Context: an optimization exercise on an open-source flow, tuned for small area, a short achievable clock period and few clock cycles per item. The choices shown serve that exercise and are no tape-out recipe.
In this exercise RTL edits were held to simulation tests only and were not proved equivalent to the original.
Not every run is shown, and edits may drop behaviour that the tests do not exercise.

==> flow/design.v <==
`timescale 1ns/1ps
module fft8_f32_stream (
    input  wire        clk,
    input  wire        rst_n,
    input  wire        s_valid,
    output wire        s_ready,
    input  wire [31:0] s_real,
    input  wire [31:0] s_imag,
    output reg         m_valid,
    input  wire        m_ready,
    output reg  [31:0] m_real,
    output reg  [31:0] m_imag
);
    localparam [31:0] FP_P0    = 32'h00000000;  
    localparam [31:0] FP_P1    = 32'h3F800000;  
    localparam [31:0] FP_M1    = 32'hBF800000;  
    localparam [31:0] FP_P0707 = 32'h3F3504F3;  
    localparam [31:0] FP_M0707 = 32'hBF3504F3;  
    localparam [31:0] TW_R0 = 32'h3F800000;  
    localparam [31:0] TW_I0 = 32'h00000000;
    localparam [31:0] TW_R1 = 32'h3F3504F3;  
    localparam [31:0] TW_I1 = 32'hBF3504F3;
    localparam [31:0] TW_R2 = 32'h00000000;  
    localparam [31:0] TW_I2 = 32'hBF800000;
    localparam [31:0] TW_R3 = 32'hBF3504F3;  
    localparam [31:0] TW_I3 = 32'hBF3504F3;
    function [31:0] fneg32;
        input [31:0] x;
        begin fneg32 = {~x[31], x[30:0]}; end
    endfunction
    function [31:0] fadd32;
        input [31:0] a, b;
        reg sa,sb,sr;
        reg [7:0] ea,eb,er;
        reg [23:0] ma,mb;
        reg [24:0] s,d;
        reg [23:0] shv;
        integer sh, i;
        reg [24:0] d_reg;
        reg [7:0] er_reg;
        begin
            sa = a[31]; ea = a[30:23]; ma = (ea==8'd0) ? 24'd0 : {1'b1, a[22:0]};
            sb = b[31]; eb = b[30:23]; mb = (eb==8'd0) ? 24'd0 : {1'b1, b[22:0]};
            if (eb > ea) begin
                sr = sb; er = eb;
                sh = eb - ea;
                if (sh >= 24) shv = 24'd0; else shv = ma >> sh;
                ma = mb; mb = shv;
            end else begin
                sr = sa; er = ea;
                sh = ea - eb;
                if (sh >= 24) shv = 24'd0; else shv = mb >> sh;
                mb = shv;
            end
            if (sa == sb) begin
                s = {1'b0, ma} + {1'b0, mb};
                if (s[24]) begin er = er + 8'd1; s = s >> 1; end
                fadd32 = {sr, er, s[22:0]};
            end else begin
                if (ma >= mb) d = {1'b0, ma} - {1'b0, mb};
                else begin d = {1'b0, mb} - {1'b0, ma}; sr = ~sr; end
                if (d == 25'd0) fadd32 = 32'h00000000;
                else begin
                    d_reg = d;
                    er_reg = er;
                    for (i = 0; i < 24; i = i + 1) begin
                        if (d_reg[23] == 1'b0 && er_reg != 8'd0) begin
                            d_reg = d_reg << 1;
                            er_reg = er_reg - 8'd1;
                        end
                    end
                    fadd32 = {sr, er_reg, d_reg[22:0]};
                end
            end
        end
    endfunction
    function [31:0] fsub32;
        input [31:0] a, b;
        begin fsub32 = fadd32(a, fneg32(b)); end
    endfunction
    function [31:0] fmul32;
        input [31:0] a, b;
        reg sa, sb, sr;
        reg [7:0] ea, eb, er;
        reg [23:0] ma, mb;
        reg [47:0] prod;
        begin
            sa = a[31]; ea = a[30:23]; ma = (ea==8'd0) ? 24'd0 : {1'b1, a[22:0]};
            sb = b[31]; eb = b[30:23]; mb = (eb==8'd0) ? 24'd0 : {1'b1, b[22:0]};
            sr = sa ^ sb;
            if (ma == 24'd0 || mb == 24'd0) fmul32 = 32'h00000000;
            else begin
                er = ea + eb - 8'd127;
                prod = ma * mb;  
                if (prod[47]) fmul32 = {sr, er+8'd1, prod[46:24]};
                else          fmul32 = {sr, er,     prod[45:23]};
            end
        end
    endfunction
    function [31:0] ffma32;
        input [31:0] a,b,c;
        begin ffma32 = fadd32(fmul32(a,b), c); end
    endfunction
    function [31:0] cadd_r; input [31:0] ax, bx; begin cadd_r = fadd32(ax, bx); end endfunction
    function [31:0] cadd_i; input [31:0] ay, by; begin cadd_i = fadd32(ay, by); end endfunction
    function [31:0] csub_r; input [31:0] ax, bx; begin csub_r = fsub32(ax, bx); end endfunction
    function [31:0] csub_i; input [31:0] ay, by; begin csub_i = fsub32(ay, by); end endfunction
    reg fill_sel;                     
    reg [2:0] wr_idx;
    reg full_A, full_B;
    reg [31:0] xrA [0:7];
    reg [31:0] xiA [0:7];
    reg [31:0] xrB [0:7];
    reg [31:0] xiB [0:7];
    wire load_A, load_B;
    always @(posedge clk or negedge rst_n) begin
        if (!rst_n) begin
            fill_sel <= 1'b0;
            wr_idx   <= 3'd0;
            full_A   <= 1'b0;
            full_B   <= 1'b0;
        end else begin
            if (s_valid && s_ready) begin
                if (fill_sel == 1'b0) begin
                    xrA[wr_idx] <= s_real;
                    xiA[wr_idx] <= s_imag;
                end else begin
                    xrB[wr_idx] <= s_real;
                    xiB[wr_idx] <= s_imag;
                end
                if (wr_idx == 3'd7) begin
                    if (fill_sel == 1'b0) full_A <= 1'b1; else full_B <= 1'b1;
                    wr_idx  <= 3'd0;
                    fill_sel<= ~fill_sel;
                end else begin
                    wr_idx <= wr_idx + 3'd1;
                end
            end
            if (load_A) full_A <= 1'b0;
            if (load_B) full_B <= 1'b0;
        end
    end
    assign s_ready = (fill_sel == 1'b0) ? !full_A : !full_B;
    localparam [1:0] ST_IDLE = 2'd0, ST_COMP = 2'd1, ST_OUT = 2'd2;
    reg [1:0]  state;
    reg        rd_sel;           
    reg [3:0]  bf_cnt;           
    reg [2:0]  out_idx;
    reg [31:0] wr [0:7];
    reg [31:0] wi [0:7];
    wire load_go = (state == ST_IDLE) && (rd_sel ? full_B : full_A);
    assign load_A = load_go && !rd_sel;
    assign load_B = load_go &&  rd_sel;
    reg [2:0] bp, bq;
    reg [1:0] tw;
    always @(*) begin
        case (bf_cnt)
            4'd0:  begin bp = 3'd0; bq = 3'd1; tw = 2'd0; end
            4'd1:  begin bp = 3'd2; bq = 3'd3; tw = 2'd0; end
            4'd2:  begin bp = 3'd4; bq = 3'd5; tw = 2'd0; end
            4'd3:  begin bp = 3'd6; bq = 3'd7; tw = 2'd0; end
            4'd4:  begin bp = 3'd0; bq = 3'd2; tw = 2'd0; end
            4'd5:  begin bp = 3'd1; bq = 3'd3; tw = 2'd2; end
            4'd6:  begin bp = 3'd4; bq = 3'd6; tw = 2'd0; end
            4'd7:  begin bp = 3'd5; bq = 3'd7; tw = 2'd2; end
            4'd8:  begin bp = 3'd0; bq = 3'd4; tw = 2'd0; end
            4'd9:  begin bp = 3'd1; bq = 3'd5; tw = 2'd1; end
            4'd10: begin bp = 3'd2; bq = 3'd6; tw = 2'd2; end
            default: begin bp = 3'd3; bq = 3'd7; tw = 2'd3; end
        endcase
    end
    reg [31:0] twr, twi;
    always @(*) begin
        case (tw)
            2'd0: begin twr = TW_R0; twi = TW_I0; end
            2'd1: begin twr = TW_R1; twi = TW_I1; end
            2'd2: begin twr = TW_R2; twi = TW_I2; end
            default: begin twr = TW_R3; twi = TW_I3; end
        endcase
    end
    wire [31:0] ar = wr[bp];
    wire [31:0] ai = wi[bp];
    wire [31:0] br = wr[bq];
    wire [31:0] bi = wi[bq];
    wire [31:0] tr = fsub32(fmul32(twr, br), fmul32(twi, bi));
    wire [31:0] ti = fadd32(fmul32(twr, bi), fmul32(twi, br));
    wire [31:0] yr_p = cadd_r(ar, tr);
    wire [31:0] yi_p = cadd_i(ai, ti);
    wire [31:0] yr_q = csub_r(ar, tr);
    wire [31:0] yi_q = csub_i(ai, ti);
    integer n;
    always @(posedge clk or negedge rst_n) begin
        if (!rst_n) begin
            state   <= ST_IDLE;
            rd_sel  <= 1'b0;
            bf_cnt  <= 4'd0;
            out_idx <= 3'd0;
            m_valid <= 1'b0;
            m_real  <= 32'h0;
            m_imag  <= 32'h0;
        end else begin
            case (state)
                ST_IDLE: begin
                    if (load_go) begin
                        for (n = 0; n < 8; n = n + 1) begin
                            wr[{n[0], n[1], n[2]}] <= rd_sel ? xrB[n] : xrA[n];
                            wi[{n[0], n[1], n[2]}] <= rd_sel ? xiB[n] : xiA[n];
                        end
                        rd_sel <= ~rd_sel;
                        bf_cnt <= 4'd0;
                        state  <= ST_COMP;
                    end
                end
                ST_COMP: begin
                    wr[bp] <= yr_p; wi[bp] <= yi_p;
                    wr[bq] <= yr_q; wi[bq] <= yi_q;
                    if (bf_cnt == 4'd11) begin
                        state   <= ST_OUT;
                        out_idx <= 3'd0;
                    end else begin
                        bf_cnt <= bf_cnt + 4'd1;
                    end
                end
                default: begin  
                    if (!m_valid || m_ready) begin
                        if (m_valid && out_idx == 3'd0) begin
                            m_valid <= 1'b0;
                            state   <= ST_IDLE;
                        end else begin
                            m_valid <= 1'b1;
                            m_real  <= wr[out_idx];
                            m_imag  <= wi[out_idx];
                            out_idx <= out_idx + 3'd1;
                        end
                    end
                end
            endcase
        end
    end
endmodule
==> flow/run.sh <==
#!/bin/bash
# synth_recipe.tcl (not shown) runs the flow's synth.tcl, then flattens the netlist and writes it again
# the make line also repeats each setting of config.mk as NAME=value (left out here)
make -C /OpenROAD-flow-scripts/flow DESIGN_CONFIG=/design/flow/config.mk WORK_HOME=/design/flow/orfs CLKGATE_MAP_FILE= SYNTH_SCRIPT=/design/flow/synth_recipe.tcl finish
==> flow/config.mk <==
export PLATFORM = sky130hd
export DESIGN_NAME = fft8_f32_stream
export DESIGN_NICKNAME = fft8_f32_stream
export VERILOG_FILES = /design/flow/design.v
export SDC_FILE = /design/flow/constraint.sdc
export NUM_CORES = 4
export LEC_CHECK = 0
export CAP_MARGIN = 20
export CORE_MARGIN = 2
export CORE_UTILIZATION = 30
export PLACE_DENSITY = 0.4
export SLEW_MARGIN = 20
==> flow/constraint.sdc <==
create_clock -name core_clock -period 90.0 [get_ports {clk}]
set_input_delay 18.0000 -clock core_clock [delete_from_list [all_inputs] [get_ports {clk}]]
set_output_delay 18.0000 -clock core_clock [all_outputs]
set_load 0.01 [all_outputs]
Fig. 1: run 1, clock wiring as the flow saved it
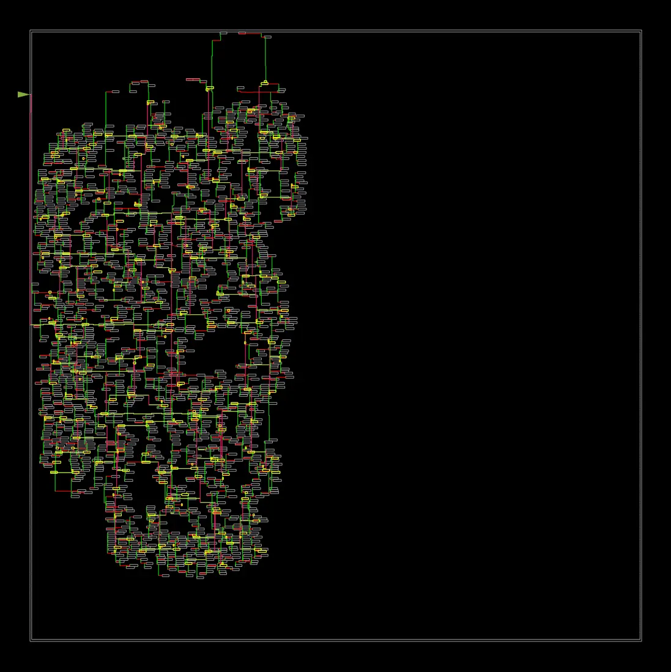
CTS buffer count: 168
CLK BUF: 214
clk sink count: 1,617

Fig. 2: run 1, the metal 4 layer
(1 px per µm)
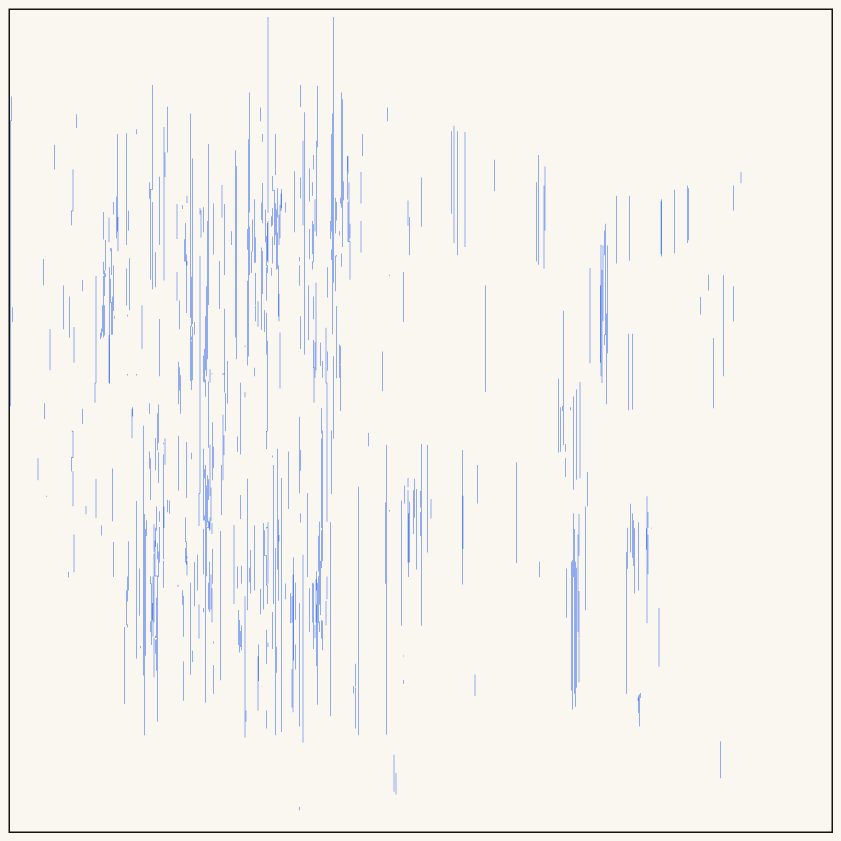
- nets with wire on the layer: 326
- main direction: vertical
- wire length on this layer: 25.8 mm
vias: 181k
DRT Wirelength: 884,000 µm

Fig. 3: run 1, clock wires, drivers and flops
(1 px per µm)
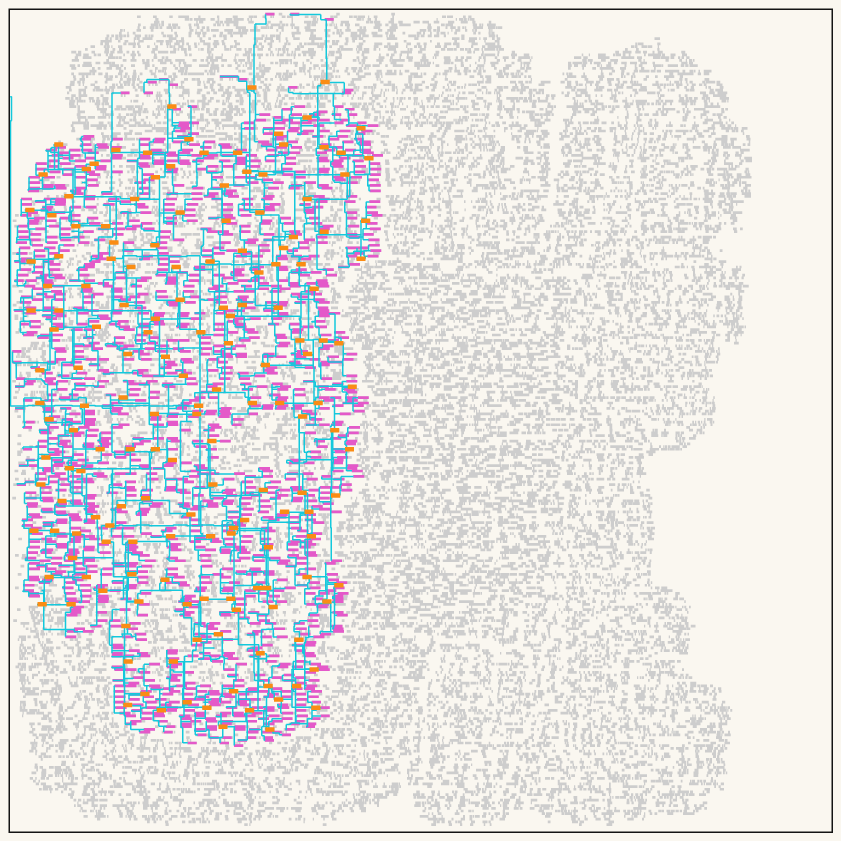
- flip-flops: magenta (count 1,617)
- clock drivers: orange (count 168)
- clock wires: cyan (length 23.7 mm)
- routed clock nets: 169
Fin Clk Skew: 0.0628 ns
Clk Latency, worst-skew pair: 0.87 ns

==> impl_results.md, run 1 <==
* Number of global-route vias before repair at 173k
* Slew Limit Headroom at 0.124
* CP startpoint: bf_cnt[0]
* Routed Antenna Nets at 0
* FF-to-FF path depth at around 310
* Initial Utilization at 0.301
* Post-place setup slack at between 3 and 4 ns
* Setup ws final at 6.35 ns
* Maximum fanout along the worst path at 32
* Vias per cell at 5.75
* Seq_cells at 1,617
* Post-route DRC at 0
* Fraction of standard cell area in multi-input logic at 0.637
* FFs w/ async S/R, synth at 0.0501
* Die height at between 800 and 900 µm
* Worst-Margin Slew at 1.30 ns
* CTS tree: done
* Syn. warnings at 7
* RR Endpoint: wr[1][23]
* DP Cell Count at 31.2k
* Hold WS at 0.482 ns
* Largest class: multi-input gates
* Fin nets at 24.6k
* Setup bufs post-CTS at 0
* Status: no timing/DRC/antenna violations
* Row cnt at 300
* Total track usage at 0.249
* Final clock-cell share at 0.0239
* Hold endpoint: m_real[27]
* #MultiIn Comb at about 18k
* DRT iter0 DRCs at 19.9k
* Final Setup Violations at 0
* Commonest non-fill, non-tap cells in the layout: nand2_1 (1,917), nor2_1 (1,822), inv_1 (1,640), a21oi_1 (1,620), edfxtp_1 (1,536)
* Clk root buf: clkbuf_16
* DRT Pass-1 Iters at 10
* Hold path cells at 2
* Antenna fix cells at 20
* Global route overflow at 0
Testbench counts for the RTL of run 1, summed over its fixed seeds: cycles 8,512, frames 384.
==> run 1: layer usage <==
layer  routed length, µm  vias up  track usage
met3               62000     1108       0.0378
met4               25800       26       0.0622
li1                    -    83500            -
met5                 186        -            0
met2              382000     6555        0.384
met1              415000    90000        0.362
==> run 1: Yosys cell counts (all sizes together), types with 58 or more instances <==
library cell	instances	area [µm²]
nand2	1952	7440
nor2	1888	7290
a21oi	1739	9070
inv	1661	6240
edfxtp	1536	46100
o21ai	1479	7560
mux2i	1474	15100
ha	1406	17600
clkbuf	866	4890
fa	670	13400
mux2	523	5940
xnor2	495	4530
nand3	478	2490
nor3	435	2450
buf	335	2770
o22ai	287	1840
a21o	270	2150
a211oi	267	2180
a22oi	267	2040
nand4	224	1450
o211ai	215	1700
a31oi	214	1520
and2	206	1400
and3	195	1350
a221oi	181	2040
a222oi	180	1800
o21bai	175	1340
nor4	169	1270
o31ai	160	1370
xor2	160	1490
or3	152	1020
o21a	149	1170
nor2b	144	926
o221ai	142	1290
or2	139	887
nand2b	125	822
dfrtp	81	2030
a211o	76	693
o311ai	71	687
a21boi	67	559
o31a	66	618
a2111oi	61	833
o2111ai	59	577
a22o	58	543
==> run 1: critical path, delay by kind of cell (launching register included) <==
| family | cells | cell delay [ns] |
|---|---|---|
| simple gates | 104 | 23.99 |
| mux | 6 | 1.85 |
| flops | 1 | 0.62 |
| fa+ha+maj | 35 | 11.75 |
| compound gates | 107 | 32.77 |
| xor+xnor | 25 | 6.21 |
| buf+inv | 36 | 5.96 |
==> run 1: kinds of logic (layout without fill, tap and decap cells) <==
kind of cell / count (synthesis) / in the layout / synth area share
flops: 1617 / 1617 / 0.240
xor+xnor: 661 / 661 / 0.0307
mux: 1999 / 1999 / 0.105
simple gates: 6455 / 6455 / 0.160
fa+ha+maj: 2079 / 2079 / 0.155
other cells: 0 / 20 / 0
compound gates: 6768 / 6770 / 0.237
buf+inv: 2912 / 2986 / 0.0716
==> run 1: worst max path at each step <==
| stage | to | slack (ns) | depth (start not counted) |
|---|---|---|---|
| 4_1_cts | wi[7][23] | 3.17 | 341 |
| 6_report | wr[1][23] | 6.35 | 313 |
| 3_3_place_gp | wi[7][23] | 4.64 | 340 |
| 2_1_floorplan | wi[1][16] | 16.52 | 350 |
| 3_5_place_dp | wi[7][23] | 3.59 | 341 |
| 5_1_grt | wi[1][16] | -0.003 | 342 |
Fig. 4: run 1, critical path on the layout
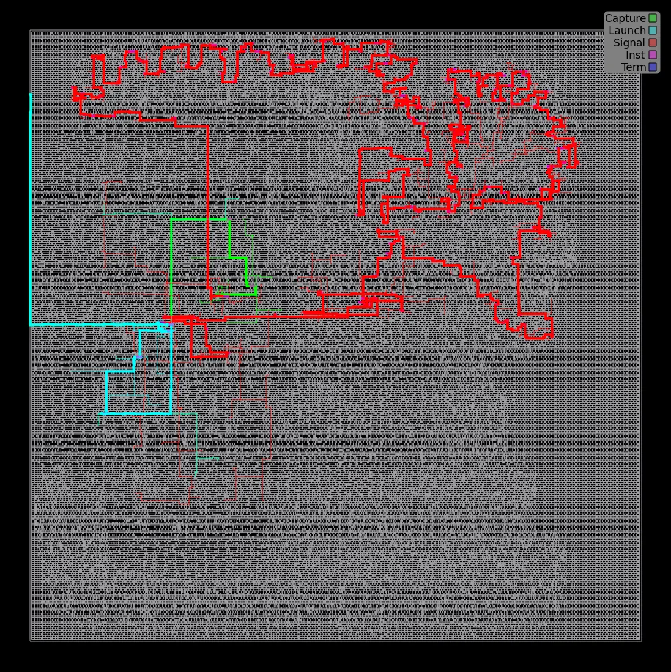

## Run 2: files that changed since run 1, shown whole
==> flow/design.v <==
`timescale 1ns/1ps
module fft8_f32_stream (
    input  wire        clk,
    input  wire        rst_n,
    input  wire        s_valid,
    output wire        s_ready,
    input  wire [31:0] s_real,
    input  wire [31:0] s_imag,
    output reg         m_valid,
    input  wire        m_ready,
    output reg  [31:0] m_real,
    output reg  [31:0] m_imag
);
    function [31:0] fz;
        input [31:0] x;
        begin fz = {x[31] & (x[30:23] != 8'd0), x[30:0]}; end
    endfunction
    function [31:0] fnz;
        input [31:0] x;
        begin fnz = {~x[31] & (x[30:23] != 8'd0), x[30:0]}; end
    endfunction
    function [31:0] ftriv;
        input [31:0] x, y;
        begin
            if (x[30:23] == 8'd0 && y[30:23] == 8'd0) ftriv = {x[31] & y[31], 31'd0};
            else if (x[30:23] == 8'd0)                ftriv = y;
            else                                      ftriv = x;
        end
    endfunction
    function [31:0] fflip;
        input [31:0] x;
        begin fflip = {~x[31], x[30:0]}; end
    endfunction
    function [63:0] tw2;
        input [63:0] b;
        begin tw2 = {fz(b[31:0]), fnz(b[63:32])}; end
    endfunction
    function [63:0] tw0;
        input [63:0] b;
        begin tw0 = {fz(b[63:32]), fz(b[31:0])}; end
    endfunction
    reg        hv, tv;
    reg [63:0] h, t;             
    reg [2:0]  ph;               
    reg        dm;               
    reg        fvc, fv1, fv2;    
    reg        skv;              
    reg [63:0] sk;
    wire in_ok  = (ph == 3'd0) ? (hv | fv1 | fv2) : (dm | hv);
    wire adv    = ~skv & in_ok;
    wire dmy    = (ph == 3'd0) ? ~hv : dm;
    wire pop    = adv & ~dmy;
    assign s_ready = ~tv;
    wire h_en = pop | ~hv;
    wire t_en = hv & ~pop & ~tv;
    always @(posedge clk) begin
        if (h_en) h <= tv ? t : {s_real, s_imag};
        if (t_en) t <= {s_real, s_imag};
    end
    always @(posedge clk or negedge rst_n) begin
        if (!rst_n) begin
            hv <= 1'b0;
            tv <= 1'b0;
        end else begin
            if (h_en) hv <= tv | s_valid;
            if (t_en) tv <= s_valid;
            else if (pop) tv <= 1'b0;
        end
    end
    always @(posedge clk or negedge rst_n) begin
        if (!rst_n) begin
            ph  <= 3'd0;
            dm  <= 1'b0;
            fvc <= 1'b0;
            fv1 <= 1'b0;
            fv2 <= 1'b0;
        end else if (adv) begin
            ph <= ph + 3'd1;
            if (ph == 3'd0) begin
                fvc <= hv;
                dm  <= ~hv;
            end
            if (ph == 3'd7) begin
                fv1 <= fvc;
                fv2 <= fv1;
            end
        end
    end
    reg [63:0] d1, d2, d3, d4;       
    reg [63:0] e1;
    reg [63:0] ss1, ss2, ss3, ss4;   
    reg [63:0] c5;                   
    reg [63:0] mm;                   
    reg        mzr, mzi;             
    reg [63:0] tt1, tt3;             
    reg [63:0] g1, g2;               
    reg [63:0] u1, u3;
    reg [63:0] f1, f2, f3, f4;       
    wire [63:0] xp, xq, yp, yq;      
    wire [63:0] tw;                  
    always @(posedge clk) begin
        if (adv) begin
            d1 <= ph[2] ? xq : h;
            d2 <= d1;
            d3 <= d2;
            d4 <= d3;
            e1 <= d4;
            g1 <= yp;
            g2 <= g1;
            f1 <= yq;
            f2 <= f1;
            f3 <= f2;
            f4 <= f3;
            if (ph[2] || ph == 3'd2) begin
                ss1 <= xp;
                ss2 <= ss1;
                ss3 <= ss2;
                ss4 <= ss3;
            end
            if (ph == 3'd0) c5 <= yp;
            if (ph == 3'd1) begin
                u1 <= yp;
                u3 <= yq;
            end
            if (ph == 3'd2) tt1 <= tw;
            if (ph == 3'd3) tt3 <= tw;
        end
    end
    wire [63:0] cin = (ph == 3'd1) ? c5 : f2;
    wire [31:0] cm_r, cm_i;
    fft8_cmul cmr (.x(cin[63:32]), .y(cm_r));
    fft8_cmul cmi (.x(cin[31:0]),  .y(cm_i));
    always @(posedge clk) begin
        if (adv) begin
            mm  <= {cm_r, cm_i};
            mzr <= (cin[62:55] == 8'd0);
            mzi <= (cin[30:23] == 8'd0);
        end
    end
    wire        w3  = (ph == 3'd3);
    wire [31:0] pr  = mm[63:32];
    wire [31:0] pi  = mm[31:0];
    wire [31:0] nr  = mzr ? 32'd0 : fflip(pr);     
    wire [31:0] ni  = mzi ? 32'd0 : fflip(pi);     
    wire        triv = (pr[30:23] == 8'd0) | (pi[30:23] == 8'd0);
    wire [31:0] tra = w3 ? ftriv(nr, fflip(ni)) : ftriv(pr, fflip(ni));
    wire [31:0] tia = w3 ? ftriv(ni, nr)        : ftriv(pi, nr);
    wire        x_tw = ~ph[2];
    wire [63:0] xa   = d4;
    wire [63:0] xb   = tw0(h);
    wire [31:0] xra  = x_tw ? (w3 ? fflip(pr) : pi) : xa[63:32];
    wire [31:0] xrb  = x_tw ? (w3 ? pi : pr)        : xb[63:32];
    fft8_as xr (.a(xra),       .b(xrb),      .p(xp[63:32]), .q(xq[63:32]));
    fft8_as xi (.a(xa[31:0]),  .b(xb[31:0]), .p(xp[31:0]),  .q(xq[31:0]));
    assign tw = triv ? {tra, tia} : {xp[63:32], xq[63:32]};
    reg [63:0] ya, yb;
    always @(*) begin
        case (ph)
            3'd0:    begin ya = d3;  yb = tw2(d1);  end    
            3'd1:    begin ya = e1;  yb = tw2(d3);  end    
            3'd2:    begin ya = ss4; yb = tw0(ss2); end    
            3'd3:    begin ya = ss4; yb = tw0(ss2); end    
            3'd4:    begin ya = g2;  yb = tw0(g1);  end    
            3'd5:    begin ya = u1;  yb = tt1;      end    
            3'd6:    begin ya = f4;  yb = tw2(f3);  end    
            default: begin ya = u3;  yb = tt3;      end    
        endcase
    end
    fft8_as yr (.a(ya[63:32]), .b(yb[63:32]), .p(yp[63:32]), .q(yq[63:32]));
    fft8_as yi (.a(ya[31:0]),  .b(yb[31:0]),  .p(yp[31:0]),  .q(yq[31:0]));
    wire [63:0] po_d = ph[2] ? yp : f4;
    wire        po_v = ph[2] ? fv1 : fv2;
    wire        o_free = ~m_valid | m_ready;
    always @(posedge clk) begin
        if (o_free & (adv | skv)) {m_real, m_imag} <= adv ? po_d : sk;
        if (adv & ~o_free) sk <= po_d;
    end
    always @(posedge clk or negedge rst_n) begin
        if (!rst_n) begin
            m_valid <= 1'b0;
            skv     <= 1'b0;
        end else if (adv) begin
            if (o_free) m_valid <= po_v;
            else if (po_v) skv <= 1'b1;
        end else if (skv & o_free) begin
            m_valid <= 1'b1;
            skv     <= 1'b0;
        end else if (m_ready) begin
            m_valid <= 1'b0;
        end
    end
endmodule
module fft8_as (
    input  wire [31:0] a,
    input  wire [31:0] b,
    output wire [31:0] p,
    output wire [31:0] q
);
    wire        sa = a[31];
    wire        sb = b[31];
    wire [7:0]  ea = a[30:23];
    wire [7:0]  eb = b[30:23];
    wire [23:0] ma = (ea == 8'd0) ? 24'd0 : {1'b1, a[22:0]};
    wire [23:0] mb = (eb == 8'd0) ? 24'd0 : {1'b1, b[22:0]};
    wire [8:0]  dab  = {1'b0, ea} - {1'b0, eb};
    wire        swap = dab[8];
    wire [7:0]  sh   = swap ? (eb - ea) : dab[7:0];
    wire [7:0]  er   = swap ? eb : ea;
    wire [23:0] mbig = swap ? mb : ma;
    wire [23:0] msm0 = swap ? ma : mb;
    wire        far  = (sh[7:5] != 3'd0) || (sh[4] & sh[3]);
    wire [23:0] msm  = far ? 24'd0 : (msm0 >> sh[4:0]);
    wire [24:0] s    = {1'b0, mbig} + {1'b0, msm};
    wire [31:0] ra   = {sa, er + {7'd0, s[24]}, s[24] ? s[23:1] : s[22:0]};
    wire [24:0] d1   = {1'b0, mbig} - {1'b0, msm};
    wire        neg  = d1[24];
    wire [23:0] d2   = msm - mbig;
    wire [23:0] d    = neg ? d2 : d1[23:0];
    reg  [4:0]  lz;
    integer k;
    always @(*) begin
        lz = 5'd23;
        for (k = 0; k < 24; k = k + 1)
            if (d[k]) lz = 5'd23 - k[4:0];
    end
    wire [7:0]  shn  = (er < {3'd0, lz}) ? er : {3'd0, lz};
    wire [23:0] dn   = d << shn[4:0];
    wire [31:0] rs   = (d == 24'd0) ? 32'd0 : {sa ^ swap ^ neg, er - shn, dn[22:0]};
    wire same = (sa == sb);
    assign p = same ? ra : rs;
    assign q = same ? rs : ra;
endmodule
module fft8_cmul (
    input  wire [31:0] x,
    output wire [31:0] y
);
    wire [7:0]  e  = x[30:23];
    wire [23:0] m  = {1'b1, x[22:0]};
    wire [26:0] t5   = {3'd0, m} + {1'b0, m, 2'b00};
    wire [31:0] t180 = {t5, 5'd0} + {3'd0, t5, 2'd0};
    wire [31:0] y181 = t180 + {8'd0, m};
    wire [34:0] y7   = {y181, 3'd0} - {3'd0, y181};
    wire [47:0] pr   = {y181, 16'd0} + {13'd0, y7};
    wire        p47  = pr[47];
    wire [7:0]  er   = p47 ? e : e - 8'd1;
    wire [22:0] mr   = p47 ? pr[46:24] : pr[45:23];
    assign y = (e == 8'd0) ? 32'd0 : {x[31], er, mr};
endmodule
Fig. 5: run 2, critical path on the layout
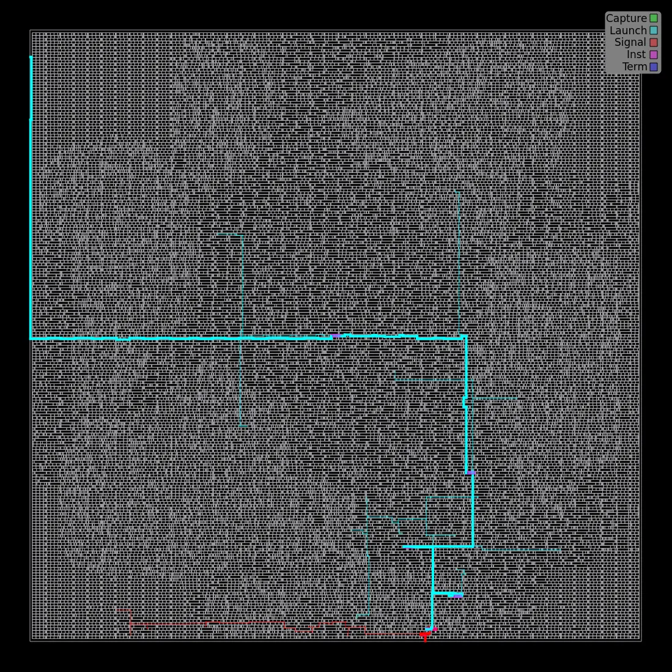
setup ws final: 69.77 ns
Final Critical Period: 20.23 ns
Final Instance Count excl. Fillers: 15.8k

Fig. 6: run 2, signal wires on met3
(1 px per µm)
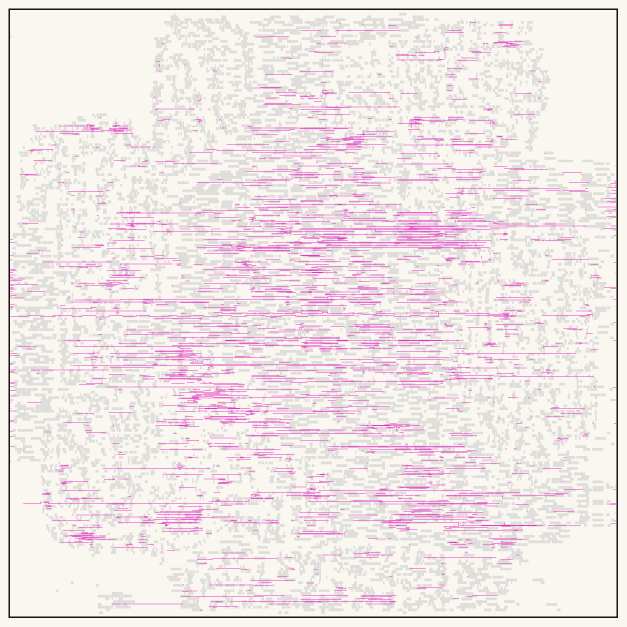
- nets with wire on the layer: 1,278
- wire length on this layer: 32.4 mm
- longest straight run: 253 µm
GR Util met3: 0.0314
vias: 91.0k
DRT Wirelength: 513,000 µm

==> impl_results.md, run 2 <==
* Post-place setup slack at 69.41 ns (+65.81 ns)
* Fill count at 36.5k
* Largest cells by area after synthesis: edfxtp_1 (44%), ha_1 (6.9%), mux2i_1 (5.3%)
* Placed cell area at 116,000 µm²
* Max Buffers Root-to-Sink at 4
* Max Cap Violations at 1
* Area growth from synthesis to layout at 12.6%
* First-pass GRT wire length at 702,000 µm
* DP Cell Count at 15.4k (-51%)
* Hold Fails Final Rpt at 0
* Number of global-route vias before repair at 85.1k (-51%)
* Startpoint Class: flop
* RSZ-0062 raised after global routing: false
* Initial antenna violation count at 51
* Critical Path RT at between 70 and 80 ns
* Final Max Slew Viols at 1
* Number of gates resized after CTS at 0
* Slowest-stage cell, CP: dfrtp_4
* Flops & latches, synth at 1,613
* Total core area at 362,000 µm²
* Max Fclk at just under 50 MHz
* Commonest non-fill, non-tap cells in the layout: edfxtp_1 (1,602), nand2_1 (1,098), nor2_1 (869), a21oi_1 (769), ha_1 (600)
* Violated checks: capacitance limit, slew limit
* Ratio of cells with drive above 1 in the final layout at 0.0938
* Fin nets at 11.6k (-53%)
* Port buffer count at 133
* Part of the cycle the worst path needs at 0.225
* Share of the synthesized area in the top cell type at 0.442 (+0.211)
* Synthesized Nets at 11.6k
* Setup bufs post-CTS at 0 (unchanged)
* EDFF count, synth at between 1.5k and 2k
* Total I/O pin count at 134
* Min-Delay Path Class: reg2reg
* Maximum fanout along the worst path at 19 (-41%)
* Clk sink count at 1,613 (-0.25%)
* Worst-Margin Slew at 1.49 ns (+0.190 ns)
* DRT iter0 DRCs at 11.1k (-44%)
* Sequential share of the synthesized area at 0.444
* DR WL/cell at 32.5 µm
* CTS tree: done
* Synth Cell Area at ~110,000 µm²
* Count leader, synth: edfxtp_1
* Critical path capture point type: primary output
* Routability Congestion at 0.928
* Total track usage at 0.270 (+0.0215)
* Syn. warnings at 2 (-5)
* Global route overflow at 0 (unchanged)
* Routed Antenna Nets at 0 (unchanged)
* Die X at 607 µm
* Ys flop type: edfxtp_1
* Setup TNS at 0 ns
* Die ar. at approximately 370,000 µm²
* Post-route DRC at 0 (unchanged)
* # hold bufs at CTS at 0
* Initial Utilization at 0.301 (about the same)
* Area leader, netlist: edfxtp_1
* Critical path cell sequence: inv_1, clkdlybuf4s50_1
* Count of different cell masters after synthesis at 137
* DRT Pass-1 Iters at 11 (+1)
* Crit path DAT at 2.23 ns
* Htree depth at 4
* Most common cell after layout, fill and taps aside: edfxtp_1
* Final Setup Violations at 0 (unchanged)
* Mapped Cells at 10.9k
* Max stage delay on crit path at 0.63 ns
* Clk root buf: clkbuf_16
* Commonest cells in the netlist: edfxtp_1 (1,602), nand2_1 (1,099), nor2_1 (879)
* CTS buffer count at 194 (+15%)
* Vias per cell at 5.76 (+0.12%)
* Mean post-synth cell area at ~10 µm²
* Die height at 607 µm (-26%)
* Status: finished with violations
* Clock-pin slew on the worst setup and hold paths at 0.06 ns
* HPWL after detailed placement at 406,000 µm
* CP Buf/Inv Count at 2 (-94%)
* Setup CP Type: reg2out
* FFs w/ async S/R, synth at 0.00682 (-0.0433)
* Delay-heaviest family, CP: flip-flops
* Slew Limit Headroom at -0.00365 (-0.128)
* Largest net degree at the start of global routing at 148
Testbench counts for the RTL of run 2, summed over its fixed seeds: cycles 3,184, frames 384.
Fig. 7: run 2, cells coloured by class
(1 px per µm) Fill, decap, tap and diode cells in grey.
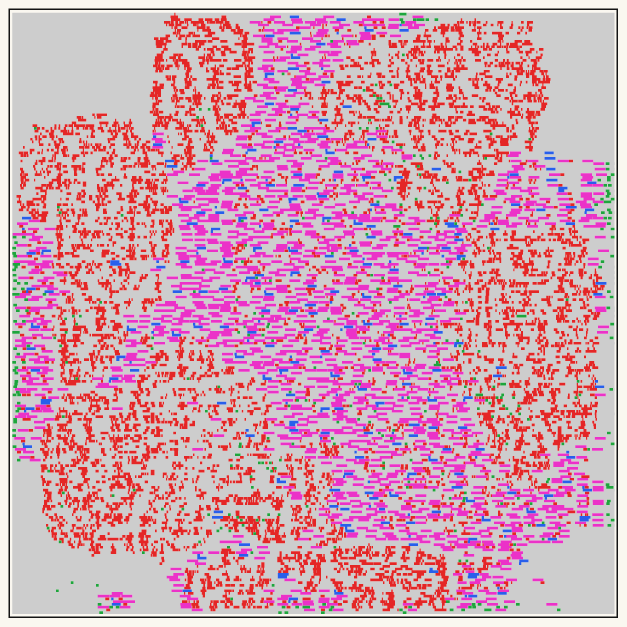
- combinational and other logic: red (cells 8,637)
- clock drivers and dummy loads: blue (cells 349)
- flops: magenta (cells 1,613)
- other buffers and delay cells: green (cells 381)
post-route cell area: 123,000 µm²
sequential cell area share: 0.395
final core area utilization: 0.339
row cnt: 221

Fig. 8: run 2, clock wires, drivers and flops
(1 px per µm)
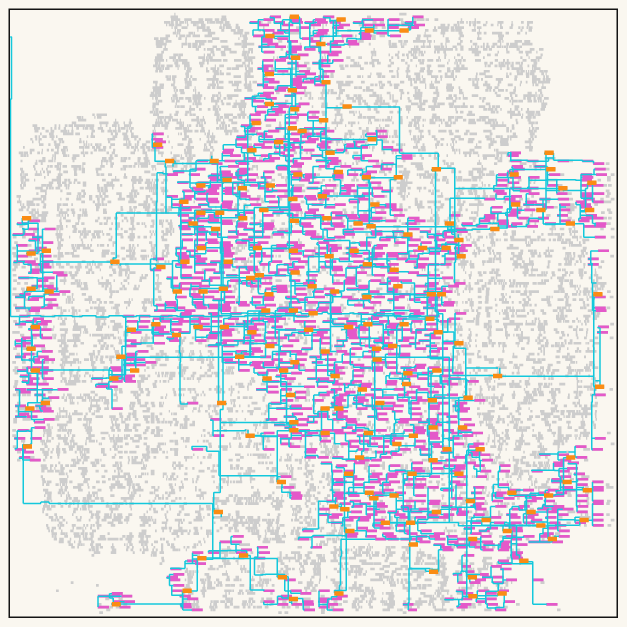
- flip-flops: magenta (count 1,613)
- clock drivers: orange (count 194)
- clock wires: cyan (length 25.5 mm)
- routed clock nets: 195
Fin Clk Skew: 0.124 ns
Clk Latency, worst-skew pair: 0.97 ns

run 2: final timing paths:
path	from	slack [ns]	cells past startpoint	end
max in group asynchronous	rst_n	72.18	1	tv
worst max-delay path	tv	69.77	2	s_ready
worst min-delay path	f1[11]	0.34	0	f2[11]
worst max register to register	ph[2]	70.86	52	m_real[14]
worst min register to register	f1[11]	0.34	0	f2[11]
min in group asynchronous	rst_n	17.39	1	ph[1]
run 2: area by class of cell:
class,instances,area [µm²],area share
Multi-Input combinational cell,8072,56500,0.461
Sequential cell,1613,48400,0.395
Antenna cell,21,52.6,0.000428
Tap cell,4794,6000,0.0489
Clock buffer,228,5000,0.0408
Timing Repair Buffer,381,3270,0.0266
Clock inverter,121,1270,0.0104
Inverter,565,2140,0.0175
run 2: worst register-to-register path, delay by kind of cell (launching register included):
kind	cells	cell delay, ns
AO/OA/AOI/OAI	21	6.44
XOR/XNOR	2	0.88
multiplexers	4	1.95
buffers and inverters	6	1.97
AND/OR/NAND/NOR	15	5.27
flip-flops	1	0.66
adder cells (fa/ha/maj)	4	1.68
run 2: kinds of logic (layout without fill, tap and decap cells):
logic type | after synthesis | after routing | synth area share
flip-flops | 1613 | 1613 | 0.444
AO/OA/AOI/OAI | 2973 | 2973 | 0.185
XOR/XNOR | 362 | 362 | 0.0294
AND/OR/NAND/NOR | 3229 | 3229 | 0.137
adder cells (fa/ha/maj) | 668 | 668 | 0.0811
other | 0 | 21 | 0
buffers and inverters | 1171 | 1295 | 0.0421
multiplexers | 840 | 840 | 0.0819
run 2: metal layers:
metal / GRT usage / vias to the layer above / share of wire
li1: - / 40700 / -
met1: 0.387 / 46200 / 0.46
met2: 0.419 / 3588 / 0.44
met3: 0.0314 / 516 / 0.063
met4: 0.0936 / 10 / 0.039
met5: 0 / - / 0.00011
run 2: through the flow:
step                hold WS (ns)
floorplan                  0.400
global placement           0.400
detailed placement         0.405
CTS                        0.317
global route               0.345
finish                     0.338
Fig. 9: run 2, the metal 4 layer
(1 px per µm)
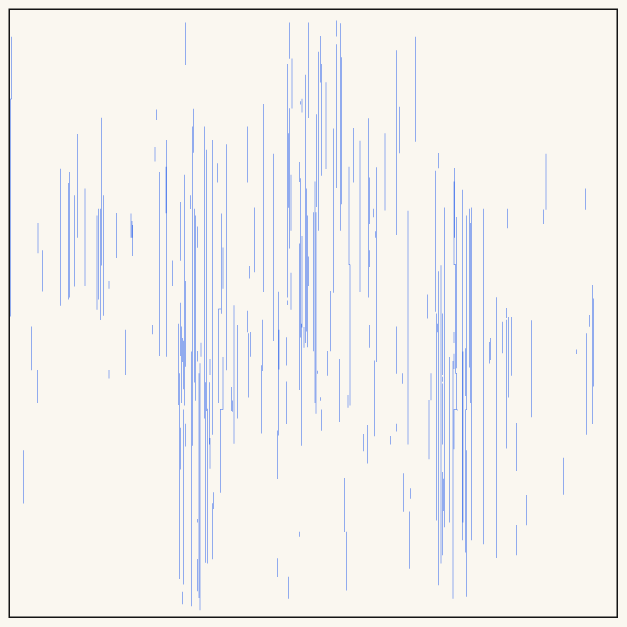

## Run 3: files that changed since run 2, shown whole
==> flow/design.v <==
`timescale 1ns/1ps
module fft8_f32_stream (
    input  wire        clk,
    input  wire        rst_n,
    input  wire        s_valid,
    output wire        s_ready,
    input  wire [31:0] s_real,
    input  wire [31:0] s_imag,
    output reg         m_valid,
    input  wire        m_ready,
    output reg  [31:0] m_real,
    output reg  [31:0] m_imag
);
    function [31:0] fz;
        input [31:0] x;
        begin fz = {x[31] & (x[30:23] != 8'd0), x[30:0]}; end
    endfunction
    function [31:0] fnz;
        input [31:0] x;
        begin fnz = {~x[31] & (x[30:23] != 8'd0), x[30:0]}; end
    endfunction
    function [31:0] ftriv;
        input [31:0] x, y;
        begin
            if (x[30:23] == 8'd0 && y[30:23] == 8'd0) ftriv = {x[31] & y[31], 31'd0};
            else if (x[30:23] == 8'd0)                ftriv = y;
            else                                      ftriv = x;
        end
    endfunction
    function [31:0] fflip;
        input [31:0] x;
        begin fflip = {~x[31], x[30:0]}; end
    endfunction
    function [63:0] tw2;
        input [63:0] b;
        begin tw2 = {fz(b[31:0]), fnz(b[63:32])}; end
    endfunction
    function [63:0] tw0;
        input [63:0] b;
        begin tw0 = {fz(b[63:32]), fz(b[31:0])}; end
    endfunction
    reg        hv, tv;
    reg [63:0] h, t;             
    reg [2:0]  ph;               
    reg [7:0]  po;               
    reg        srdy;             
    reg        mvn;              
    reg        dm;               
    reg        fvc, fv1, fv2;    
    reg        skv;              
    reg [63:0] sk;
    wire in_ok  = po[0] ? (hv | fv1 | fv2) : (dm | hv);
    wire adv    = ~skv & in_ok;
    wire dmy    = po[0] ? ~hv : dm;
    wire pop    = adv & ~dmy;
    assign s_ready = srdy;
    wire h_en = pop | ~hv;
    wire t_en = hv & ~pop & ~tv;
    always @(posedge clk) begin
        if (h_en) h <= tv ? t : {s_real, s_imag};
        if (t_en) t <= {s_real, s_imag};
    end
    always @(posedge clk or negedge rst_n) begin
        if (!rst_n) begin
            hv   <= 1'b0;
            tv   <= 1'b0;
            srdy <= 1'b1;
        end else begin
            if (h_en) hv <= tv | s_valid;
            if (t_en) begin
                tv   <= s_valid;
                srdy <= ~s_valid;
            end else if (pop) begin
                tv   <= 1'b0;
                srdy <= 1'b1;
            end
        end
    end
    always @(posedge clk or negedge rst_n) begin
        if (!rst_n) begin
            ph  <= 3'd0;
            po  <= 8'd1;
            dm  <= 1'b0;
            fvc <= 1'b0;
            fv1 <= 1'b0;
            fv2 <= 1'b0;
        end else if (adv) begin
            ph <= ph + 3'd1;
            po <= {po[6:0], po[7]};
            if (po[0]) begin
                fvc <= hv;
                dm  <= ~hv;
            end
            if (po[7]) begin
                fv1 <= fvc;
                fv2 <= fv1;
            end
        end
    end
    reg [63:0] d1, d2, d3, d4;       
    reg [63:0] e1;
    reg [63:0] ss1, ss2, ss3, ss4;   
    reg [63:0] mm;                   
    reg        mzr, mzi;             
    reg [63:0] tt1, tt3;             
    reg [63:0] g1, g2;               
    reg [63:0] u1, u3;
    reg [63:0] f1, f2, f3, f4;       
    wire [63:0] xp, xq, yp, yq;      
    wire [63:0] tw;                  
    always @(posedge clk) begin
        if (adv) begin
            d1 <= ph[2] ? xq : h;
            d2 <= d1;
            d3 <= d2;
            d4 <= d3;
            e1 <= d4;
            g1 <= yp;
            g2 <= g1;
            f1 <= yq;
            f2 <= f1;
            f3 <= f2;
            f4 <= f3;
            if (ph[2] || po[2]) begin
                ss1 <= xp;
                ss2 <= ss1;
                ss3 <= ss2;
                ss4 <= ss3;
            end
            if (po[1]) begin
                u1 <= yp;
                u3 <= yq;
            end
            if (po[2]) tt1 <= tw;
            if (po[3]) tt3 <= tw;
        end
    end
    wire [63:0] cin = po[1] ? g1 : f2;
    wire [31:0] cm_r, cm_i;
    fft8_cmul cmr (.x(cin[63:32]), .y(cm_r));
    fft8_cmul cmi (.x(cin[31:0]),  .y(cm_i));
    always @(posedge clk) begin
        if (adv) begin
            mm  <= {cm_r, cm_i};
            mzr <= (cin[62:55] == 8'd0);
            mzi <= (cin[30:23] == 8'd0);
        end
    end
    wire        w3  = po[3];
    wire [31:0] pr  = mm[63:32];
    wire [31:0] pi  = mm[31:0];
    wire [31:0] nr  = mzr ? 32'd0 : fflip(pr);     
    wire [31:0] ni  = mzi ? 32'd0 : fflip(pi);     
    wire        triv = (pr[30:23] == 8'd0) | (pi[30:23] == 8'd0);
    wire [31:0] tra = w3 ? ftriv(nr, fflip(ni)) : ftriv(pr, fflip(ni));
    wire [31:0] tia = w3 ? ftriv(ni, nr)        : ftriv(pi, nr);
    wire        x_tw = ~ph[2];
    wire [63:0] xa   = d4;
    wire [63:0] xb   = tw0(h);
    wire [31:0] xra  = x_tw ? (w3 ? fflip(pr) : pi) : xa[63:32];
    wire [31:0] xrb  = x_tw ? (w3 ? pi : pr)        : xb[63:32];
    fft8_as xr (.a(xra),       .b(xrb),      .p(xp[63:32]), .q(xq[63:32]));
    fft8_as xi (.a(xa[31:0]),  .b(xb[31:0]), .p(xp[31:0]),  .q(xq[31:0]));
    assign tw = triv ? {tra, tia} : {xp[63:32], xq[63:32]};
    wire [63:0] ya = ({64{po[0]}} & d3) | ({64{po[1]}} & e1) |
                     ({64{po[2] | po[3]}} & ss4) | ({64{po[4]}} & g2) |
                     ({64{po[5]}} & u1) | ({64{po[6]}} & f4) | ({64{po[7]}} & u3);
    wire [63:0] yb = ({64{po[0]}} & tw2(d1)) | ({64{po[1]}} & tw2(d3)) |
                     ({64{po[2] | po[3]}} & tw0(ss2)) | ({64{po[4]}} & tw0(g1)) |
                     ({64{po[5]}} & tt1) | ({64{po[6]}} & tw2(f3)) | ({64{po[7]}} & tt3);
    fft8_as yr (.a(ya[63:32]), .b(yb[63:32]), .p(yp[63:32]), .q(yq[63:32]));
    fft8_as yi (.a(ya[31:0]),  .b(yb[31:0]),  .p(yp[31:0]),  .q(yq[31:0]));
    wire [63:0] po_d = ph[2] ? yp : f4;
    wire        po_v = ph[2] ? fv1 : fv2;
    wire        o_free = mvn | m_ready;
    always @(posedge clk) begin
        if (o_free & (adv | skv)) {m_real, m_imag} <= adv ? po_d : sk;
        if (adv & ~o_free) sk <= po_d;
    end
    always @(posedge clk or negedge rst_n) begin
        if (!rst_n) begin
            m_valid <= 1'b0;
            mvn     <= 1'b1;
            skv     <= 1'b0;
        end else if (adv) begin
            if (o_free) begin
                m_valid <= po_v;
                mvn     <= ~po_v;
            end else if (po_v) skv <= 1'b1;
        end else if (skv & o_free) begin
            m_valid <= 1'b1;
            mvn     <= 1'b0;
            skv     <= 1'b0;
        end else if (m_ready) begin
            m_valid <= 1'b0;
            mvn     <= 1'b1;
        end
    end
endmodule
module fft8_as (
    input  wire [31:0] a,
    input  wire [31:0] b,
    output wire [31:0] p,
    output wire [31:0] q
);
    wire        sa = a[31];
    wire        sb = b[31];
    wire [7:0]  ea = a[30:23];
    wire [7:0]  eb = b[30:23];
    wire        za = (ea == 8'd0);
    wire        zb = (eb == 8'd0);
    wire [22:0] fa = za ? 23'd0 : a[22:0];
    wire [22:0] fb = zb ? 23'd0 : b[22:0];
    wire        swap = {ea, fa} < {eb, fb};
    wire [7:0]  er   = swap ? eb : ea;
    wire [7:0]  es   = swap ? ea : eb;
    wire [7:0]  sh   = er - es;
    wire [23:0] mbig = swap ? {~zb, fb} : {~za, fa};
    wire [23:0] msm0 = swap ? {~za, fa} : {~zb, fb};
    wire        far  = (sh[7:5] != 3'd0) || (sh[4] & sh[3]);
    wire [23:0] msm  = far ? 24'd0 : (msm0 >> sh[4:0]);
    wire [24:0] s    = {1'b0, mbig} + {1'b0, msm};
    wire [31:0] ra   = {sa, er + {7'd0, s[24]}, s[24] ? s[23:1] : s[22:0]};
    wire [23:0] d    = mbig - msm;
    reg  [4:0]  lz;
    integer k;
    always @(*) begin
        lz = 5'd23;
        for (k = 0; k < 24; k = k + 1)
            if (d[k]) lz = 5'd23 - k[4:0];
    end
    wire [7:0]  shn  = (er < {3'd0, lz}) ? er : {3'd0, lz};
    wire [23:0] dn   = d << shn[4:0];
    wire [31:0] rs   = (d == 24'd0) ? 32'd0 : {sa ^ swap, er - shn, dn[22:0]};
    wire same = (sa == sb);
    assign p = same ? ra : rs;
    assign q = same ? rs : ra;
endmodule
module fft8_cmul (
    input  wire [31:0] x,
    output wire [31:0] y
);
    function [47:0] radd;    
        input [47:0] a, b;
        input ci;
        reg c;
        integer i;
        begin
            c = ci;
            for (i = 0; i < 48; i = i + 1) begin
                radd[i] = a[i] ^ b[i] ^ c;
                c = (a[i] & b[i]) | (c & (a[i] ^ b[i]));
            end
        end
    endfunction
    wire [7:0]  e  = x[30:23];
    wire [47:0] m  = {24'd0, 1'b1, x[22:0]};
    wire [47:0] t5   = radd(m, m << 2, 1'b0);                  
    wire [47:0] t180 = radd(t5 << 5, t5 << 2, 1'b0);           
    wire [47:0] y181 = radd(t180, m, 1'b0);                    
    wire [34:0] y7   = {y181[31:0], 3'd0} - {3'd0, y181[31:0]};
    wire [47:0] pr   = {y181[31:0], 16'd0} + {13'd0, y7};
    wire        p47 = pr[47];
    wire [7:0]  er  = p47 ? e : e - 8'd1;
    wire [22:0] mr  = p47 ? pr[46:24] : pr[45:23];
    assign y = (e == 8'd0) ? 32'd0 : {x[31], er, mr};
endmodule
==> flow/config.mk <==
export PLATFORM = sky130hd
export DESIGN_NAME = fft8_f32_stream
export DESIGN_NICKNAME = fft8_f32_stream
export VERILOG_FILES = /design/flow/design.v
export SDC_FILE = /design/flow/constraint.sdc
export NUM_CORES = 4
export LEC_CHECK = 0
export CAP_MARGIN = 35
export CORE_MARGIN = 2
export CORE_UTILIZATION = 45
export PLACE_DENSITY = 0.55
export SLEW_MARGIN = 35
Fig. 10: run 3, the metal 4 layer
(1 px per µm)
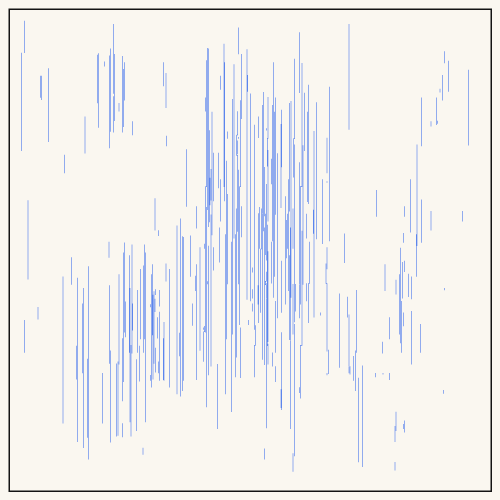
- longest straight run: 250 µm
- main direction: vertical
- wire length on this layer: 18,200 µm
- nets with wire on the layer: 209
vias: 83.8k
DRT Wirelength: 418,000 µm

Fig. 11: run 3, clock wires, drivers and flops
(1 px per µm)
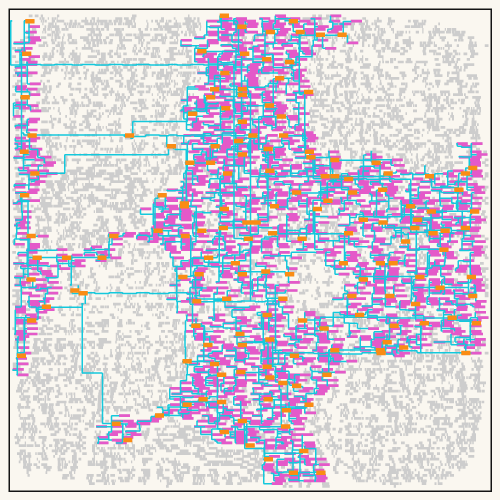
- clock drivers: orange (count 164)
- flip-flops: magenta (count 1,559)
- clock wires: cyan (length 19,300 µm)
- routed clock nets: 165
Clk Latency, worst-skew pair: 0.83 ns
Fin Clk Skew: 0.0407 ns

Fig. 12: run 3, clock wiring as the flow saved it
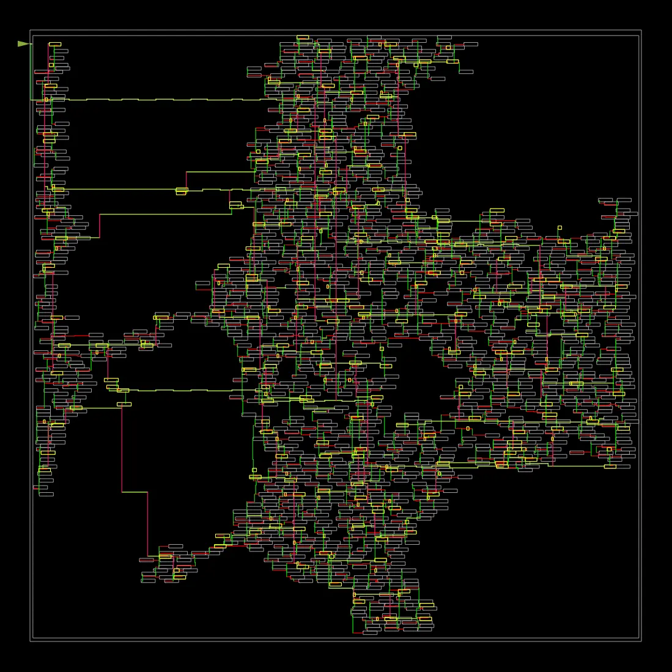
CTS buffer count: 164
clk sink count: 1,559
seq_cells: 1,559
CLK BUF: 194

Fig. 13: run 3, signal wires on met3
(1 px per µm)
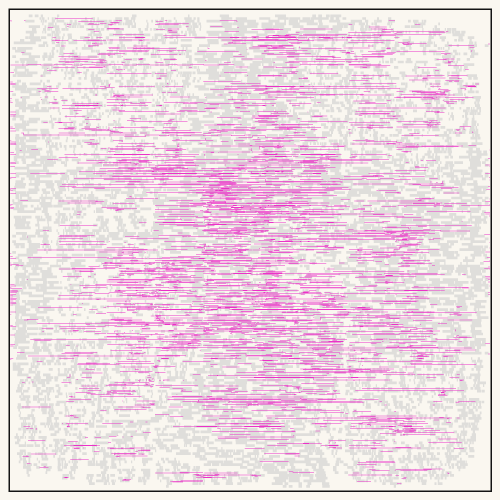
- nets with wire on the layer: 1,603
- main direction: horizontal
- longest straight run: 227 µm
GR Util met3: 0.0690

==> impl_results.md, run 3 <==
* Critical path capture point type: primary output
* Max Cap Violations at 0 (-1)
* Max Fclk at 50.4 MHz (+1.9%)
* Routability Congestion at 1.01 (+8.3%)
* Final Max Slew Viols at 0 (-1)
* Commonest non-fill, non-tap cells in the layout: edfxtp_1 (1,538), nand2_1 (927), nor2_1 (723), a21oi_1 (606), mux2i_1 (555)
* Hold_sp: ss1[61]
* Hold path cells at 0 (unchanged)
* Most common cell after layout, fill and taps aside: edfxtp_1
* Number of global-route vias before repair at 76.3k (-10%)
* Commonest cells in the netlist: edfxtp_1 (1,538), nand2_1 (932), nor2_1 (729)
* Area growth from synthesis to layout at 9.92%
* DR WL/cell at 32.6 µm (+0.26%)
* Mean post-synth cell area at 10.4 µm² (+3.7%)
* Initial antenna violation count at 33 (-35%)
* Ratio of cells with drive above 1 in the final layout at 0.0932 (-0.000559)
* Clk root buf: clkbuf_16
* Max Buffers Root-to-Sink at 3 (-1)
* # hold bufs at CTS at 0 (unchanged)
* Synthesized Nets at 10.5k (-9.4%)
* Final Critical Period at 19.86 ns (-0.368 ns)
* CTS tree: done
* Die X at 480 µm (-21%)
* Register-to-register setup slack at 70.40 ns (-0.46 ns)
* FFs w/ async S/R, synth at 0.0135 (+0.00665)
* Vias per cell at 6.53 (+13%)
* RSZ-0062 raised after global routing: false
* Critical Path RT at 72.00 ns (about the same)
* Final Setup Violations at 0 (unchanged)
* Hold WS at 0.401 ns (+0.0629 ns)
* Initial Utilization at 0.453 (+0.152)
* Share of the synthesized area in the top cell type at 0.452 (+0.0106)
* Die height at 480 µm (-21%)
* Crit path DAT at 1.86 ns (-0.37 ns)
* Routed Antenna Nets at 0 (unchanged)
* Maximum fanout along the worst path at 2 (-17)
* Synth Cell Area at 102,000 µm² (-6.2%)
* Startpoint Class: flop
* Largest net degree at the start of global routing at 144 (-2.7%)
* Sequential share of the synthesized area at 0.457 (+0.0133)
* Post-Synth Simple-Gate Area at 0.133 (-0.00317)
* Synth Area in XOR/XNOR at 0.0250 (-0.00441)
* Hold endpoint: ss2[61]
* FF-to-FF path depth at 57 (+9.6%)
* Largest cells by area after synthesis: edfxtp_1 (45%), ha_1 (5.9%), mux2i_1 (5.5%)
* Htree depth at 4 (unchanged)
* CP Buf/Inv Count at 1 (-1)
* DRT iter0 DRCs at 12.4k (+12%)
* DRT Pass-1 Iters at 10 (-1)
* Total track usage at 0.353 (+0.0823)
* Worst reg2reg startpoint: po[1]
* EDFF count, synth at 1,538 (-4.0%)
* Part of the cycle the worst path needs at 0.221 (-0.00409)
* Ys flop type: edfxtp_1
* Number of gates resized after CTS at 0 (unchanged)
* Total I/O pin count at 134 (unchanged)
* Setup bufs post-CTS at 0 (unchanged)
* Slew Limit Headroom at 0.254 (+0.258)
* Slowest-stage cell, CP: dfstp_2
* Status: no timing/DRC/antenna violations
* Critical path cell sequence: clkdlybuf4s50_1
* RR Endpoint: mm[21]
* Die ar. at 231,000 µm² (-37%)
* Worst-Margin Slew at 1.11 ns (-0.380 ns)
* Count of different cell masters after synthesis at 122 (-11%)
* Area leader, netlist: edfxtp_1
* Global route overflow at 0 (unchanged)
* Row cnt at 174 (-21%)
* Min-Delay Path Class: reg2reg
* Mux contribution to synthesized area at 0.0904 (+0.00852)
* Stages on worst setup path at 1 (-1)
* Synth Area in Compound Gates at 0.167 (-0.0177)
* Syn. warnings at 3 (+1)
* Delay-heaviest family, CP: flip-flops
* Post-route DRC at 0 (unchanged)
* Setup ws final at 70.14 ns (+0.368 ns)
* Adder-Cell Fraction of Synth Area at 0.0860 (+0.00484)
* Total core area at 225,000 µm² (-38%)
* Setup CP Type: reg2out
* Count leader, synth: edfxtp_1
* First-pass GRT wire length at 582,000 µm (-17%)
* Post-place setup slack at 70.06 ns (+0.650 ns)
* Flops & latches, synth at 1,559 (-3.3%)
* HPWL after detailed placement at 328,000 µm (-19%)
* Fill count at 20.6k (-44%)
* Setup TNS at 0 ns (unchanged)
* Max stage delay on crit path at 0.53 ns (-0.10 ns)
* Fin nets at 10.4k (-10%)
* Placed cell area at 107,000 µm² (-8.1%)
* Largest family of logic cells by synthesized area: compound AO/OA/AOI/OAI gates
* Port buffer count at 133 (unchanged)
* Mapped Cells at 9,811 (-9.6%)
* Clock-pin slew on the worst setup and hold paths at 0.06 ns (about the same)
* Hold Fails Final Rpt at 0 (unchanged)
* Post-route cell area at 112,000 µm² (-8.5%)
Testbench counts for the RTL of run 3, summed over its fixed seeds: cycles 3,184, frames 384.
[run 3: routing by layer]
metal,up-vias,GRT usage,share of wire
met5,-,0,0.00030
met4,20,0.133,0.044
met3,598,0.0690,0.11
met2,4751,0.507,0.42
met1,41700,0.522,0.43
li1,36800,-,-
[run 3: how the worst max path moves through the flow]
stage | end | startpoint | slack (ns)
floorplan | d1[0] | po[0] | 64.75
CTS | s_ready | srdy | 70.10
detailed placement | m_imag[13] | m_ready | 70.06
global route | mm[21] | po[1] | 69.37
finish | s_ready | srdy | 70.14
global placement | m_imag[18] | m_ready | 69.20
[run 3: logic make-up after synthesis]
| logic type | after synthesis |
|---|---|
| simple gates | 2903 |
| fa+ha+maj | 619 |
| mux | 860 |
| flops | 1559 |
| buf+inv | 1074 |
| xor+xnor | 292 |
| compound gates | 2504 |
[run 3: cell type report]
type | instances | area (µm²) | area share
flip-flops and latches | 1559 | 46700 | 0.416
clock inverters | 94 | 963 | 0.00858
diodes | 9 | 22.5 | 0.000201
multi-input cells | 7178 | 51800 | 0.461
clock buffers | 194 | 4280 | 0.0381
inverters | 509 | 1920 | 0.0171
well taps | 2992 | 3740 | 0.0333
repair buffers | 300 | 2820 | 0.0251
[run 3: through the flow]
step	utilization	instances
6_report	0.498	12800
5_1_grt	0.498	12800
4_1_cts	0.497	12800
3_5_place_dp	0.474	12500
3_3_place_gp	0.473	12500
2_1_floorplan	-	9811
Fig. 14: run 3, critical path on the layout
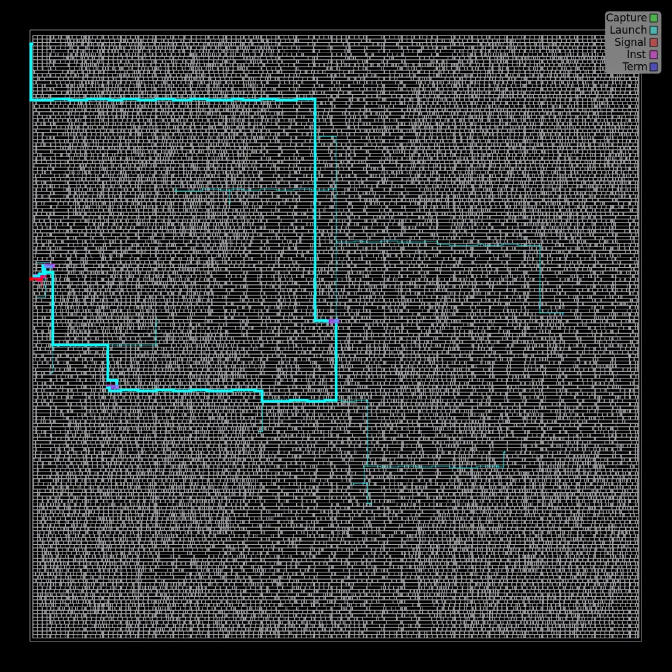

## Run 4: what changed since run 3
--- a/flow/config.mk
+++ b/flow/config.mk
@@ -7,6 +7,6 @@
 export LEC_CHECK = 0
 export CAP_MARGIN = 35
 export CORE_MARGIN = 2
-export CORE_UTILIZATION = 45
-export PLACE_DENSITY = 0.55
+export CORE_UTILIZATION = 30
+export PLACE_DENSITY = 0.4
 export SLEW_MARGIN = 35
Fig. 15: run 4, critical path on the layout
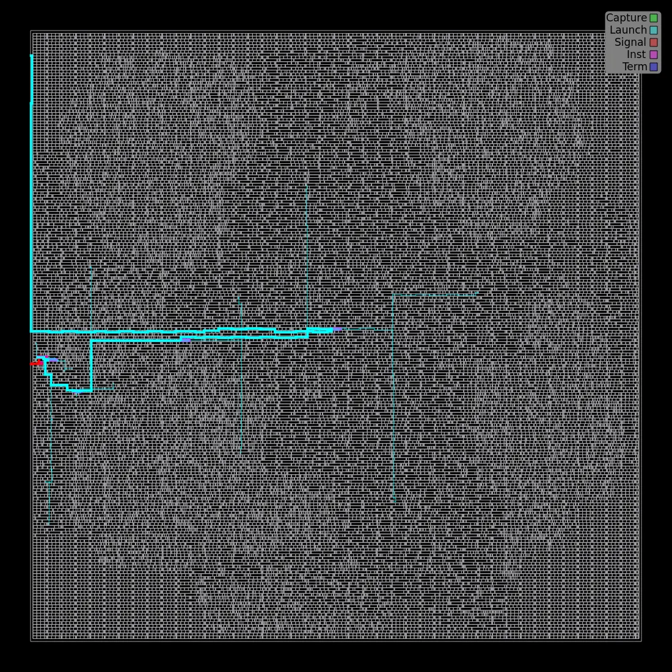
setup ws final: 70.09 ns
final core area utilization: 0.339
Final Instance Count excl. Fillers: 14.5k

Fig. 16: run 4, cells coloured by class
(1 px per µm) Fill, decap, tap and diode cells in grey.
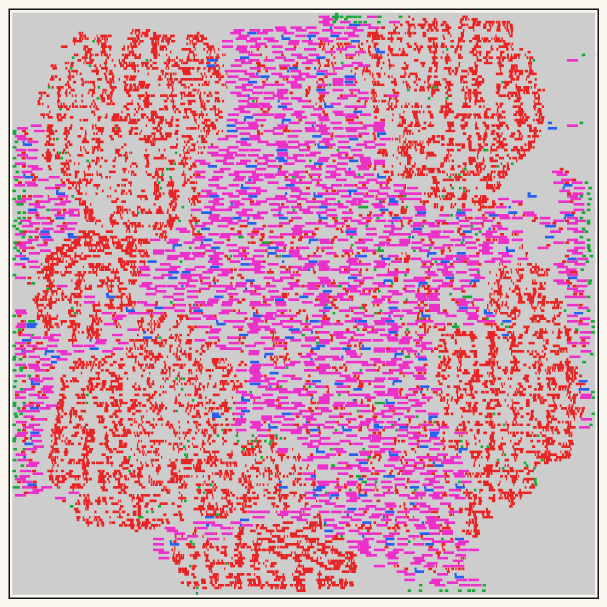
- flops: magenta (cells 1,559)
- clock drivers and dummy loads: blue (cells 333)
- combinational and other logic: red (cells 7,687)
- other buffers and delay cells: green (cells 343)
row cnt: 214
total core area: 339,000 µm²

Fig. 17: run 4, the metal 4 layer
(1 px per µm)
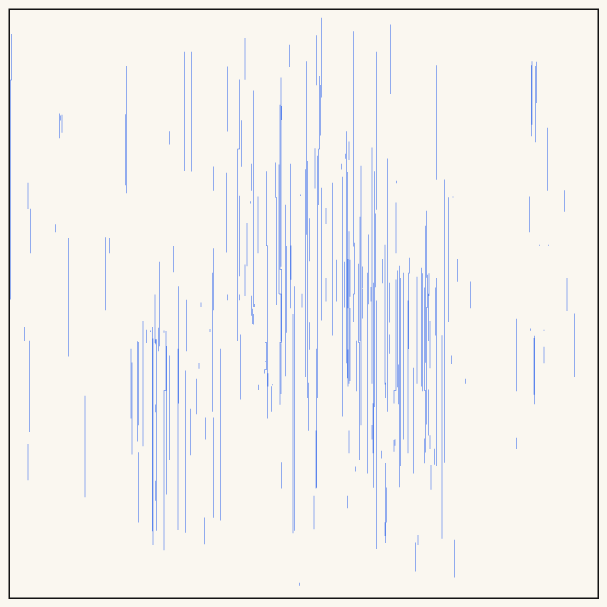
- nets with wire on the layer: 154
- wire length on this layer: 17,900 µm
- main direction: vertical
- share of all routed wire: 3.8%
- longest straight run: 283 µm
DRT Wirelength: 471,000 µm
vias: 83.0k

Fig. 18: run 4, signal wires on met3
(1 px per µm)
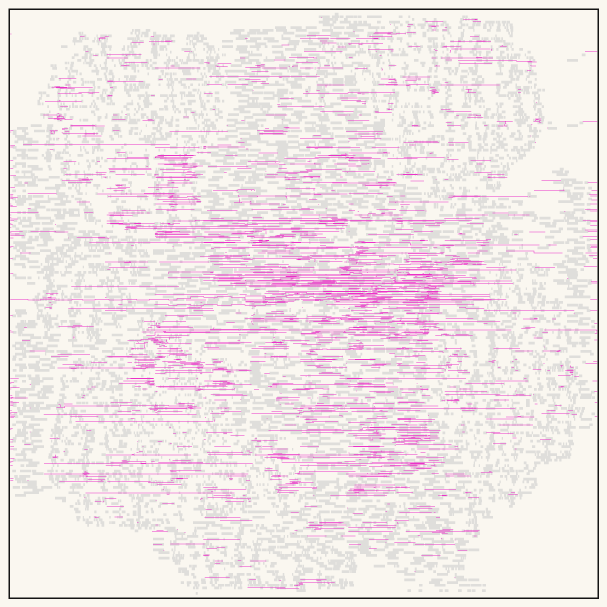
- share of all routed wire: 7.1%
- main direction: horizontal
GR Util met3: 0.0378

==> impl_results.md, run 4 <==
* RR Endpoint: mm[29]
* Initial Utilization at 0.301 (-0.152)
* Sequential Area at 46,700 µm² (about the same)
* Startpoint Class: flop
* Min-Delay Path Class: reg2reg
* Setup bufs post-CTS at 0 (unchanged)
* Mean post-synth cell area at 10.4 µm² (unchanged)
* Critical path capture point type: primary output
* Largest net degree at the start of global routing at 131 (-9.0%)
* DR WL/cell at 32.5 µm (-0.14%)
* Stages on worst setup path at 1 (unchanged)
* Number of gates resized after CTS at 0 (unchanged)
* # hold bufs at CTS at 0 (unchanged)
* Total track usage at 0.263 (-0.0893)
* Area leader, netlist: edfxtp_1
* Maximum fanout along the worst path at 2 (unchanged)
* Fill count at 34.3k (+67%)
* Worst setup path end: s_ready
* Htree depth at 4 (unchanged)
* Part of the cycle the worst path needs at 0.221 (+0.000584)
* Critical Path RT at 72.00 ns (about the same)
* Critical path cell sequence: clkdlybuf4s50_1
* Clock-pin slew on the worst setup and hold paths at 0.06 ns (about the same)
* Clk Latency, worst-skew pair at 0.90 ns (+0.07 ns)
* Max Fclk at 50.2 MHz (-0.26%)
* Routability Congestion at 0.958 (-4.7%)
* CP Buf/Inv Count at 1 (unchanged)
* Count leader, synth: edfxtp_1
* Status: no timing/DRC/antenna violations
* Share of the synthesized area in the top cell type at 0.452 (unchanged)
* Commonest cells in the netlist: edfxtp_1 (1,538), nand2_1 (932), nor2_1 (729)
* Final Max Slew Viols at 0 (unchanged)
* DRT Pass-1 Iters at 9 (-1)
* Mapped Cells at 9,811 (unchanged)
* Sequential share of the synthesized area at 0.457 (unchanged)
* Global route overflow at 0 (unchanged)
* Max Buffers Root-to-Sink at 4 (+1)
* DP Cell Count at 14.1k (+13%)
* Die X at 587 µm (+22%)
* Area growth from synthesis to layout at 12.6%
* EDFF count, synth at 1,538 (unchanged)
* Ratio of cells with drive above 1 in the final layout at 0.101 (+0.00754)
* CTS tree: done
* Final Setup Violations at 0 (unchanged)
* Hold WS at 0.401 ns (+0.000123 ns)
* Number of global-route vias before repair at 77.8k (+1.8%)
* Routed Antenna Nets at 0 (unchanged)
* Ys flop type: edfxtp_1
* Slew Limit Headroom at 0.264 (+0.00962)
* Final Critical Period at 19.91 ns (+0.0526 ns)
* FFs w/ async S/R, synth at 0.0135 (unchanged)
* Slowest-stage cell, CP: dfstp_2
* Crit path DAT at 1.91 ns (+0.05 ns)
* Register-to-register setup slack at 70.38 ns (-0.02 ns)
* Vias per cell at 5.73 (-12%)
* Post-route DRC at 0 (unchanged)
* Syn. warnings at 3 (unchanged)
* RSZ-0062 raised after global routing: false
* Clk sink count at 1,559 (unchanged)
* Total I/O pin count at 134 (unchanged)
* Initial antenna violation count at 42 (+27%)
* Count of different cell masters after synthesis at 122 (unchanged)
* Delay-heaviest family, CP: flip-flops
* Synth Cell Area at 102,000 µm² (unchanged)
* Commonest non-fill, non-tap cells in the layout: edfxtp_1 (1,538), nand2_1 (926), nor2_1 (723), a21oi_1 (606), mux2i_1 (543)
* Fin Clk Skew at 0.0543 ns (+0.0135 ns)
* Max Cap Violations at 0 (unchanged)
* Port buffer count at 133 (unchanged)
* Fin nets at 10.5k (+0.62%)
* Synthesized Nets at 10.5k (unchanged)
* Footprint of the multi-input gates at 51,800 µm² (+0.13%)
* Clk root buf: clkbuf_16
* FF-to-FF path depth at 56 (-1.8%)
* Worst-Margin Slew at 1.10 ns (-0.00495 ns)
* Hold Fails Final Rpt at 0 (unchanged)
* Die ar. at 345,000 µm² (+50%)
* Flops & latches, synth at 1,559 (unchanged)
* First-pass GRT wire length at 644,000 µm (+11%)
* CTS buffer count at 185 (+13%)
-- run 4: cell counts after synthesis --
No cell type changed its count.
-- run 4: cell type report --
type                    instances  area share
well taps                    4536      0.0493
diodes                         14    0.000305
flip-flops and latches       1559       0.406
clock buffers                 227      0.0421
clock inverters               106     0.00831
repair buffers                343      0.0264
inverters                     509      0.0167
multi-input cells            7178       0.451
-- run 4: how the worst min path moves through the flow --
| stage | start | to | slack [ns] | depth (start not counted) |
|---|---|---|---|---|
| after CTS | ss3[4] | ss4[4] | 0.41 | 0 |
| after global routing | d2[12] | d3[12] | 0.41 | 0 |
| after floorplan | d2[0] | d3[0] | 0.40 | 0 |
| after detailed placement | d2[15] | d3[15] | 0.40 | 0 |
| after global placement | d2[25] | d3[25] | 0.40 | 0 |
| final | ss3[4] | ss4[4] | 0.40 | 0 |
-- run 4: layer usage --
metal,track usage,wire length [µm]
met1,0.386,217000
met2,0.395,202000
met3,0.0378,33500
met4,0.0870,17900
met5,0,138
-- run 4: per-stage QoR --
| step | utilization | setup WS, ns | instance area (µm²) |
|---|---|---|---|
| floorplan | - | 64.75 | 102000 |
| global placement | 0.321 | 69.76 | 109000 |
| detailed placement | 0.322 | 69.71 | 109000 |
| CTS | 0.339 | 70.02 | 115000 |
| global route | 0.339 | 69.54 | 115000 |
| finish | 0.339 | 70.09 | 115000 |
-- run 4: worst register-to-register path: cells and delay by family, from the launching register on --
family / cells / cell delay, ns
buf+inv: 12 / 2.63
simple gates: 6 / 1.43
compound gates: 3 / 0.93
xor+xnor: 3 / 0.41
mux: 1 / 0.91
fa+ha+maj: 31 / 12.38
flops: 1 / 0.78
-- run 4: logic make-up (layout without fill, tap and decap cells) --
kind of cell	Yosys count	in the layout	share of synthesized area
buffers and inverters	1074	1185	0.0408
AND/OR/NAND/NOR	2903	2903	0.133
adder cells (fa/ha/maj)	619	619	0.0860
flip-flops	1559	1559	0.457
XOR/XNOR	292	292	0.0250
AO/OA/AOI/OAI	2504	2504	0.167
multiplexers	860	860	0.0904
other	0	14	0
Fig. 19: run 4, clock wires, drivers and flops
(1 px per µm)
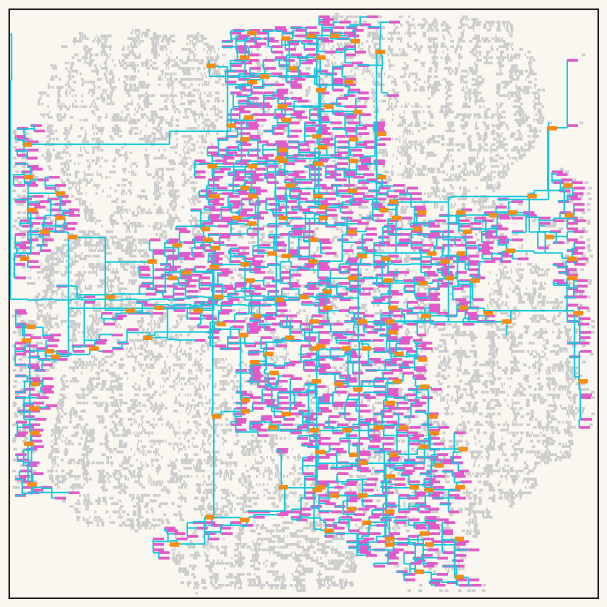

--- run 5 (changed files replaced; the others as in run 4) ---
==> flow/design.v <==
`timescale 1ns/1ps
module fft8_f32_stream (
    input  wire        clk,
    input  wire        rst_n,
    input  wire        s_valid,
    output wire        s_ready,
    input  wire [31:0] s_real,
    input  wire [31:0] s_imag,
    output reg         m_valid,
    input  wire        m_ready,
    output reg  [31:0] m_real,
    output reg  [31:0] m_imag
);
    function [31:0] fz;
        input [31:0] x;
        begin fz = {x[31] & (x[30:23] != 8'd0), x[30:0]}; end
    endfunction
    function [31:0] fnz;
        input [31:0] x;
        begin fnz = {~x[31] & (x[30:23] != 8'd0), x[30:0]}; end
    endfunction
    function [31:0] ftriv;
        input [31:0] x, y;
        begin
            if (x[30:23] == 8'd0 && y[30:23] == 8'd0) ftriv = {x[31] & y[31], 31'd0};
            else if (x[30:23] == 8'd0)                ftriv = y;
            else                                      ftriv = x;
        end
    endfunction
    function [31:0] fflip;
        input [31:0] x;
        begin fflip = {~x[31], x[30:0]}; end
    endfunction
    function [63:0] tw2;
        input [63:0] b;
        begin tw2 = {fz(b[31:0]), fnz(b[63:32])}; end
    endfunction
    function [63:0] tw0;
        input [63:0] b;
        begin tw0 = {fz(b[63:32]), fz(b[31:0])}; end
    endfunction
    reg        hv;
    reg [63:0] h;                
    reg [2:0]  ph;               
    reg [7:0]  po;               
    reg        srdy;             
    reg        mvn;              
    reg        dm;               
    reg        fvc, fv1, fv2;    
    reg        skv;              
    reg [63:0] sk;
    wire in_ok  = po[0] ? (hv | fv1 | fv2) : (dm | hv);
    wire adv    = ~skv & in_ok;
    wire dmy    = po[0] ? ~hv : dm;
    wire pop    = adv & ~dmy;
    wire [63:0] po_d;                
    wire        po_v;
    wire        o_free = mvn | m_ready;
    wire       hv_n  = srdy ? s_valid : hv;
    wire [7:0] po_n  = adv ? {po[6:0], po[7]} : po;
    wire       dm_n  = (adv & po[0]) ? ~hv : dm;
    wire       fvc_n = (adv & po[0]) ? hv : fvc;
    wire       fv1_n = (adv & po[7]) ? fvc : fv1;
    wire       fv2_n = (adv & po[7]) ? fv1 : fv2;
    wire       skv_n = adv ? (~o_free & po_v) : (skv & ~o_free);
    wire       adv_n = ~skv_n & (po_n[0] ? (hv_n | fv1_n | fv2_n) : (dm_n | hv_n));
    wire       pop_n = adv_n & ~(po_n[0] ? ~hv_n : dm_n);
    assign s_ready = srdy;
    always @(posedge clk) begin
        if (srdy) h <= {s_real, s_imag};
    end
    always @(posedge clk or negedge rst_n) begin
        if (!rst_n) begin
            hv   <= 1'b0;
            srdy <= 1'b1;
            ph   <= 3'd0;
            po   <= 8'd1;
            dm   <= 1'b0;
            fvc  <= 1'b0;
            fv1  <= 1'b0;
            fv2  <= 1'b0;
        end else begin
            hv   <= hv_n;
            srdy <= ~hv_n | pop_n;
            if (adv) ph <= ph + 3'd1;
            po   <= po_n;
            dm   <= dm_n;
            fvc  <= fvc_n;
            fv1  <= fv1_n;
            fv2  <= fv2_n;
        end
    end
    reg [63:0] d1, d2, d3, d4;       
    reg [63:0] ss1, ss2, ss3, ss4;   
    reg [63:0] rr;                   
    reg        mzr, mzi;             
    reg [63:0] tt1;                  
    reg [63:0] u1;
    reg [63:0] u3;
    reg [63:0] f1, f2, f3, f4;       
    wire [63:0] xp, xq, yp, yq;      
    wire [31:0] cm_r, cm_i;          
    wire [63:0] tw;                  
    always @(posedge clk) begin
        if (adv) begin
            d1 <= ph[2] ? xq : h;
            d2 <= d1;
            d3 <= d2;
            d4 <= d3;
            f1 <= yq;
            f2 <= f1;
            f3 <= f2;
            f4 <= f3;
            if (ph[2] || po[2]) begin
                ss1 <= po[2] ? yp : xp;
                ss3 <= ss2;
                ss4 <= ss3;
            end
            if (ph[2] || po[2] || po[3]) ss2 <= po[3] ? yp : ss1;
            if (po[0]) tt1 <= yp;
            if (po[1]) tt1 <= f1;
            if (po[1]) begin
                u1 <= yp;
                u3 <= yq;
            end
            if (po[2]) tt1 <= tw;
            if (po[0]) rr <= d4;
            if (po[1] || po[2]) rr <= {cm_r, cm_i};
            if (po[3]) rr <= tw;
        end
    end
    wire [63:0] cin = tt1;
    fft8_cmul cmr (.x(cin[63:32]), .y(cm_r));
    fft8_cmul cmi (.x(cin[31:0]),  .y(cm_i));
    always @(posedge clk) begin
        if (adv) begin
            mzr <= (cin[62:55] == 8'd0);
            mzi <= (cin[30:23] == 8'd0);
        end
    end
    wire        w3  = po[3];
    wire [31:0] pr  = rr[63:32];
    wire [31:0] pi  = rr[31:0];
    wire [31:0] nr  = mzr ? 32'd0 : fflip(pr);     
    wire [31:0] ni  = mzi ? 32'd0 : fflip(pi);     
    wire        triv = (pr[30:23] == 8'd0) | (pi[30:23] == 8'd0);
    wire [31:0] tra = w3 ? ftriv(nr, fflip(ni)) : ftriv(pr, fflip(ni));
    wire [31:0] tia = w3 ? ftriv(ni, nr)        : ftriv(pi, nr);
    wire        x_tw = ~ph[2];
    wire [63:0] xa   = d4;
    wire [63:0] xb   = tw0(h);
    wire [31:0] xra  = x_tw ? (w3 ? fflip(pr) : pi) : xa[63:32];
    wire [31:0] xrb  = x_tw ? (w3 ? pi : pr)        : xb[63:32];
    fft8_as xr (.a(xra),       .b(xrb),      .p(xp[63:32]), .q(xq[63:32]));
    fft8_as xi (.a(xa[31:0]),  .b(xb[31:0]), .p(xp[31:0]),  .q(xq[31:0]));
    assign tw = triv ? {tra, tia} : {xp[63:32], xq[63:32]};
    wire [63:0] ya = ({64{po[0]}} & d3) | ({64{po[1]}} & rr) |
                     ({64{po[2] | po[3]}} & ss4) | ({64{po[4]}} & ss1) |
                     ({64{po[5]}} & u1) | ({64{po[6]}} & f4) | ({64{po[7]}} & u3);
    wire [63:0] yb = ({64{po[0]}} & tw2(d1)) | ({64{po[1]}} & tw2(d3)) |
                     ({64{po[2] | po[3] | po[4]}} & tw0(ss2)) |
                     ({64{po[5]}} & tt1) | ({64{po[6]}} & tw2(f3)) | ({64{po[7]}} & rr);
    fft8_as yr (.a(ya[63:32]), .b(yb[63:32]), .p(yp[63:32]), .q(yq[63:32]));
    fft8_as yi (.a(ya[31:0]),  .b(yb[31:0]),  .p(yp[31:0]),  .q(yq[31:0]));
    assign po_d = ph[2] ? yp : f4;
    assign po_v = ph[2] ? fv1 : fv2;
    always @(posedge clk) begin
        if (o_free & (adv | skv)) {m_real, m_imag} <= adv ? po_d : sk;
        if (adv & ~o_free) sk <= po_d;
    end
    always @(posedge clk or negedge rst_n) begin
        if (!rst_n) begin
            m_valid <= 1'b0;
            mvn     <= 1'b1;
            skv     <= 1'b0;
        end else begin
            skv <= skv_n;
            if (o_free & (adv | skv)) begin
                m_valid <= adv ? po_v : 1'b1;
                mvn     <= adv ? ~po_v : 1'b0;
            end else if (m_ready) begin
                m_valid <= 1'b0;
                mvn     <= 1'b1;
            end
        end
    end
endmodule
module fft8_as (
    input  wire [31:0] a,
    input  wire [31:0] b,
    output wire [31:0] p,
    output wire [31:0] q
);
    wire        sa = a[31];
    wire        sb = b[31];
    wire [7:0]  ea = a[30:23];
    wire [7:0]  eb = b[30:23];
    wire        za = (ea == 8'd0);
    wire        zb = (eb == 8'd0);
    wire [22:0] fa = za ? 23'd0 : a[22:0];
    wire [22:0] fb = zb ? 23'd0 : b[22:0];
    wire        swap = {ea, fa} < {eb, fb};
    wire [7:0]  er   = swap ? eb : ea;
    wire [7:0]  es   = swap ? ea : eb;
    wire [7:0]  sh   = er - es;
    wire [23:0] mbig = swap ? {~zb, fb} : {~za, fa};
    wire [23:0] msm0 = swap ? {~za, fa} : {~zb, fb};
    wire        far  = (sh[7:5] != 3'd0) || (sh[4] & sh[3]);
    wire [23:0] msm  = far ? 24'd0 : (msm0 >> sh[4:0]);
    wire [24:0] s    = {1'b0, mbig} + {1'b0, msm};
    wire [31:0] ra   = {sa, er + {7'd0, s[24]}, s[24] ? s[23:1] : s[22:0]};
    wire [23:0] d    = mbig - msm;
    reg  [4:0]  lz;
    integer k;
    always @(*) begin
        lz = 5'd23;
        for (k = 0; k < 24; k = k + 1)
            if (d[k]) lz = 5'd23 - k[4:0];
    end
    wire [7:0]  shn  = (er < {3'd0, lz}) ? er : {3'd0, lz};
    wire [23:0] dn   = d << shn[4:0];
    wire [31:0] rs   = (d == 24'd0) ? 32'd0 : {sa ^ swap, er - shn, dn[22:0]};
    wire same = (sa == sb);
    assign p = same ? ra : rs;
    assign q = same ? rs : ra;
endmodule
module fft8_cmul (
    input  wire [31:0] x,
    output wire [31:0] y
);
    function [47:0] radd;    
        input [47:0] a, b;
        input ci;
        reg c;
        integer i;
        begin
            c = ci;
            for (i = 0; i < 48; i = i + 1) begin
                radd[i] = a[i] ^ b[i] ^ c;
                c = (a[i] & b[i]) | (c & (a[i] ^ b[i]));
            end
        end
    endfunction
    wire [7:0]  e  = x[30:23];
    wire [47:0] m  = {24'd0, 1'b1, x[22:0]};
    wire [47:0] t5   = radd(m, m << 2, 1'b0);                  
    wire [47:0] t180 = radd(t5 << 5, t5 << 2, 1'b0);           
    wire [47:0] y181 = radd(t180, m, 1'b0);                    
    wire [34:0] y7   = {y181[31:0], 3'd0} - {3'd0, y181[31:0]};
    wire [47:0] pr   = {y181[31:0], 16'd0} + {13'd0, y7};
    wire        p47 = pr[47];
    wire [7:0]  er  = p47 ? e : e - 8'd1;
    wire [22:0] mr  = p47 ? pr[46:24] : pr[45:23];
    assign y = (e == 8'd0) ? 32'd0 : {x[31], er, mr};
endmodule
Fig. 20: run 5, clock wires, drivers and flops
(1 px per µm)
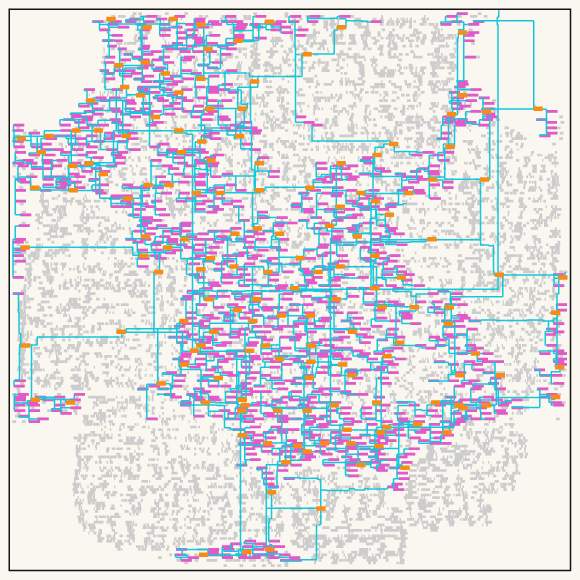
- clock drivers: orange (count 157)
- flip-flops: magenta (count 1,238)
- clock wires: cyan (length 21.1 mm)
- flops lie: widely spread
Clk Latency, worst-skew pair: 0.90 ns
Fin Clk Skew: 0.101 ns

Fig. 21: run 5, critical path on the layout
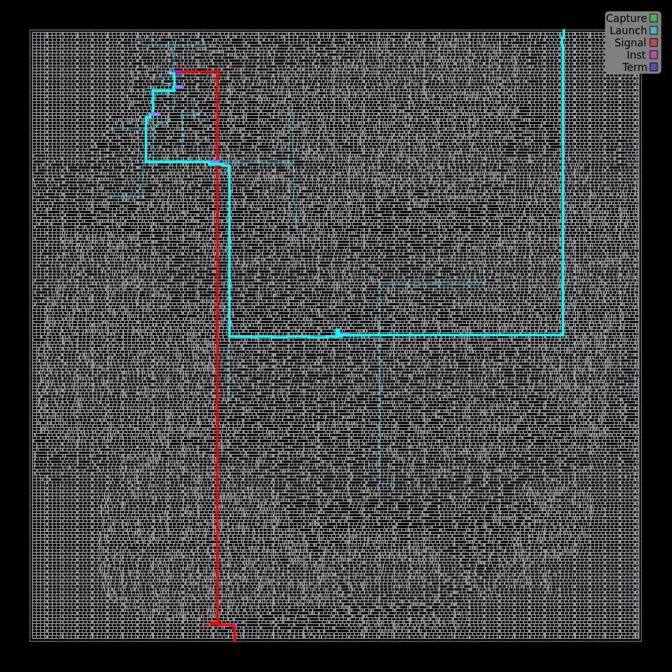
setup ws final: 69.72 ns
final core area utilization: 0.339
setup TNS: 0 ns
Final Critical Period: 20.28 ns
Final Instance Count excl. Fillers: 13.9k

==> impl_results.md, run 5 <==
* Critical path capture point type: primary output
* Mux contribution to synthesized area at 0.0915 (+0.00102)
* Post-place setup slack at 69.69 ns (-0.0196 ns)
* Port buffer count at 133 (unchanged)
* Hold WS at 0.379 ns (-0.0229 ns)
* Status: no timing/DRC/antenna violations
* Routed Antenna Nets at 0 (unchanged)
* FFs w/ async S/R, synth at 0.0162 (+0.00268)
* Min-Delay Path Class: reg2reg
* Synth Area in Compound Gates at 0.192 (+0.0250)
* Count leader, synth: edfxtp_1
* Commonest cells in the netlist: edfxtp_1 (1,218), nand2_1 (928), nor2_1 (854)
* Hold endpoint: ss4[52]
* Initial antenna violation count at 24 (-43%)
* Max Buffers Root-to-Sink at 4 (unchanged)
* Slew Limit Headroom at 0.241 (-0.0225)
* First-pass GRT wire length at 640,000 µm (-0.65%)
* Maximum fanout along the worst path at 4 (+2)
* Initial Utilization at 0.301 (about the same)
* Setup bufs post-CTS at 0 (unchanged)
* Die ar. at 313,000 µm² (-9.2%)
* Global route overflow at 0 (unchanged)
* Commonest non-fill, non-tap cells in the layout: edfxtp_1 (1,218), nand2_1 (928), nor2_1 (843), a21oi_1 (758), mux2i_1 (558)
* Part of the cycle the worst path needs at 0.225 (+0.00410)
* Adder-Cell Fraction of Synth Area at 0.0945 (+0.00851)
* Count of different cell masters after synthesis at 114 (-6.6%)
* Hold path cells at 0 (unchanged)
* DR WL/cell at 33.7 µm (+3.6%)
* Area leader, netlist: edfxtp_1
* Worst reg2reg startpoint: po[0]
* Max Fclk at 49.3 MHz (-1.8%)
* Share of the synthesized area in the top cell type at 0.395 (-0.0575)
* Register-to-register setup slack at 71.28 ns (+0.90 ns)
* Die X at 560 µm (-4.7%)
* Fin nets at 10.3k (-1.1%)
* Crit path DAT at 2.28 ns (+0.37 ns)
* Total core area at 308,000 µm² (-9.2%)
* CTS tree: done
* RSZ-0062 raised after global routing: false
* Final Max Slew Viols at 0 (unchanged)
* RR Endpoint: m_imag[30]
* Synthesized Nets at 10.4k (-0.58%)
* Final Setup Violations at 0 (unchanged)
* Number of global-route vias before repair at 77.1k (-0.89%)
* Vias per cell at 5.90 (+2.8%)
* Area growth from synthesis to layout at 12.5% (about the same)
* Syn. warnings at 3 (unchanged)
* Placed cell area at 99,100 µm² (-9.1%)
* Total I/O pin count at 134 (unchanged)
* Mapped Cells at 9,752 (-0.60%)
* FF-to-FF path depth at 55 (-1.8%)
* Hold_sp: ss3[52]
* Flops & latches, synth at 1,238 (-21%)
* CP Buf/Inv Count at 1 (unchanged)
* Largest family of logic cells by synthesized area: compound AO/OA/AOI/OAI gates
* Clk root buf: clkbuf_16
* Worst-Margin Slew at 1.14 ns (+0.0338 ns)
* Startpoint Class: flop
* Hold Fails Final Rpt at 0 (unchanged)
* Post-Synth Simple-Gate Area at 0.147 (+0.0137)
* Clock-pin slew on the worst setup and hold paths at 0.06 ns (about the same)
* EDFF count, synth at 1,218 (-21%)
* Sequential share of the synthesized area at 0.400 (-0.0572)
* Row cnt at 204 (-4.7%)
* Number of gates resized after CTS at 0 (unchanged)
* Largest net degree at the start of global routing at 130 (-0.76%)
* Fill count at 31.7k (-7.7%)
* DRT Pass-1 Iters at 7 (-2)
* # hold bufs at CTS at 0 (unchanged)
* Post-route cell area at 104,000 µm² (-9.4%)
* Slowest-stage cell, CP: dfstp_4
* Ys flop type: edfxtp_1
* Total track usage at 0.288 (+0.0251)
* Critical Path RT at 72.00 ns (about the same)
* Critical path cell sequence: clkdlybuf4s50_1
* Synth Cell Area at 92,700 µm² (-9.3%)
* Max Cap Violations at 0 (unchanged)
* Post-route DRC at 0 (unchanged)
* Synth Area in XOR/XNOR at 0.0263 (+0.00123)
* Delay-heaviest family, CP: flip-flops
* Mean post-synth cell area at 9.50 µm² (-8.7%)
Testbench counts for the RTL of run 5, summed over its fixed seeds: cycles 3,184, frames 384.
Fig. 22: run 5, signal wires on met3
(1 px per µm)
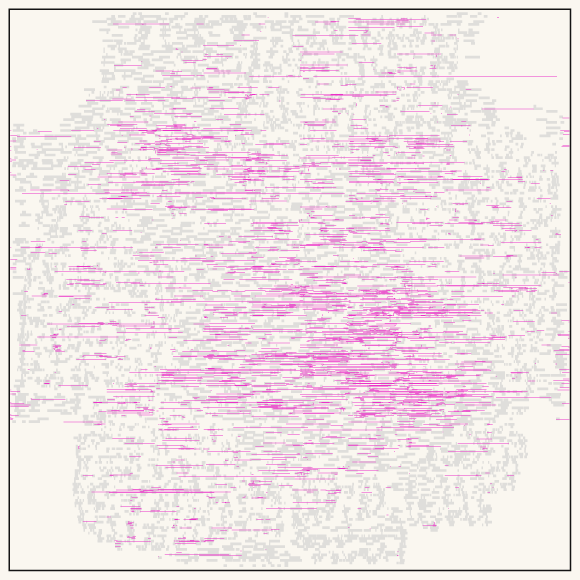
- share of all routed wire: 7.3%
- longest straight run: 323 µm
- wire length on this layer: 34.3 mm
- nets with wire on the layer: 1,237
- main direction: horizontal
GR Util met3: 0.0342
vias: 82.0k
DRT Wirelength: 469,000 µm

Fig. 23: run 5, clock wiring as the flow saved it
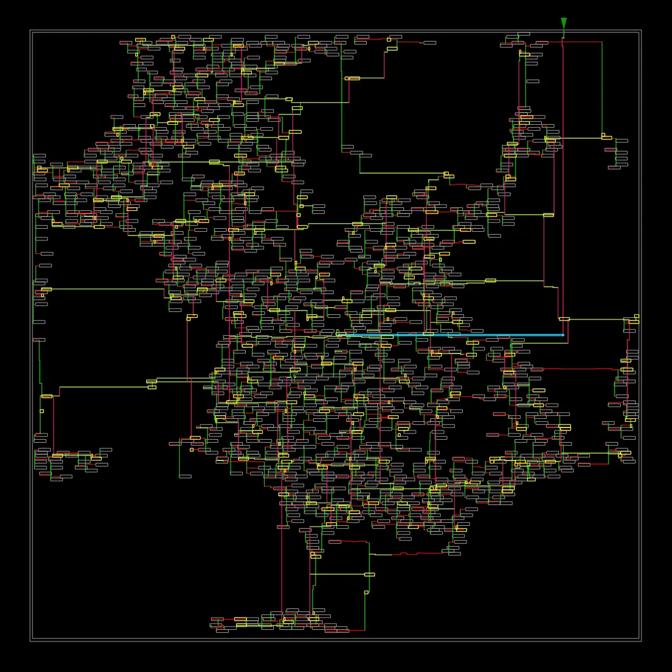
CLK BUF: 186
CTS buffer count: 157
clk sink count: 1,238
seq_cells: 1,238

-- run 5: cell type report --
cell class	count	area, µm²	share of cell area
clock buffers	186	4060	0.0389
inverters	563	2130	0.0204
diodes	13	32.5	0.000312
multi-input cells	7346	51700	0.496
flip-flops and latches	1238	37100	0.356
repair buffers	356	3100	0.0297
well taps	4120	5150	0.0494
clock inverters	92	1020	0.00974
-- run 5: metal layers --
metal | vias to the layer above | wire length (µm) | global-route usage | part of all wire
met5 | - | 267 | 0 | 0.00057
met4 | 10 | 24900 | 0.131 | 0.053
met3 | 582 | 34300 | 0.0342 | 0.073
met2 | 3791 | 203000 | 0.439 | 0.43
met1 | 41500 | 206000 | 0.408 | 0.44
li1 | 36100 | - | - | -
-- run 5: how the worst max path moves through the flow --
stage,slack [ns],to,cells after the start,from
floorplan,67.04,sk[0],1,m_ready
global placement,69.69,sk[16],4,m_ready
detailed placement,69.69,sk[16],4,m_ready
CTS,69.63,s_ready,1,srdy
global route,69.69,s_ready,1,srdy
finish,69.72,s_ready,1,srdy
-- run 5: metrics by stage --
step	utilization	instances
3_3_place_gp	0.321	13600
4_1_cts	0.338	13900
2_1_floorplan	-	9752
5_1_grt	0.338	13900
3_5_place_dp	0.322	13600
6_report	0.339	13900
-- run 5: kinds of logic after synthesis --
logic type / count (synthesis)
simple gates: 2971
compound gates: 2678
flops: 1238
buf+inv: 1168
mux: 802
fa+ha+maj: 617
xor+xnor: 278
Fig. 24: run 5, cells coloured by class
(1 px per µm) Fill, decap, tap and diode cells in grey.
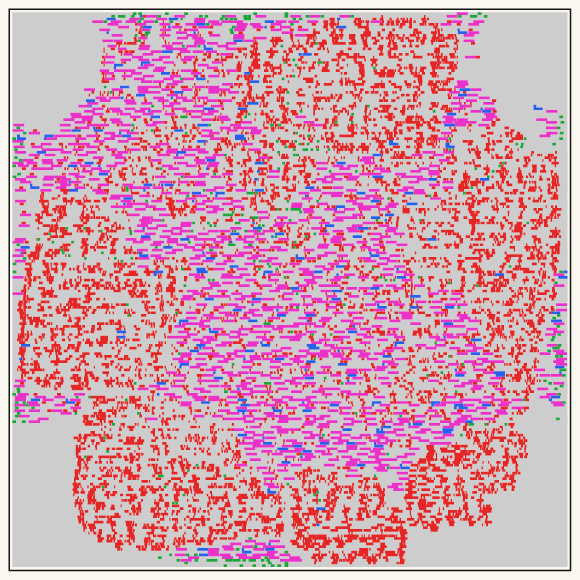

## Run 6: what changed since run 5
--- a/flow/design.v
+++ b/flow/design.v
@@ -35,6 +35,10 @@
         input [63:0] b;
         begin tw2 = {fz(b[31:0]), fnz(b[63:32])}; end
     endfunction
+    function [63:0] tw2n;
+        input [63:0] b;
+        begin tw2n = {fflip(fz(b[31:0])), fflip(fnz(b[63:32]))}; end
+    endfunction
     function [63:0] tw0;
         input [63:0] b;
         begin tw0 = {fz(b[63:32]), fz(b[31:0])}; end
@@ -44,6 +48,7 @@
     reg [2:0]  ph;               
     reg [7:0]  po;               
     reg        srdy;             
+    reg        hbz;              
     reg        mvn;              
     reg        dm;               
     reg        fvc, fv1, fv2;    
@@ -56,7 +61,7 @@
     wire [63:0] po_d;                
     wire        po_v;
     wire        o_free = mvn | m_ready;
-    wire       hv_n  = srdy ? s_valid : hv;
+    wire       hv_n  = hbz ? hv : s_valid;
     wire [7:0] po_n  = adv ? {po[6:0], po[7]} : po;
     wire       dm_n  = (adv & po[0]) ? ~hv : dm;
     wire       fvc_n = (adv & po[0]) ? hv : fvc;
@@ -67,12 +72,13 @@
     wire       pop_n = adv_n & ~(po_n[0] ? ~hv_n : dm_n);
     assign s_ready = srdy;
     always @(posedge clk) begin
-        if (srdy) h <= {s_real, s_imag};
+        if (!hbz) h <= {s_real, s_imag};
     end
     always @(posedge clk or negedge rst_n) begin
         if (!rst_n) begin
             hv   <= 1'b0;
             srdy <= 1'b1;
+            hbz  <= 1'b0;
             ph   <= 3'd0;
             po   <= 8'd1;
             dm   <= 1'b0;
@@ -82,6 +88,7 @@
         end else begin
             hv   <= hv_n;
             srdy <= ~hv_n | pop_n;
+            hbz  <= hv_n & ~pop_n;
             if (adv) ph <= ph + 3'd1;
             po   <= po_n;
             dm   <= dm_n;
@@ -95,7 +102,6 @@
     reg [63:0] rr;                   
     reg        mzr, mzi;             
     reg [63:0] tt1;                  
-    reg [63:0] u1;
     reg [63:0] u3;
     reg [63:0] f1, f2, f3, f4;       
     wire [63:0] xp, xq, yp, yq;      
@@ -119,10 +125,7 @@
             if (ph[2] || po[2] || po[3]) ss2 <= po[3] ? yp : ss1;
             if (po[0]) tt1 <= yp;
             if (po[1]) tt1 <= f1;
-            if (po[1]) begin
-                u1 <= yp;
-                u3 <= yq;
-            end
+            if (po[1]) u3 <= yp;
             if (po[2]) tt1 <= tw;
             if (po[0]) rr <= d4;
             if (po[1] || po[2]) rr <= {cm_r, cm_i};
@@ -156,8 +159,8 @@
     assign tw = triv ? {tra, tia} : {xp[63:32], xq[63:32]};
     wire [63:0] ya = ({64{po[0]}} & d3) | ({64{po[1]}} & rr) |
                      ({64{po[2] | po[3]}} & ss4) | ({64{po[4]}} & ss1) |
-                     ({64{po[5]}} & u1) | ({64{po[6]}} & f4) | ({64{po[7]}} & u3);
-    wire [63:0] yb = ({64{po[0]}} & tw2(d1)) | ({64{po[1]}} & tw2(d3)) |
+                     ({64{po[5] | po[6]}} & f4) | ({64{po[7]}} & u3);
+    wire [63:0] yb = ({64{po[0]}} & tw2(d1)) | ({64{po[1]}} & tw2n(d3)) |
                      ({64{po[2] | po[3] | po[4]}} & tw0(ss2)) |
                      ({64{po[5]}} & tt1) | ({64{po[6]}} & tw2(f3)) | ({64{po[7]}} & rr);
     fft8_as yr (.a(ya[63:32]), .b(yb[63:32]), .p(yp[63:32]), .q(yq[63:32]));
Fig. 25: run 6, cells coloured by class
(1 px per µm) Fill, decap, tap and diode cells in grey.
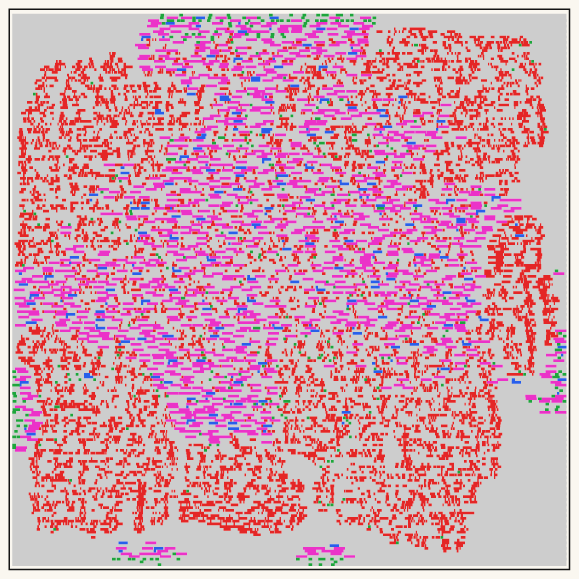
- other buffers and delay cells: green (cells 362)
- clock drivers and dummy loads: blue (cells 258)
- flops: magenta (cells 1,175)
- combinational and other logic: red (cells 8,054)
sequential cell area share: 0.341
final core area utilization: 0.337

Fig. 26: run 6, the metal 4 layer
(1 px per µm)
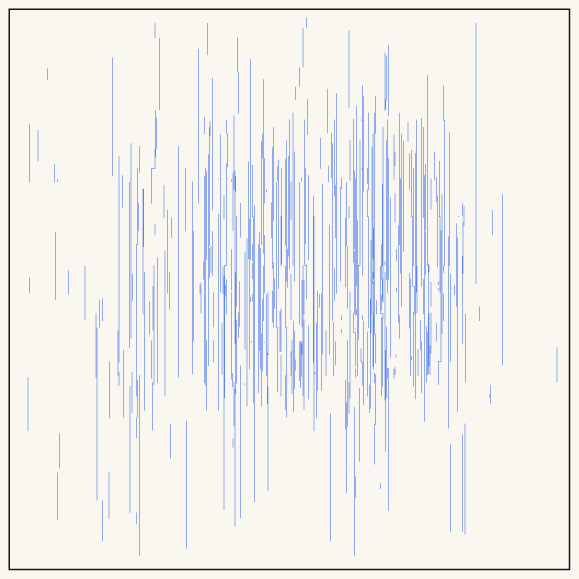
- wire length on this layer: 27.5 mm
- longest straight run: 297 µm
- nets with wire on the layer: 262
- share of all routed wire: 5.7%
DRT Wirelength: 486,000 µm
vias: 84.1k

Fig. 27: run 6, critical path on the layout
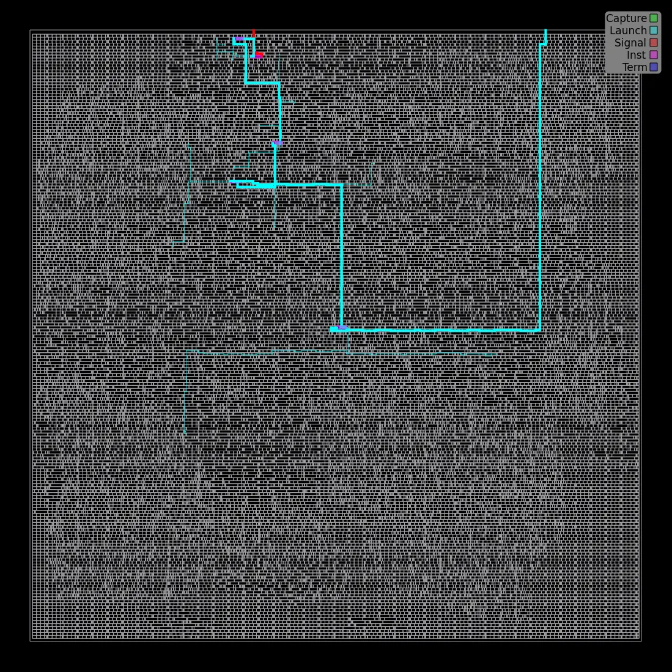
setup ws final: 70.13 ns
Final Critical Period: 19.87 ns
Final Instance Count excl. Fillers: 14.0k

Fig. 28: run 6, signal wires on met3
(1 px per µm)
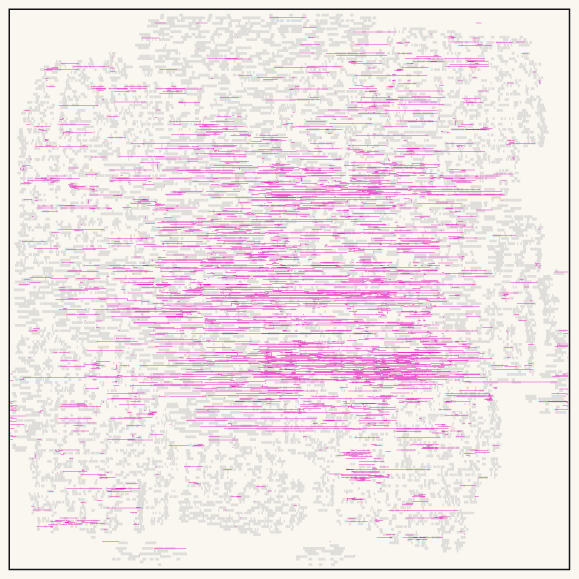
- longest straight run: 239 µm
- main direction: horizontal
- nets with wire on the layer: 1,284
- wire length on this layer: 38.9 mm
- share of all routed wire: 8.0%
GR Util met3: 0.0566

==> impl_results.md, run 6 <==
* Part of the cycle the worst path needs at 0.221 (-0.00459)
* Total I/O pin count at 134 (unchanged)
* Die ar. at 312,000 µm² (-0.37%)
* Flops & latches, synth at 1,175 (-5.1%)
* Port buffer count at 133 (unchanged)
* Count of different cell masters after synthesis at 146 (+28%)
* FFs w/ async S/R, synth at 0.0179 (+0.00172)
* Critical path cell sequence: clkdlybuf4s50_1
* Fill count at 31.5k (-0.52%)
* Clock-pin slew on the worst setup and hold paths at 0.07 ns (about the same)
* Setup bufs post-CTS at 0 (unchanged)
* Initial antenna violation count at 47 (+96%)
* Syn. warnings at 3 (unchanged)
* Final Setup Violations at 0 (unchanged)
* Global route overflow at 0 (unchanged)
* Critical path capture point type: primary output
* Routed Antenna Nets at 0 (unchanged)
* Commonest cells in the netlist: edfxtp_1 (1,154), nand2_1 (924), nor2_1 (836)
* Clk Latency, worst-skew pair at 0.90 ns (about the same)
* Hold WS at 0.363 ns (-0.0156 ns)
* DRT Pass-1 Iters at 10 (+3)
* Total core area at 306,000 µm² (-0.66%)
* Count leader, synth: edfxtp_1
* Max Buffers Root-to-Sink at 4 (unchanged)
* Commonest non-fill, non-tap cells in the layout: edfxtp_1 (1,154), nand2_1 (922), nor2_1 (826), a21oi_1 (767), o21ai_0 (562)
* Delay-heaviest family, CP: buffers and inverters
* Max Fclk at 50.3 MHz (+2.1%)
* Ys flop type: edfxtp_1
* Vias per cell at 6.02 (+2.1%)
* EDFF count, synth at 1,154 (-5.3%)
* Number of global-route vias before repair at 78.5k (+1.9%)
* Crit path DAT at 1.87 ns (-0.41 ns)
* CTS tree: done
* Startpoint Class: flop
* Clk root buf: clkbuf_16
* Min-Delay Path Class: reg2reg
* Fin Clk Skew at 0.0989 ns (-0.00178 ns)
* First-pass GRT wire length at 655,000 µm (+2.4%)
* Footprint of the multi-input gates at 53,200 µm² (+3.0%)
* Row cnt at 203 (-0.49%)
* Clk sink count at 1,175 (-5.1%)
* Area leader, netlist: edfxtp_1
* Sequential Area at 35,200 µm² (-5.1%)
* Setup TNS at 0 ns (unchanged)
* Die X at 559 µm (-0.19%)
* Number of gates resized after CTS at 0 (unchanged)
* DR WL/cell at 34.8 µm (+3.1%)
* Status: no timing/DRC/antenna violations
* Fin nets at 10.4k (+0.76%)
* Hold Fails Final Rpt at 0 (unchanged)
* Maximum fanout along the worst path at 1 (-3)
* Initial Utilization at 0.302 (+0.000855)
* Max Cap Violations at 0 (unchanged)
* Post-route DRC at 0 (unchanged)
* Sequential share of the synthesized area at 0.381 (-0.0190)
* Area growth from synthesis to layout at 11.7%
* RSZ-0062 raised after global routing: false
* Mapped Cells at 9,846 (+0.96%)
* # hold bufs at CTS at 0 (unchanged)
* Total track usage at 0.300 (+0.0120)
* Critical Path RT at 72.00 ns (about the same)
* Slew Limit Headroom at 0.256 (+0.0147)
* Synth Cell Area at 92,300 µm² (-0.37%)
* CP Buf/Inv Count at 1 (unchanged)
* Worst-Margin Slew at 1.12 ns (-0.0221 ns)
* Synthesized Nets at 10.5k (+0.90%)
Testbench counts for the RTL of run 6, summed over its fixed seeds: cycles 3,184, frames 384.
==> run 6: changes by cell type in the layout (fill, tap and decap cells not counted), sizes merged, moves of 47 or more <==
cell / before / now
a222oi: 129 / 64
mux2i: 569 / 433
a211oi: 87 / 134
o21ai: 527 / 635
nand3: 304 / 229
inv: 571 / 497
edfxtp: 1218 / 1154
==> run 6: final cells by class <==
type,instances,share of cell area
sequential,1175,0.341
antenna,21,0.000509
tap,4100,0.0497
multi-input combinational,7559,0.516
inverter,495,0.0183
clock buffer,191,0.0390
clock inverter,67,0.00485
timing repair buffer,362,0.0303
==> run 6: path summary, 6_finish.rpt <==
kind	to	startpoint	depth (start not counted)	slack (ns)
setup reg to reg	tt1[30]	po[1]	53	71.35
setup / recovery	s_ready	srdy	1	70.13
min in group asynchronous	m_valid	rst_n	1	17.15
hold reg to reg	ss4[35]	ss3[35]	0	0.36
hold / removal	ss4[35]	ss3[35]	0	0.36
max in group asynchronous	ph[2]	rst_n	1	72.47
==> run 6: logic make-up (layout without fill, tap and decap cells) <==
| logic type | count (synthesis) | in the layout | share of synthesized area |
|---|---|---|---|
| AO/OA/AOI/OAI | 3044 | 3044 | 0.221 |
| XOR/XNOR | 306 | 306 | 0.0290 |
| adder cells (fa/ha/maj) | 617 | 617 | 0.0948 |
| buffers and inverters | 1112 | 1115 | 0.0488 |
| flip-flops | 1175 | 1175 | 0.381 |
| multiplexers | 646 | 646 | 0.0757 |
| other | 0 | 21 | 0 |
| AND/OR/NAND/NOR | 2946 | 2946 | 0.149 |
==> run 6: metal layers <==
metal	vias to the layer above	wire, µm	track usage
met5	-	161	0
met4	22	27500	0.149
met3	789	38900	0.0566
met2	3970	218000	0.473
met1	42600	201000	0.393
li1	36700	-	-
==> run 6: per-stage QoR <==
step	worst slack, ns	std cells	area (µm²)
after floorplan	67.04	9846	92300
after global routing	70.09	14000	103000
after global placement	70.15	13700	98100
final	70.13	14000	103000
after detailed placement	70.16	13700	98500
after CTS	70.08	13900	103000
Fig. 29: run 6, clock wiring as the flow saved it
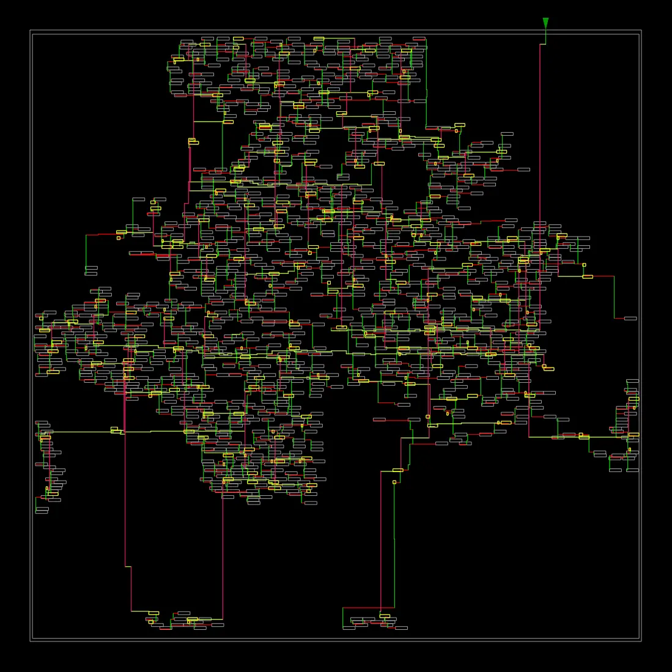

## Run 7: what changed since run 6
==> flow/flow/run.sh (new file) <==
#!/bin/bash
# The standard layout (standard synthesis included), except that the port
# buffers are plain buffers rather than the delay cells the placer picks by
# default. Every input and output port still gets its own buffer.
set -euo pipefail
export BUFFER_PORTS_ARGS="-buffer_cell sky130_fd_sc_hd__buf_2"
bash standard.sh > standard.log 2>&1
==> flow/standard.sh (new file) <==
#!/bin/bash
# synth_recipe.tcl (not shown) runs the flow's synth.tcl, then flattens the netlist and writes it again
# the make line also repeats each setting of config.mk as NAME=value (left out here)
make -C /OpenROAD-flow-scripts/flow DESIGN_CONFIG=/design/flow/config.mk WORK_HOME=/design/flow/orfs CLKGATE_MAP_FILE= SYNTH_SCRIPT=/design/flow/synth_recipe.tcl "${@:-finish}"
removed: flow/run.sh
Fig. 30: run 7, clock wiring as the flow saved it
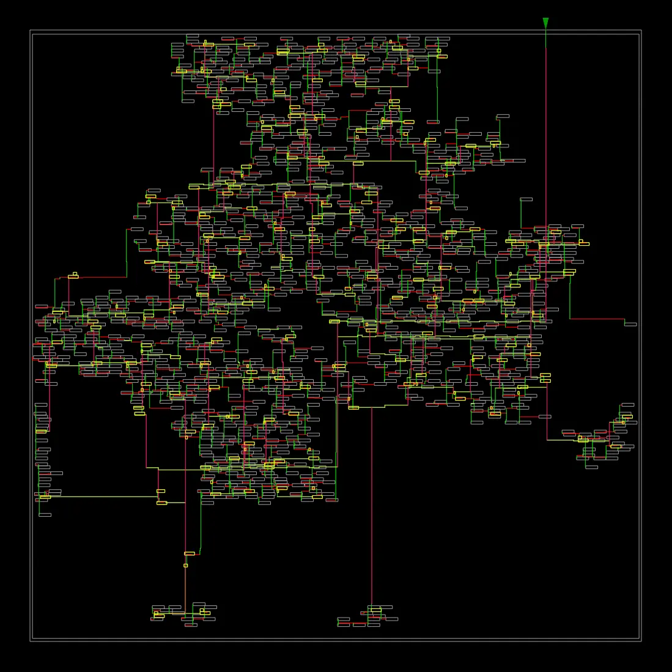
CLK BUF: 197
Fin Clk Skew: 0.110 ns
seq_cells: 1,175

Fig. 31: run 7, clock wires, drivers and flops
(1 px per µm)
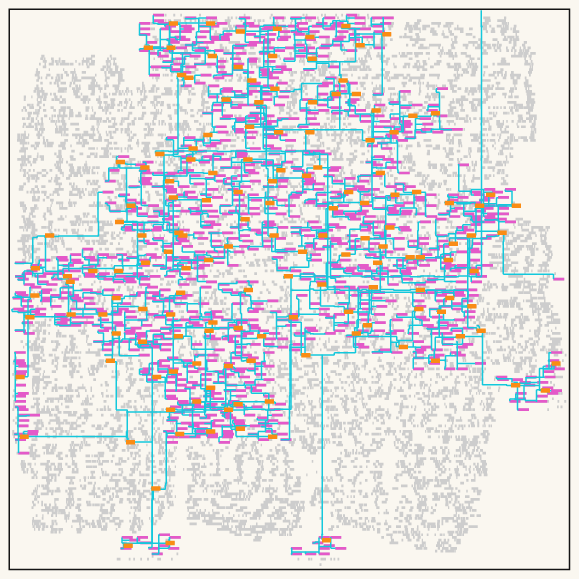
- flip-flops: magenta (count 1,175)
- clock wires: cyan (length 19,400 µm)
- clock drivers: orange (count 150)
- routed clock nets: 151
Clk Latency, worst-skew pair: 0.91 ns

==> impl_results.md, run 7 <==
* RSZ-0062 raised after global routing: false
* Commonest non-fill, non-tap cells in the layout: edfxtp_1 (1,154), nand2_1 (923), nor2_1 (827), a21oi_1 (767), o21ai_0 (558)
* Final Instance Count excl. Fillers at 14.0k (+0.036%)
* Maximum fanout along the worst path at 1 (unchanged)
* Max Buffers Root-to-Sink at 4 (unchanged)
* Ys flop type: edfxtp_1
* Max Cap Violations at 0 (unchanged)
* Global route overflow at 0 (unchanged)
* Area leader, netlist: edfxtp_1
* Flops & latches, synth at 1,175 (unchanged)
* FFs w/ async S/R, synth at 0.0179 (unchanged)
* Wire length on met3 at 38,900 µm (about the same)
* Critical path cell sequence: buf_2
* Commonest cells in the netlist: edfxtp_1 (1,154), nand2_1 (924), nor2_1 (836)
* Slew Limit Headroom at 0.248 (-0.00779)
* Initial antenna violation count at 55 (+17%)
* Footprint of the multi-input gates at 53,200 µm² (about the same)
* Critical Path RT at 72.00 ns (about the same)
* Clk root buf: clkbuf_16
* Mapped Cells at 9,846 (unchanged)
* Number of global-route vias before repair at 78.5k (-0.10%)
* CTS tree: done
* Total track usage at 0.305 (+0.00485)
* Min-Delay Path Class: reg2reg
* Met2 wire length at 220,000 µm (+0.70%)
* Hold Fails Final Rpt at 0 (unchanged)
* Vias per cell at 6.05 (+0.45%)
* Count leader, synth: edfxtp_1
* Sequential share of the synthesized area at 0.381 (unchanged)
* Status: no timing/DRC/antenna violations
* DP Cell Count at 13.7k (+0.066%)
* Die X at 559 µm (unchanged)
* Area growth from synthesis to layout at 11.3%
* Routed Antenna Nets at 0 (unchanged)
* Worst-Margin Slew at 1.12 ns (+0.00492 ns)
* Max Fclk at 51.4 MHz (+2.2%)
* Part of the cycle the worst path needs at 0.216 (-0.00471)
* Synth Cell Area at 92,300 µm² (unchanged)
* DR WL/cell at 35.2 µm (+1.3%)
Fig. 32: run 7, the metal 4 layer
(1 px per µm)
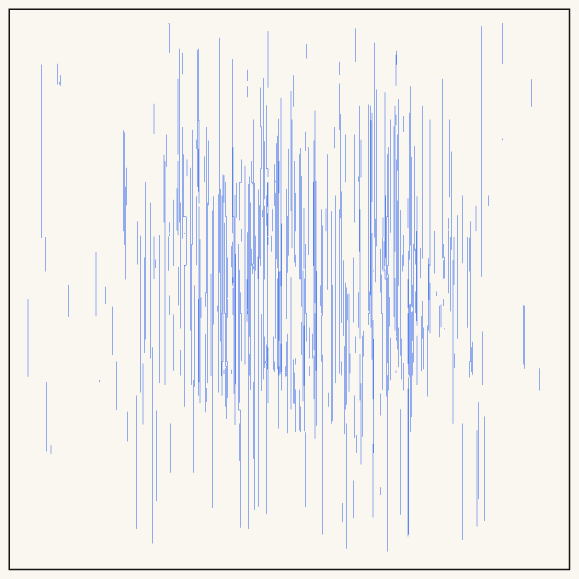
- main direction: vertical
- longest straight run: 345 µm
- wire length on this layer: 30.4 mm
vias: 84.5k
DRT Wirelength: 492,000 µm

Fig. 33: run 7, cells coloured by class
(1 px per µm) Fill, decap, tap and diode cells in grey.
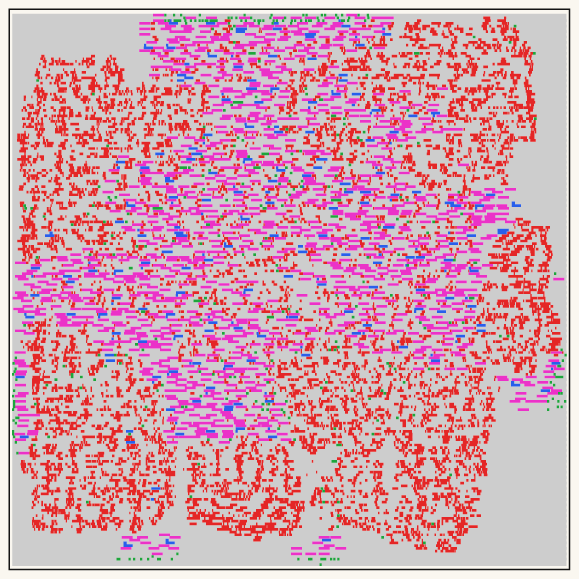
- flops: magenta (cells 1,175)
- clock drivers and dummy loads: blue (cells 255)
- other buffers and delay cells: green (cells 372)
- combinational and other logic: red (cells 8,054)
sequential cell area share: 0.343
row cnt: 203
total core area: 306,000 µm²

run 7: changes by cell type in the layout (fill, tap and decap cells not counted), moves of 4 or more:
cell	previous run	this run
o21ai_0	562	558
buf_4	196	208
buf_2	18	144
mux2i_2	13	8
o21ai_1	62	67
clkdlybuf4s50_1	132	0
clkinv_1	32	21
clkinvlp_4	8	1
mux2i_1	416	420
run 7: logic make-up after synthesis:
| kind of cell | synth area share |
|---|---|
| xor+xnor | 0.0290 |
| flops | 0.381 |
| mux | 0.0757 |
| simple gates | 0.149 |
| compound gates | 0.221 |
| fa+ha+maj | 0.0948 |
| buf+inv | 0.0488 |
run 7: final cells by class:
class,instances,share of cell area
Clock inverter,58,0.00557
Inverter,495,0.0184
Sequential cell,1175,0.343
Multi-Input combinational cell,7559,0.518
Antenna cell,19,0.000463
Timing Repair Buffer,372,0.0255
Clock buffer,197,0.0396
Tap cell,4100,0.0499
run 7: layer usage:
layer	track usage	vias up
li1	-	36800
met1	0.401	42500
met2	0.481	4329
met3	0.0503	816
met4	0.158	22
met5	0	-
run 7: metrics by stage:
stage	util	cell area (µm²)	setup WS [ns]	hold slack, ns
after global routing	0.336	103000	70.51	0.400
after global placement	0.319	97600	70.57	0.400
after detailed placement	0.320	97900	70.57	0.405
final	0.336	103000	70.56	0.399
after CTS	0.335	103000	70.51	0.385
after floorplan	-	92300	67.04	0.400
run 7: worst paths after layout:
kind | from | end | slack [ns] | cells past startpoint
setup / recovery | srdy | s_ready | 70.56 | 1
hold / removal | f2[13] | f3[13] | 0.40 | 0
setup reg to reg | po[3] | tt1[30] | 71.28 | 53
hold reg to reg | f2[13] | f3[13] | 0.40 | 0
max in group asynchronous | rst_n | po[2] | 72.23 | 1
min in group asynchronous | rst_n | ph[2] | 17.23 | 1

==> static timing again, ports no longer ideal <==
How much do the figures lean on ideal ports? The routed layouts below were timed once more, with nothing changed but the port constraints. Step 1: set_driving_cell puts a clkbuf_16 on clk and a buf_2 on each other input, an assumption about the parent block. Step 2 adds t to the input delays and takes it off the output delays; t is the mean of the earliest and latest rising clock arrival at the registers after step 1. Input paths then give back, and output paths get back, about the clock's delay inside the block. Slacks: ideal ports / drivers / drivers and shift; pairs: ideal ports / drivers.
run | t (ns) | setup WS [ns] | hold slack, ns | worst setup path at the end | worst register clock-pin slew, ns
run 1 | 0.925 | 6.347 / 6.347 / 6.347 | 0.482 / 0.482 / 0.482 | register to register | 0.08 / 0.08
run 2 | 1.016 | 69.774 / 69.668 / 69.420 | 0.338 / 0.338 / 0.338 | input to register | 0.07 / 0.07
run 3 | 0.915 | 70.142 / 70.041 / 69.995 | 0.401 / 0.401 / 0.401 | input to register | 0.07 / 0.07
run 4 | 0.970 | 70.089 / 69.989 / 69.692 | 0.401 / 0.401 / 0.401 | input to register | 0.07 / 0.07
run 5 | 0.960 | 69.720 / 69.615 / 69.744 | 0.379 / 0.379 / 0.379 | input to register | 0.08 / 0.08
run 6 | 0.966 | 70.134 / 70.016 / 70.108 | 0.363 / 0.363 / 0.363 | input to register | 0.08 / 0.08
run 7 | 0.958 | 70.558 / 70.451 / 70.567 | 0.399 / 0.399 / 0.399 | input to register | 0.07 / 0.07
The setup slack of run 4, which loses most, moves by -0.100 ns with the drivers and by -0.397 ns with both steps.
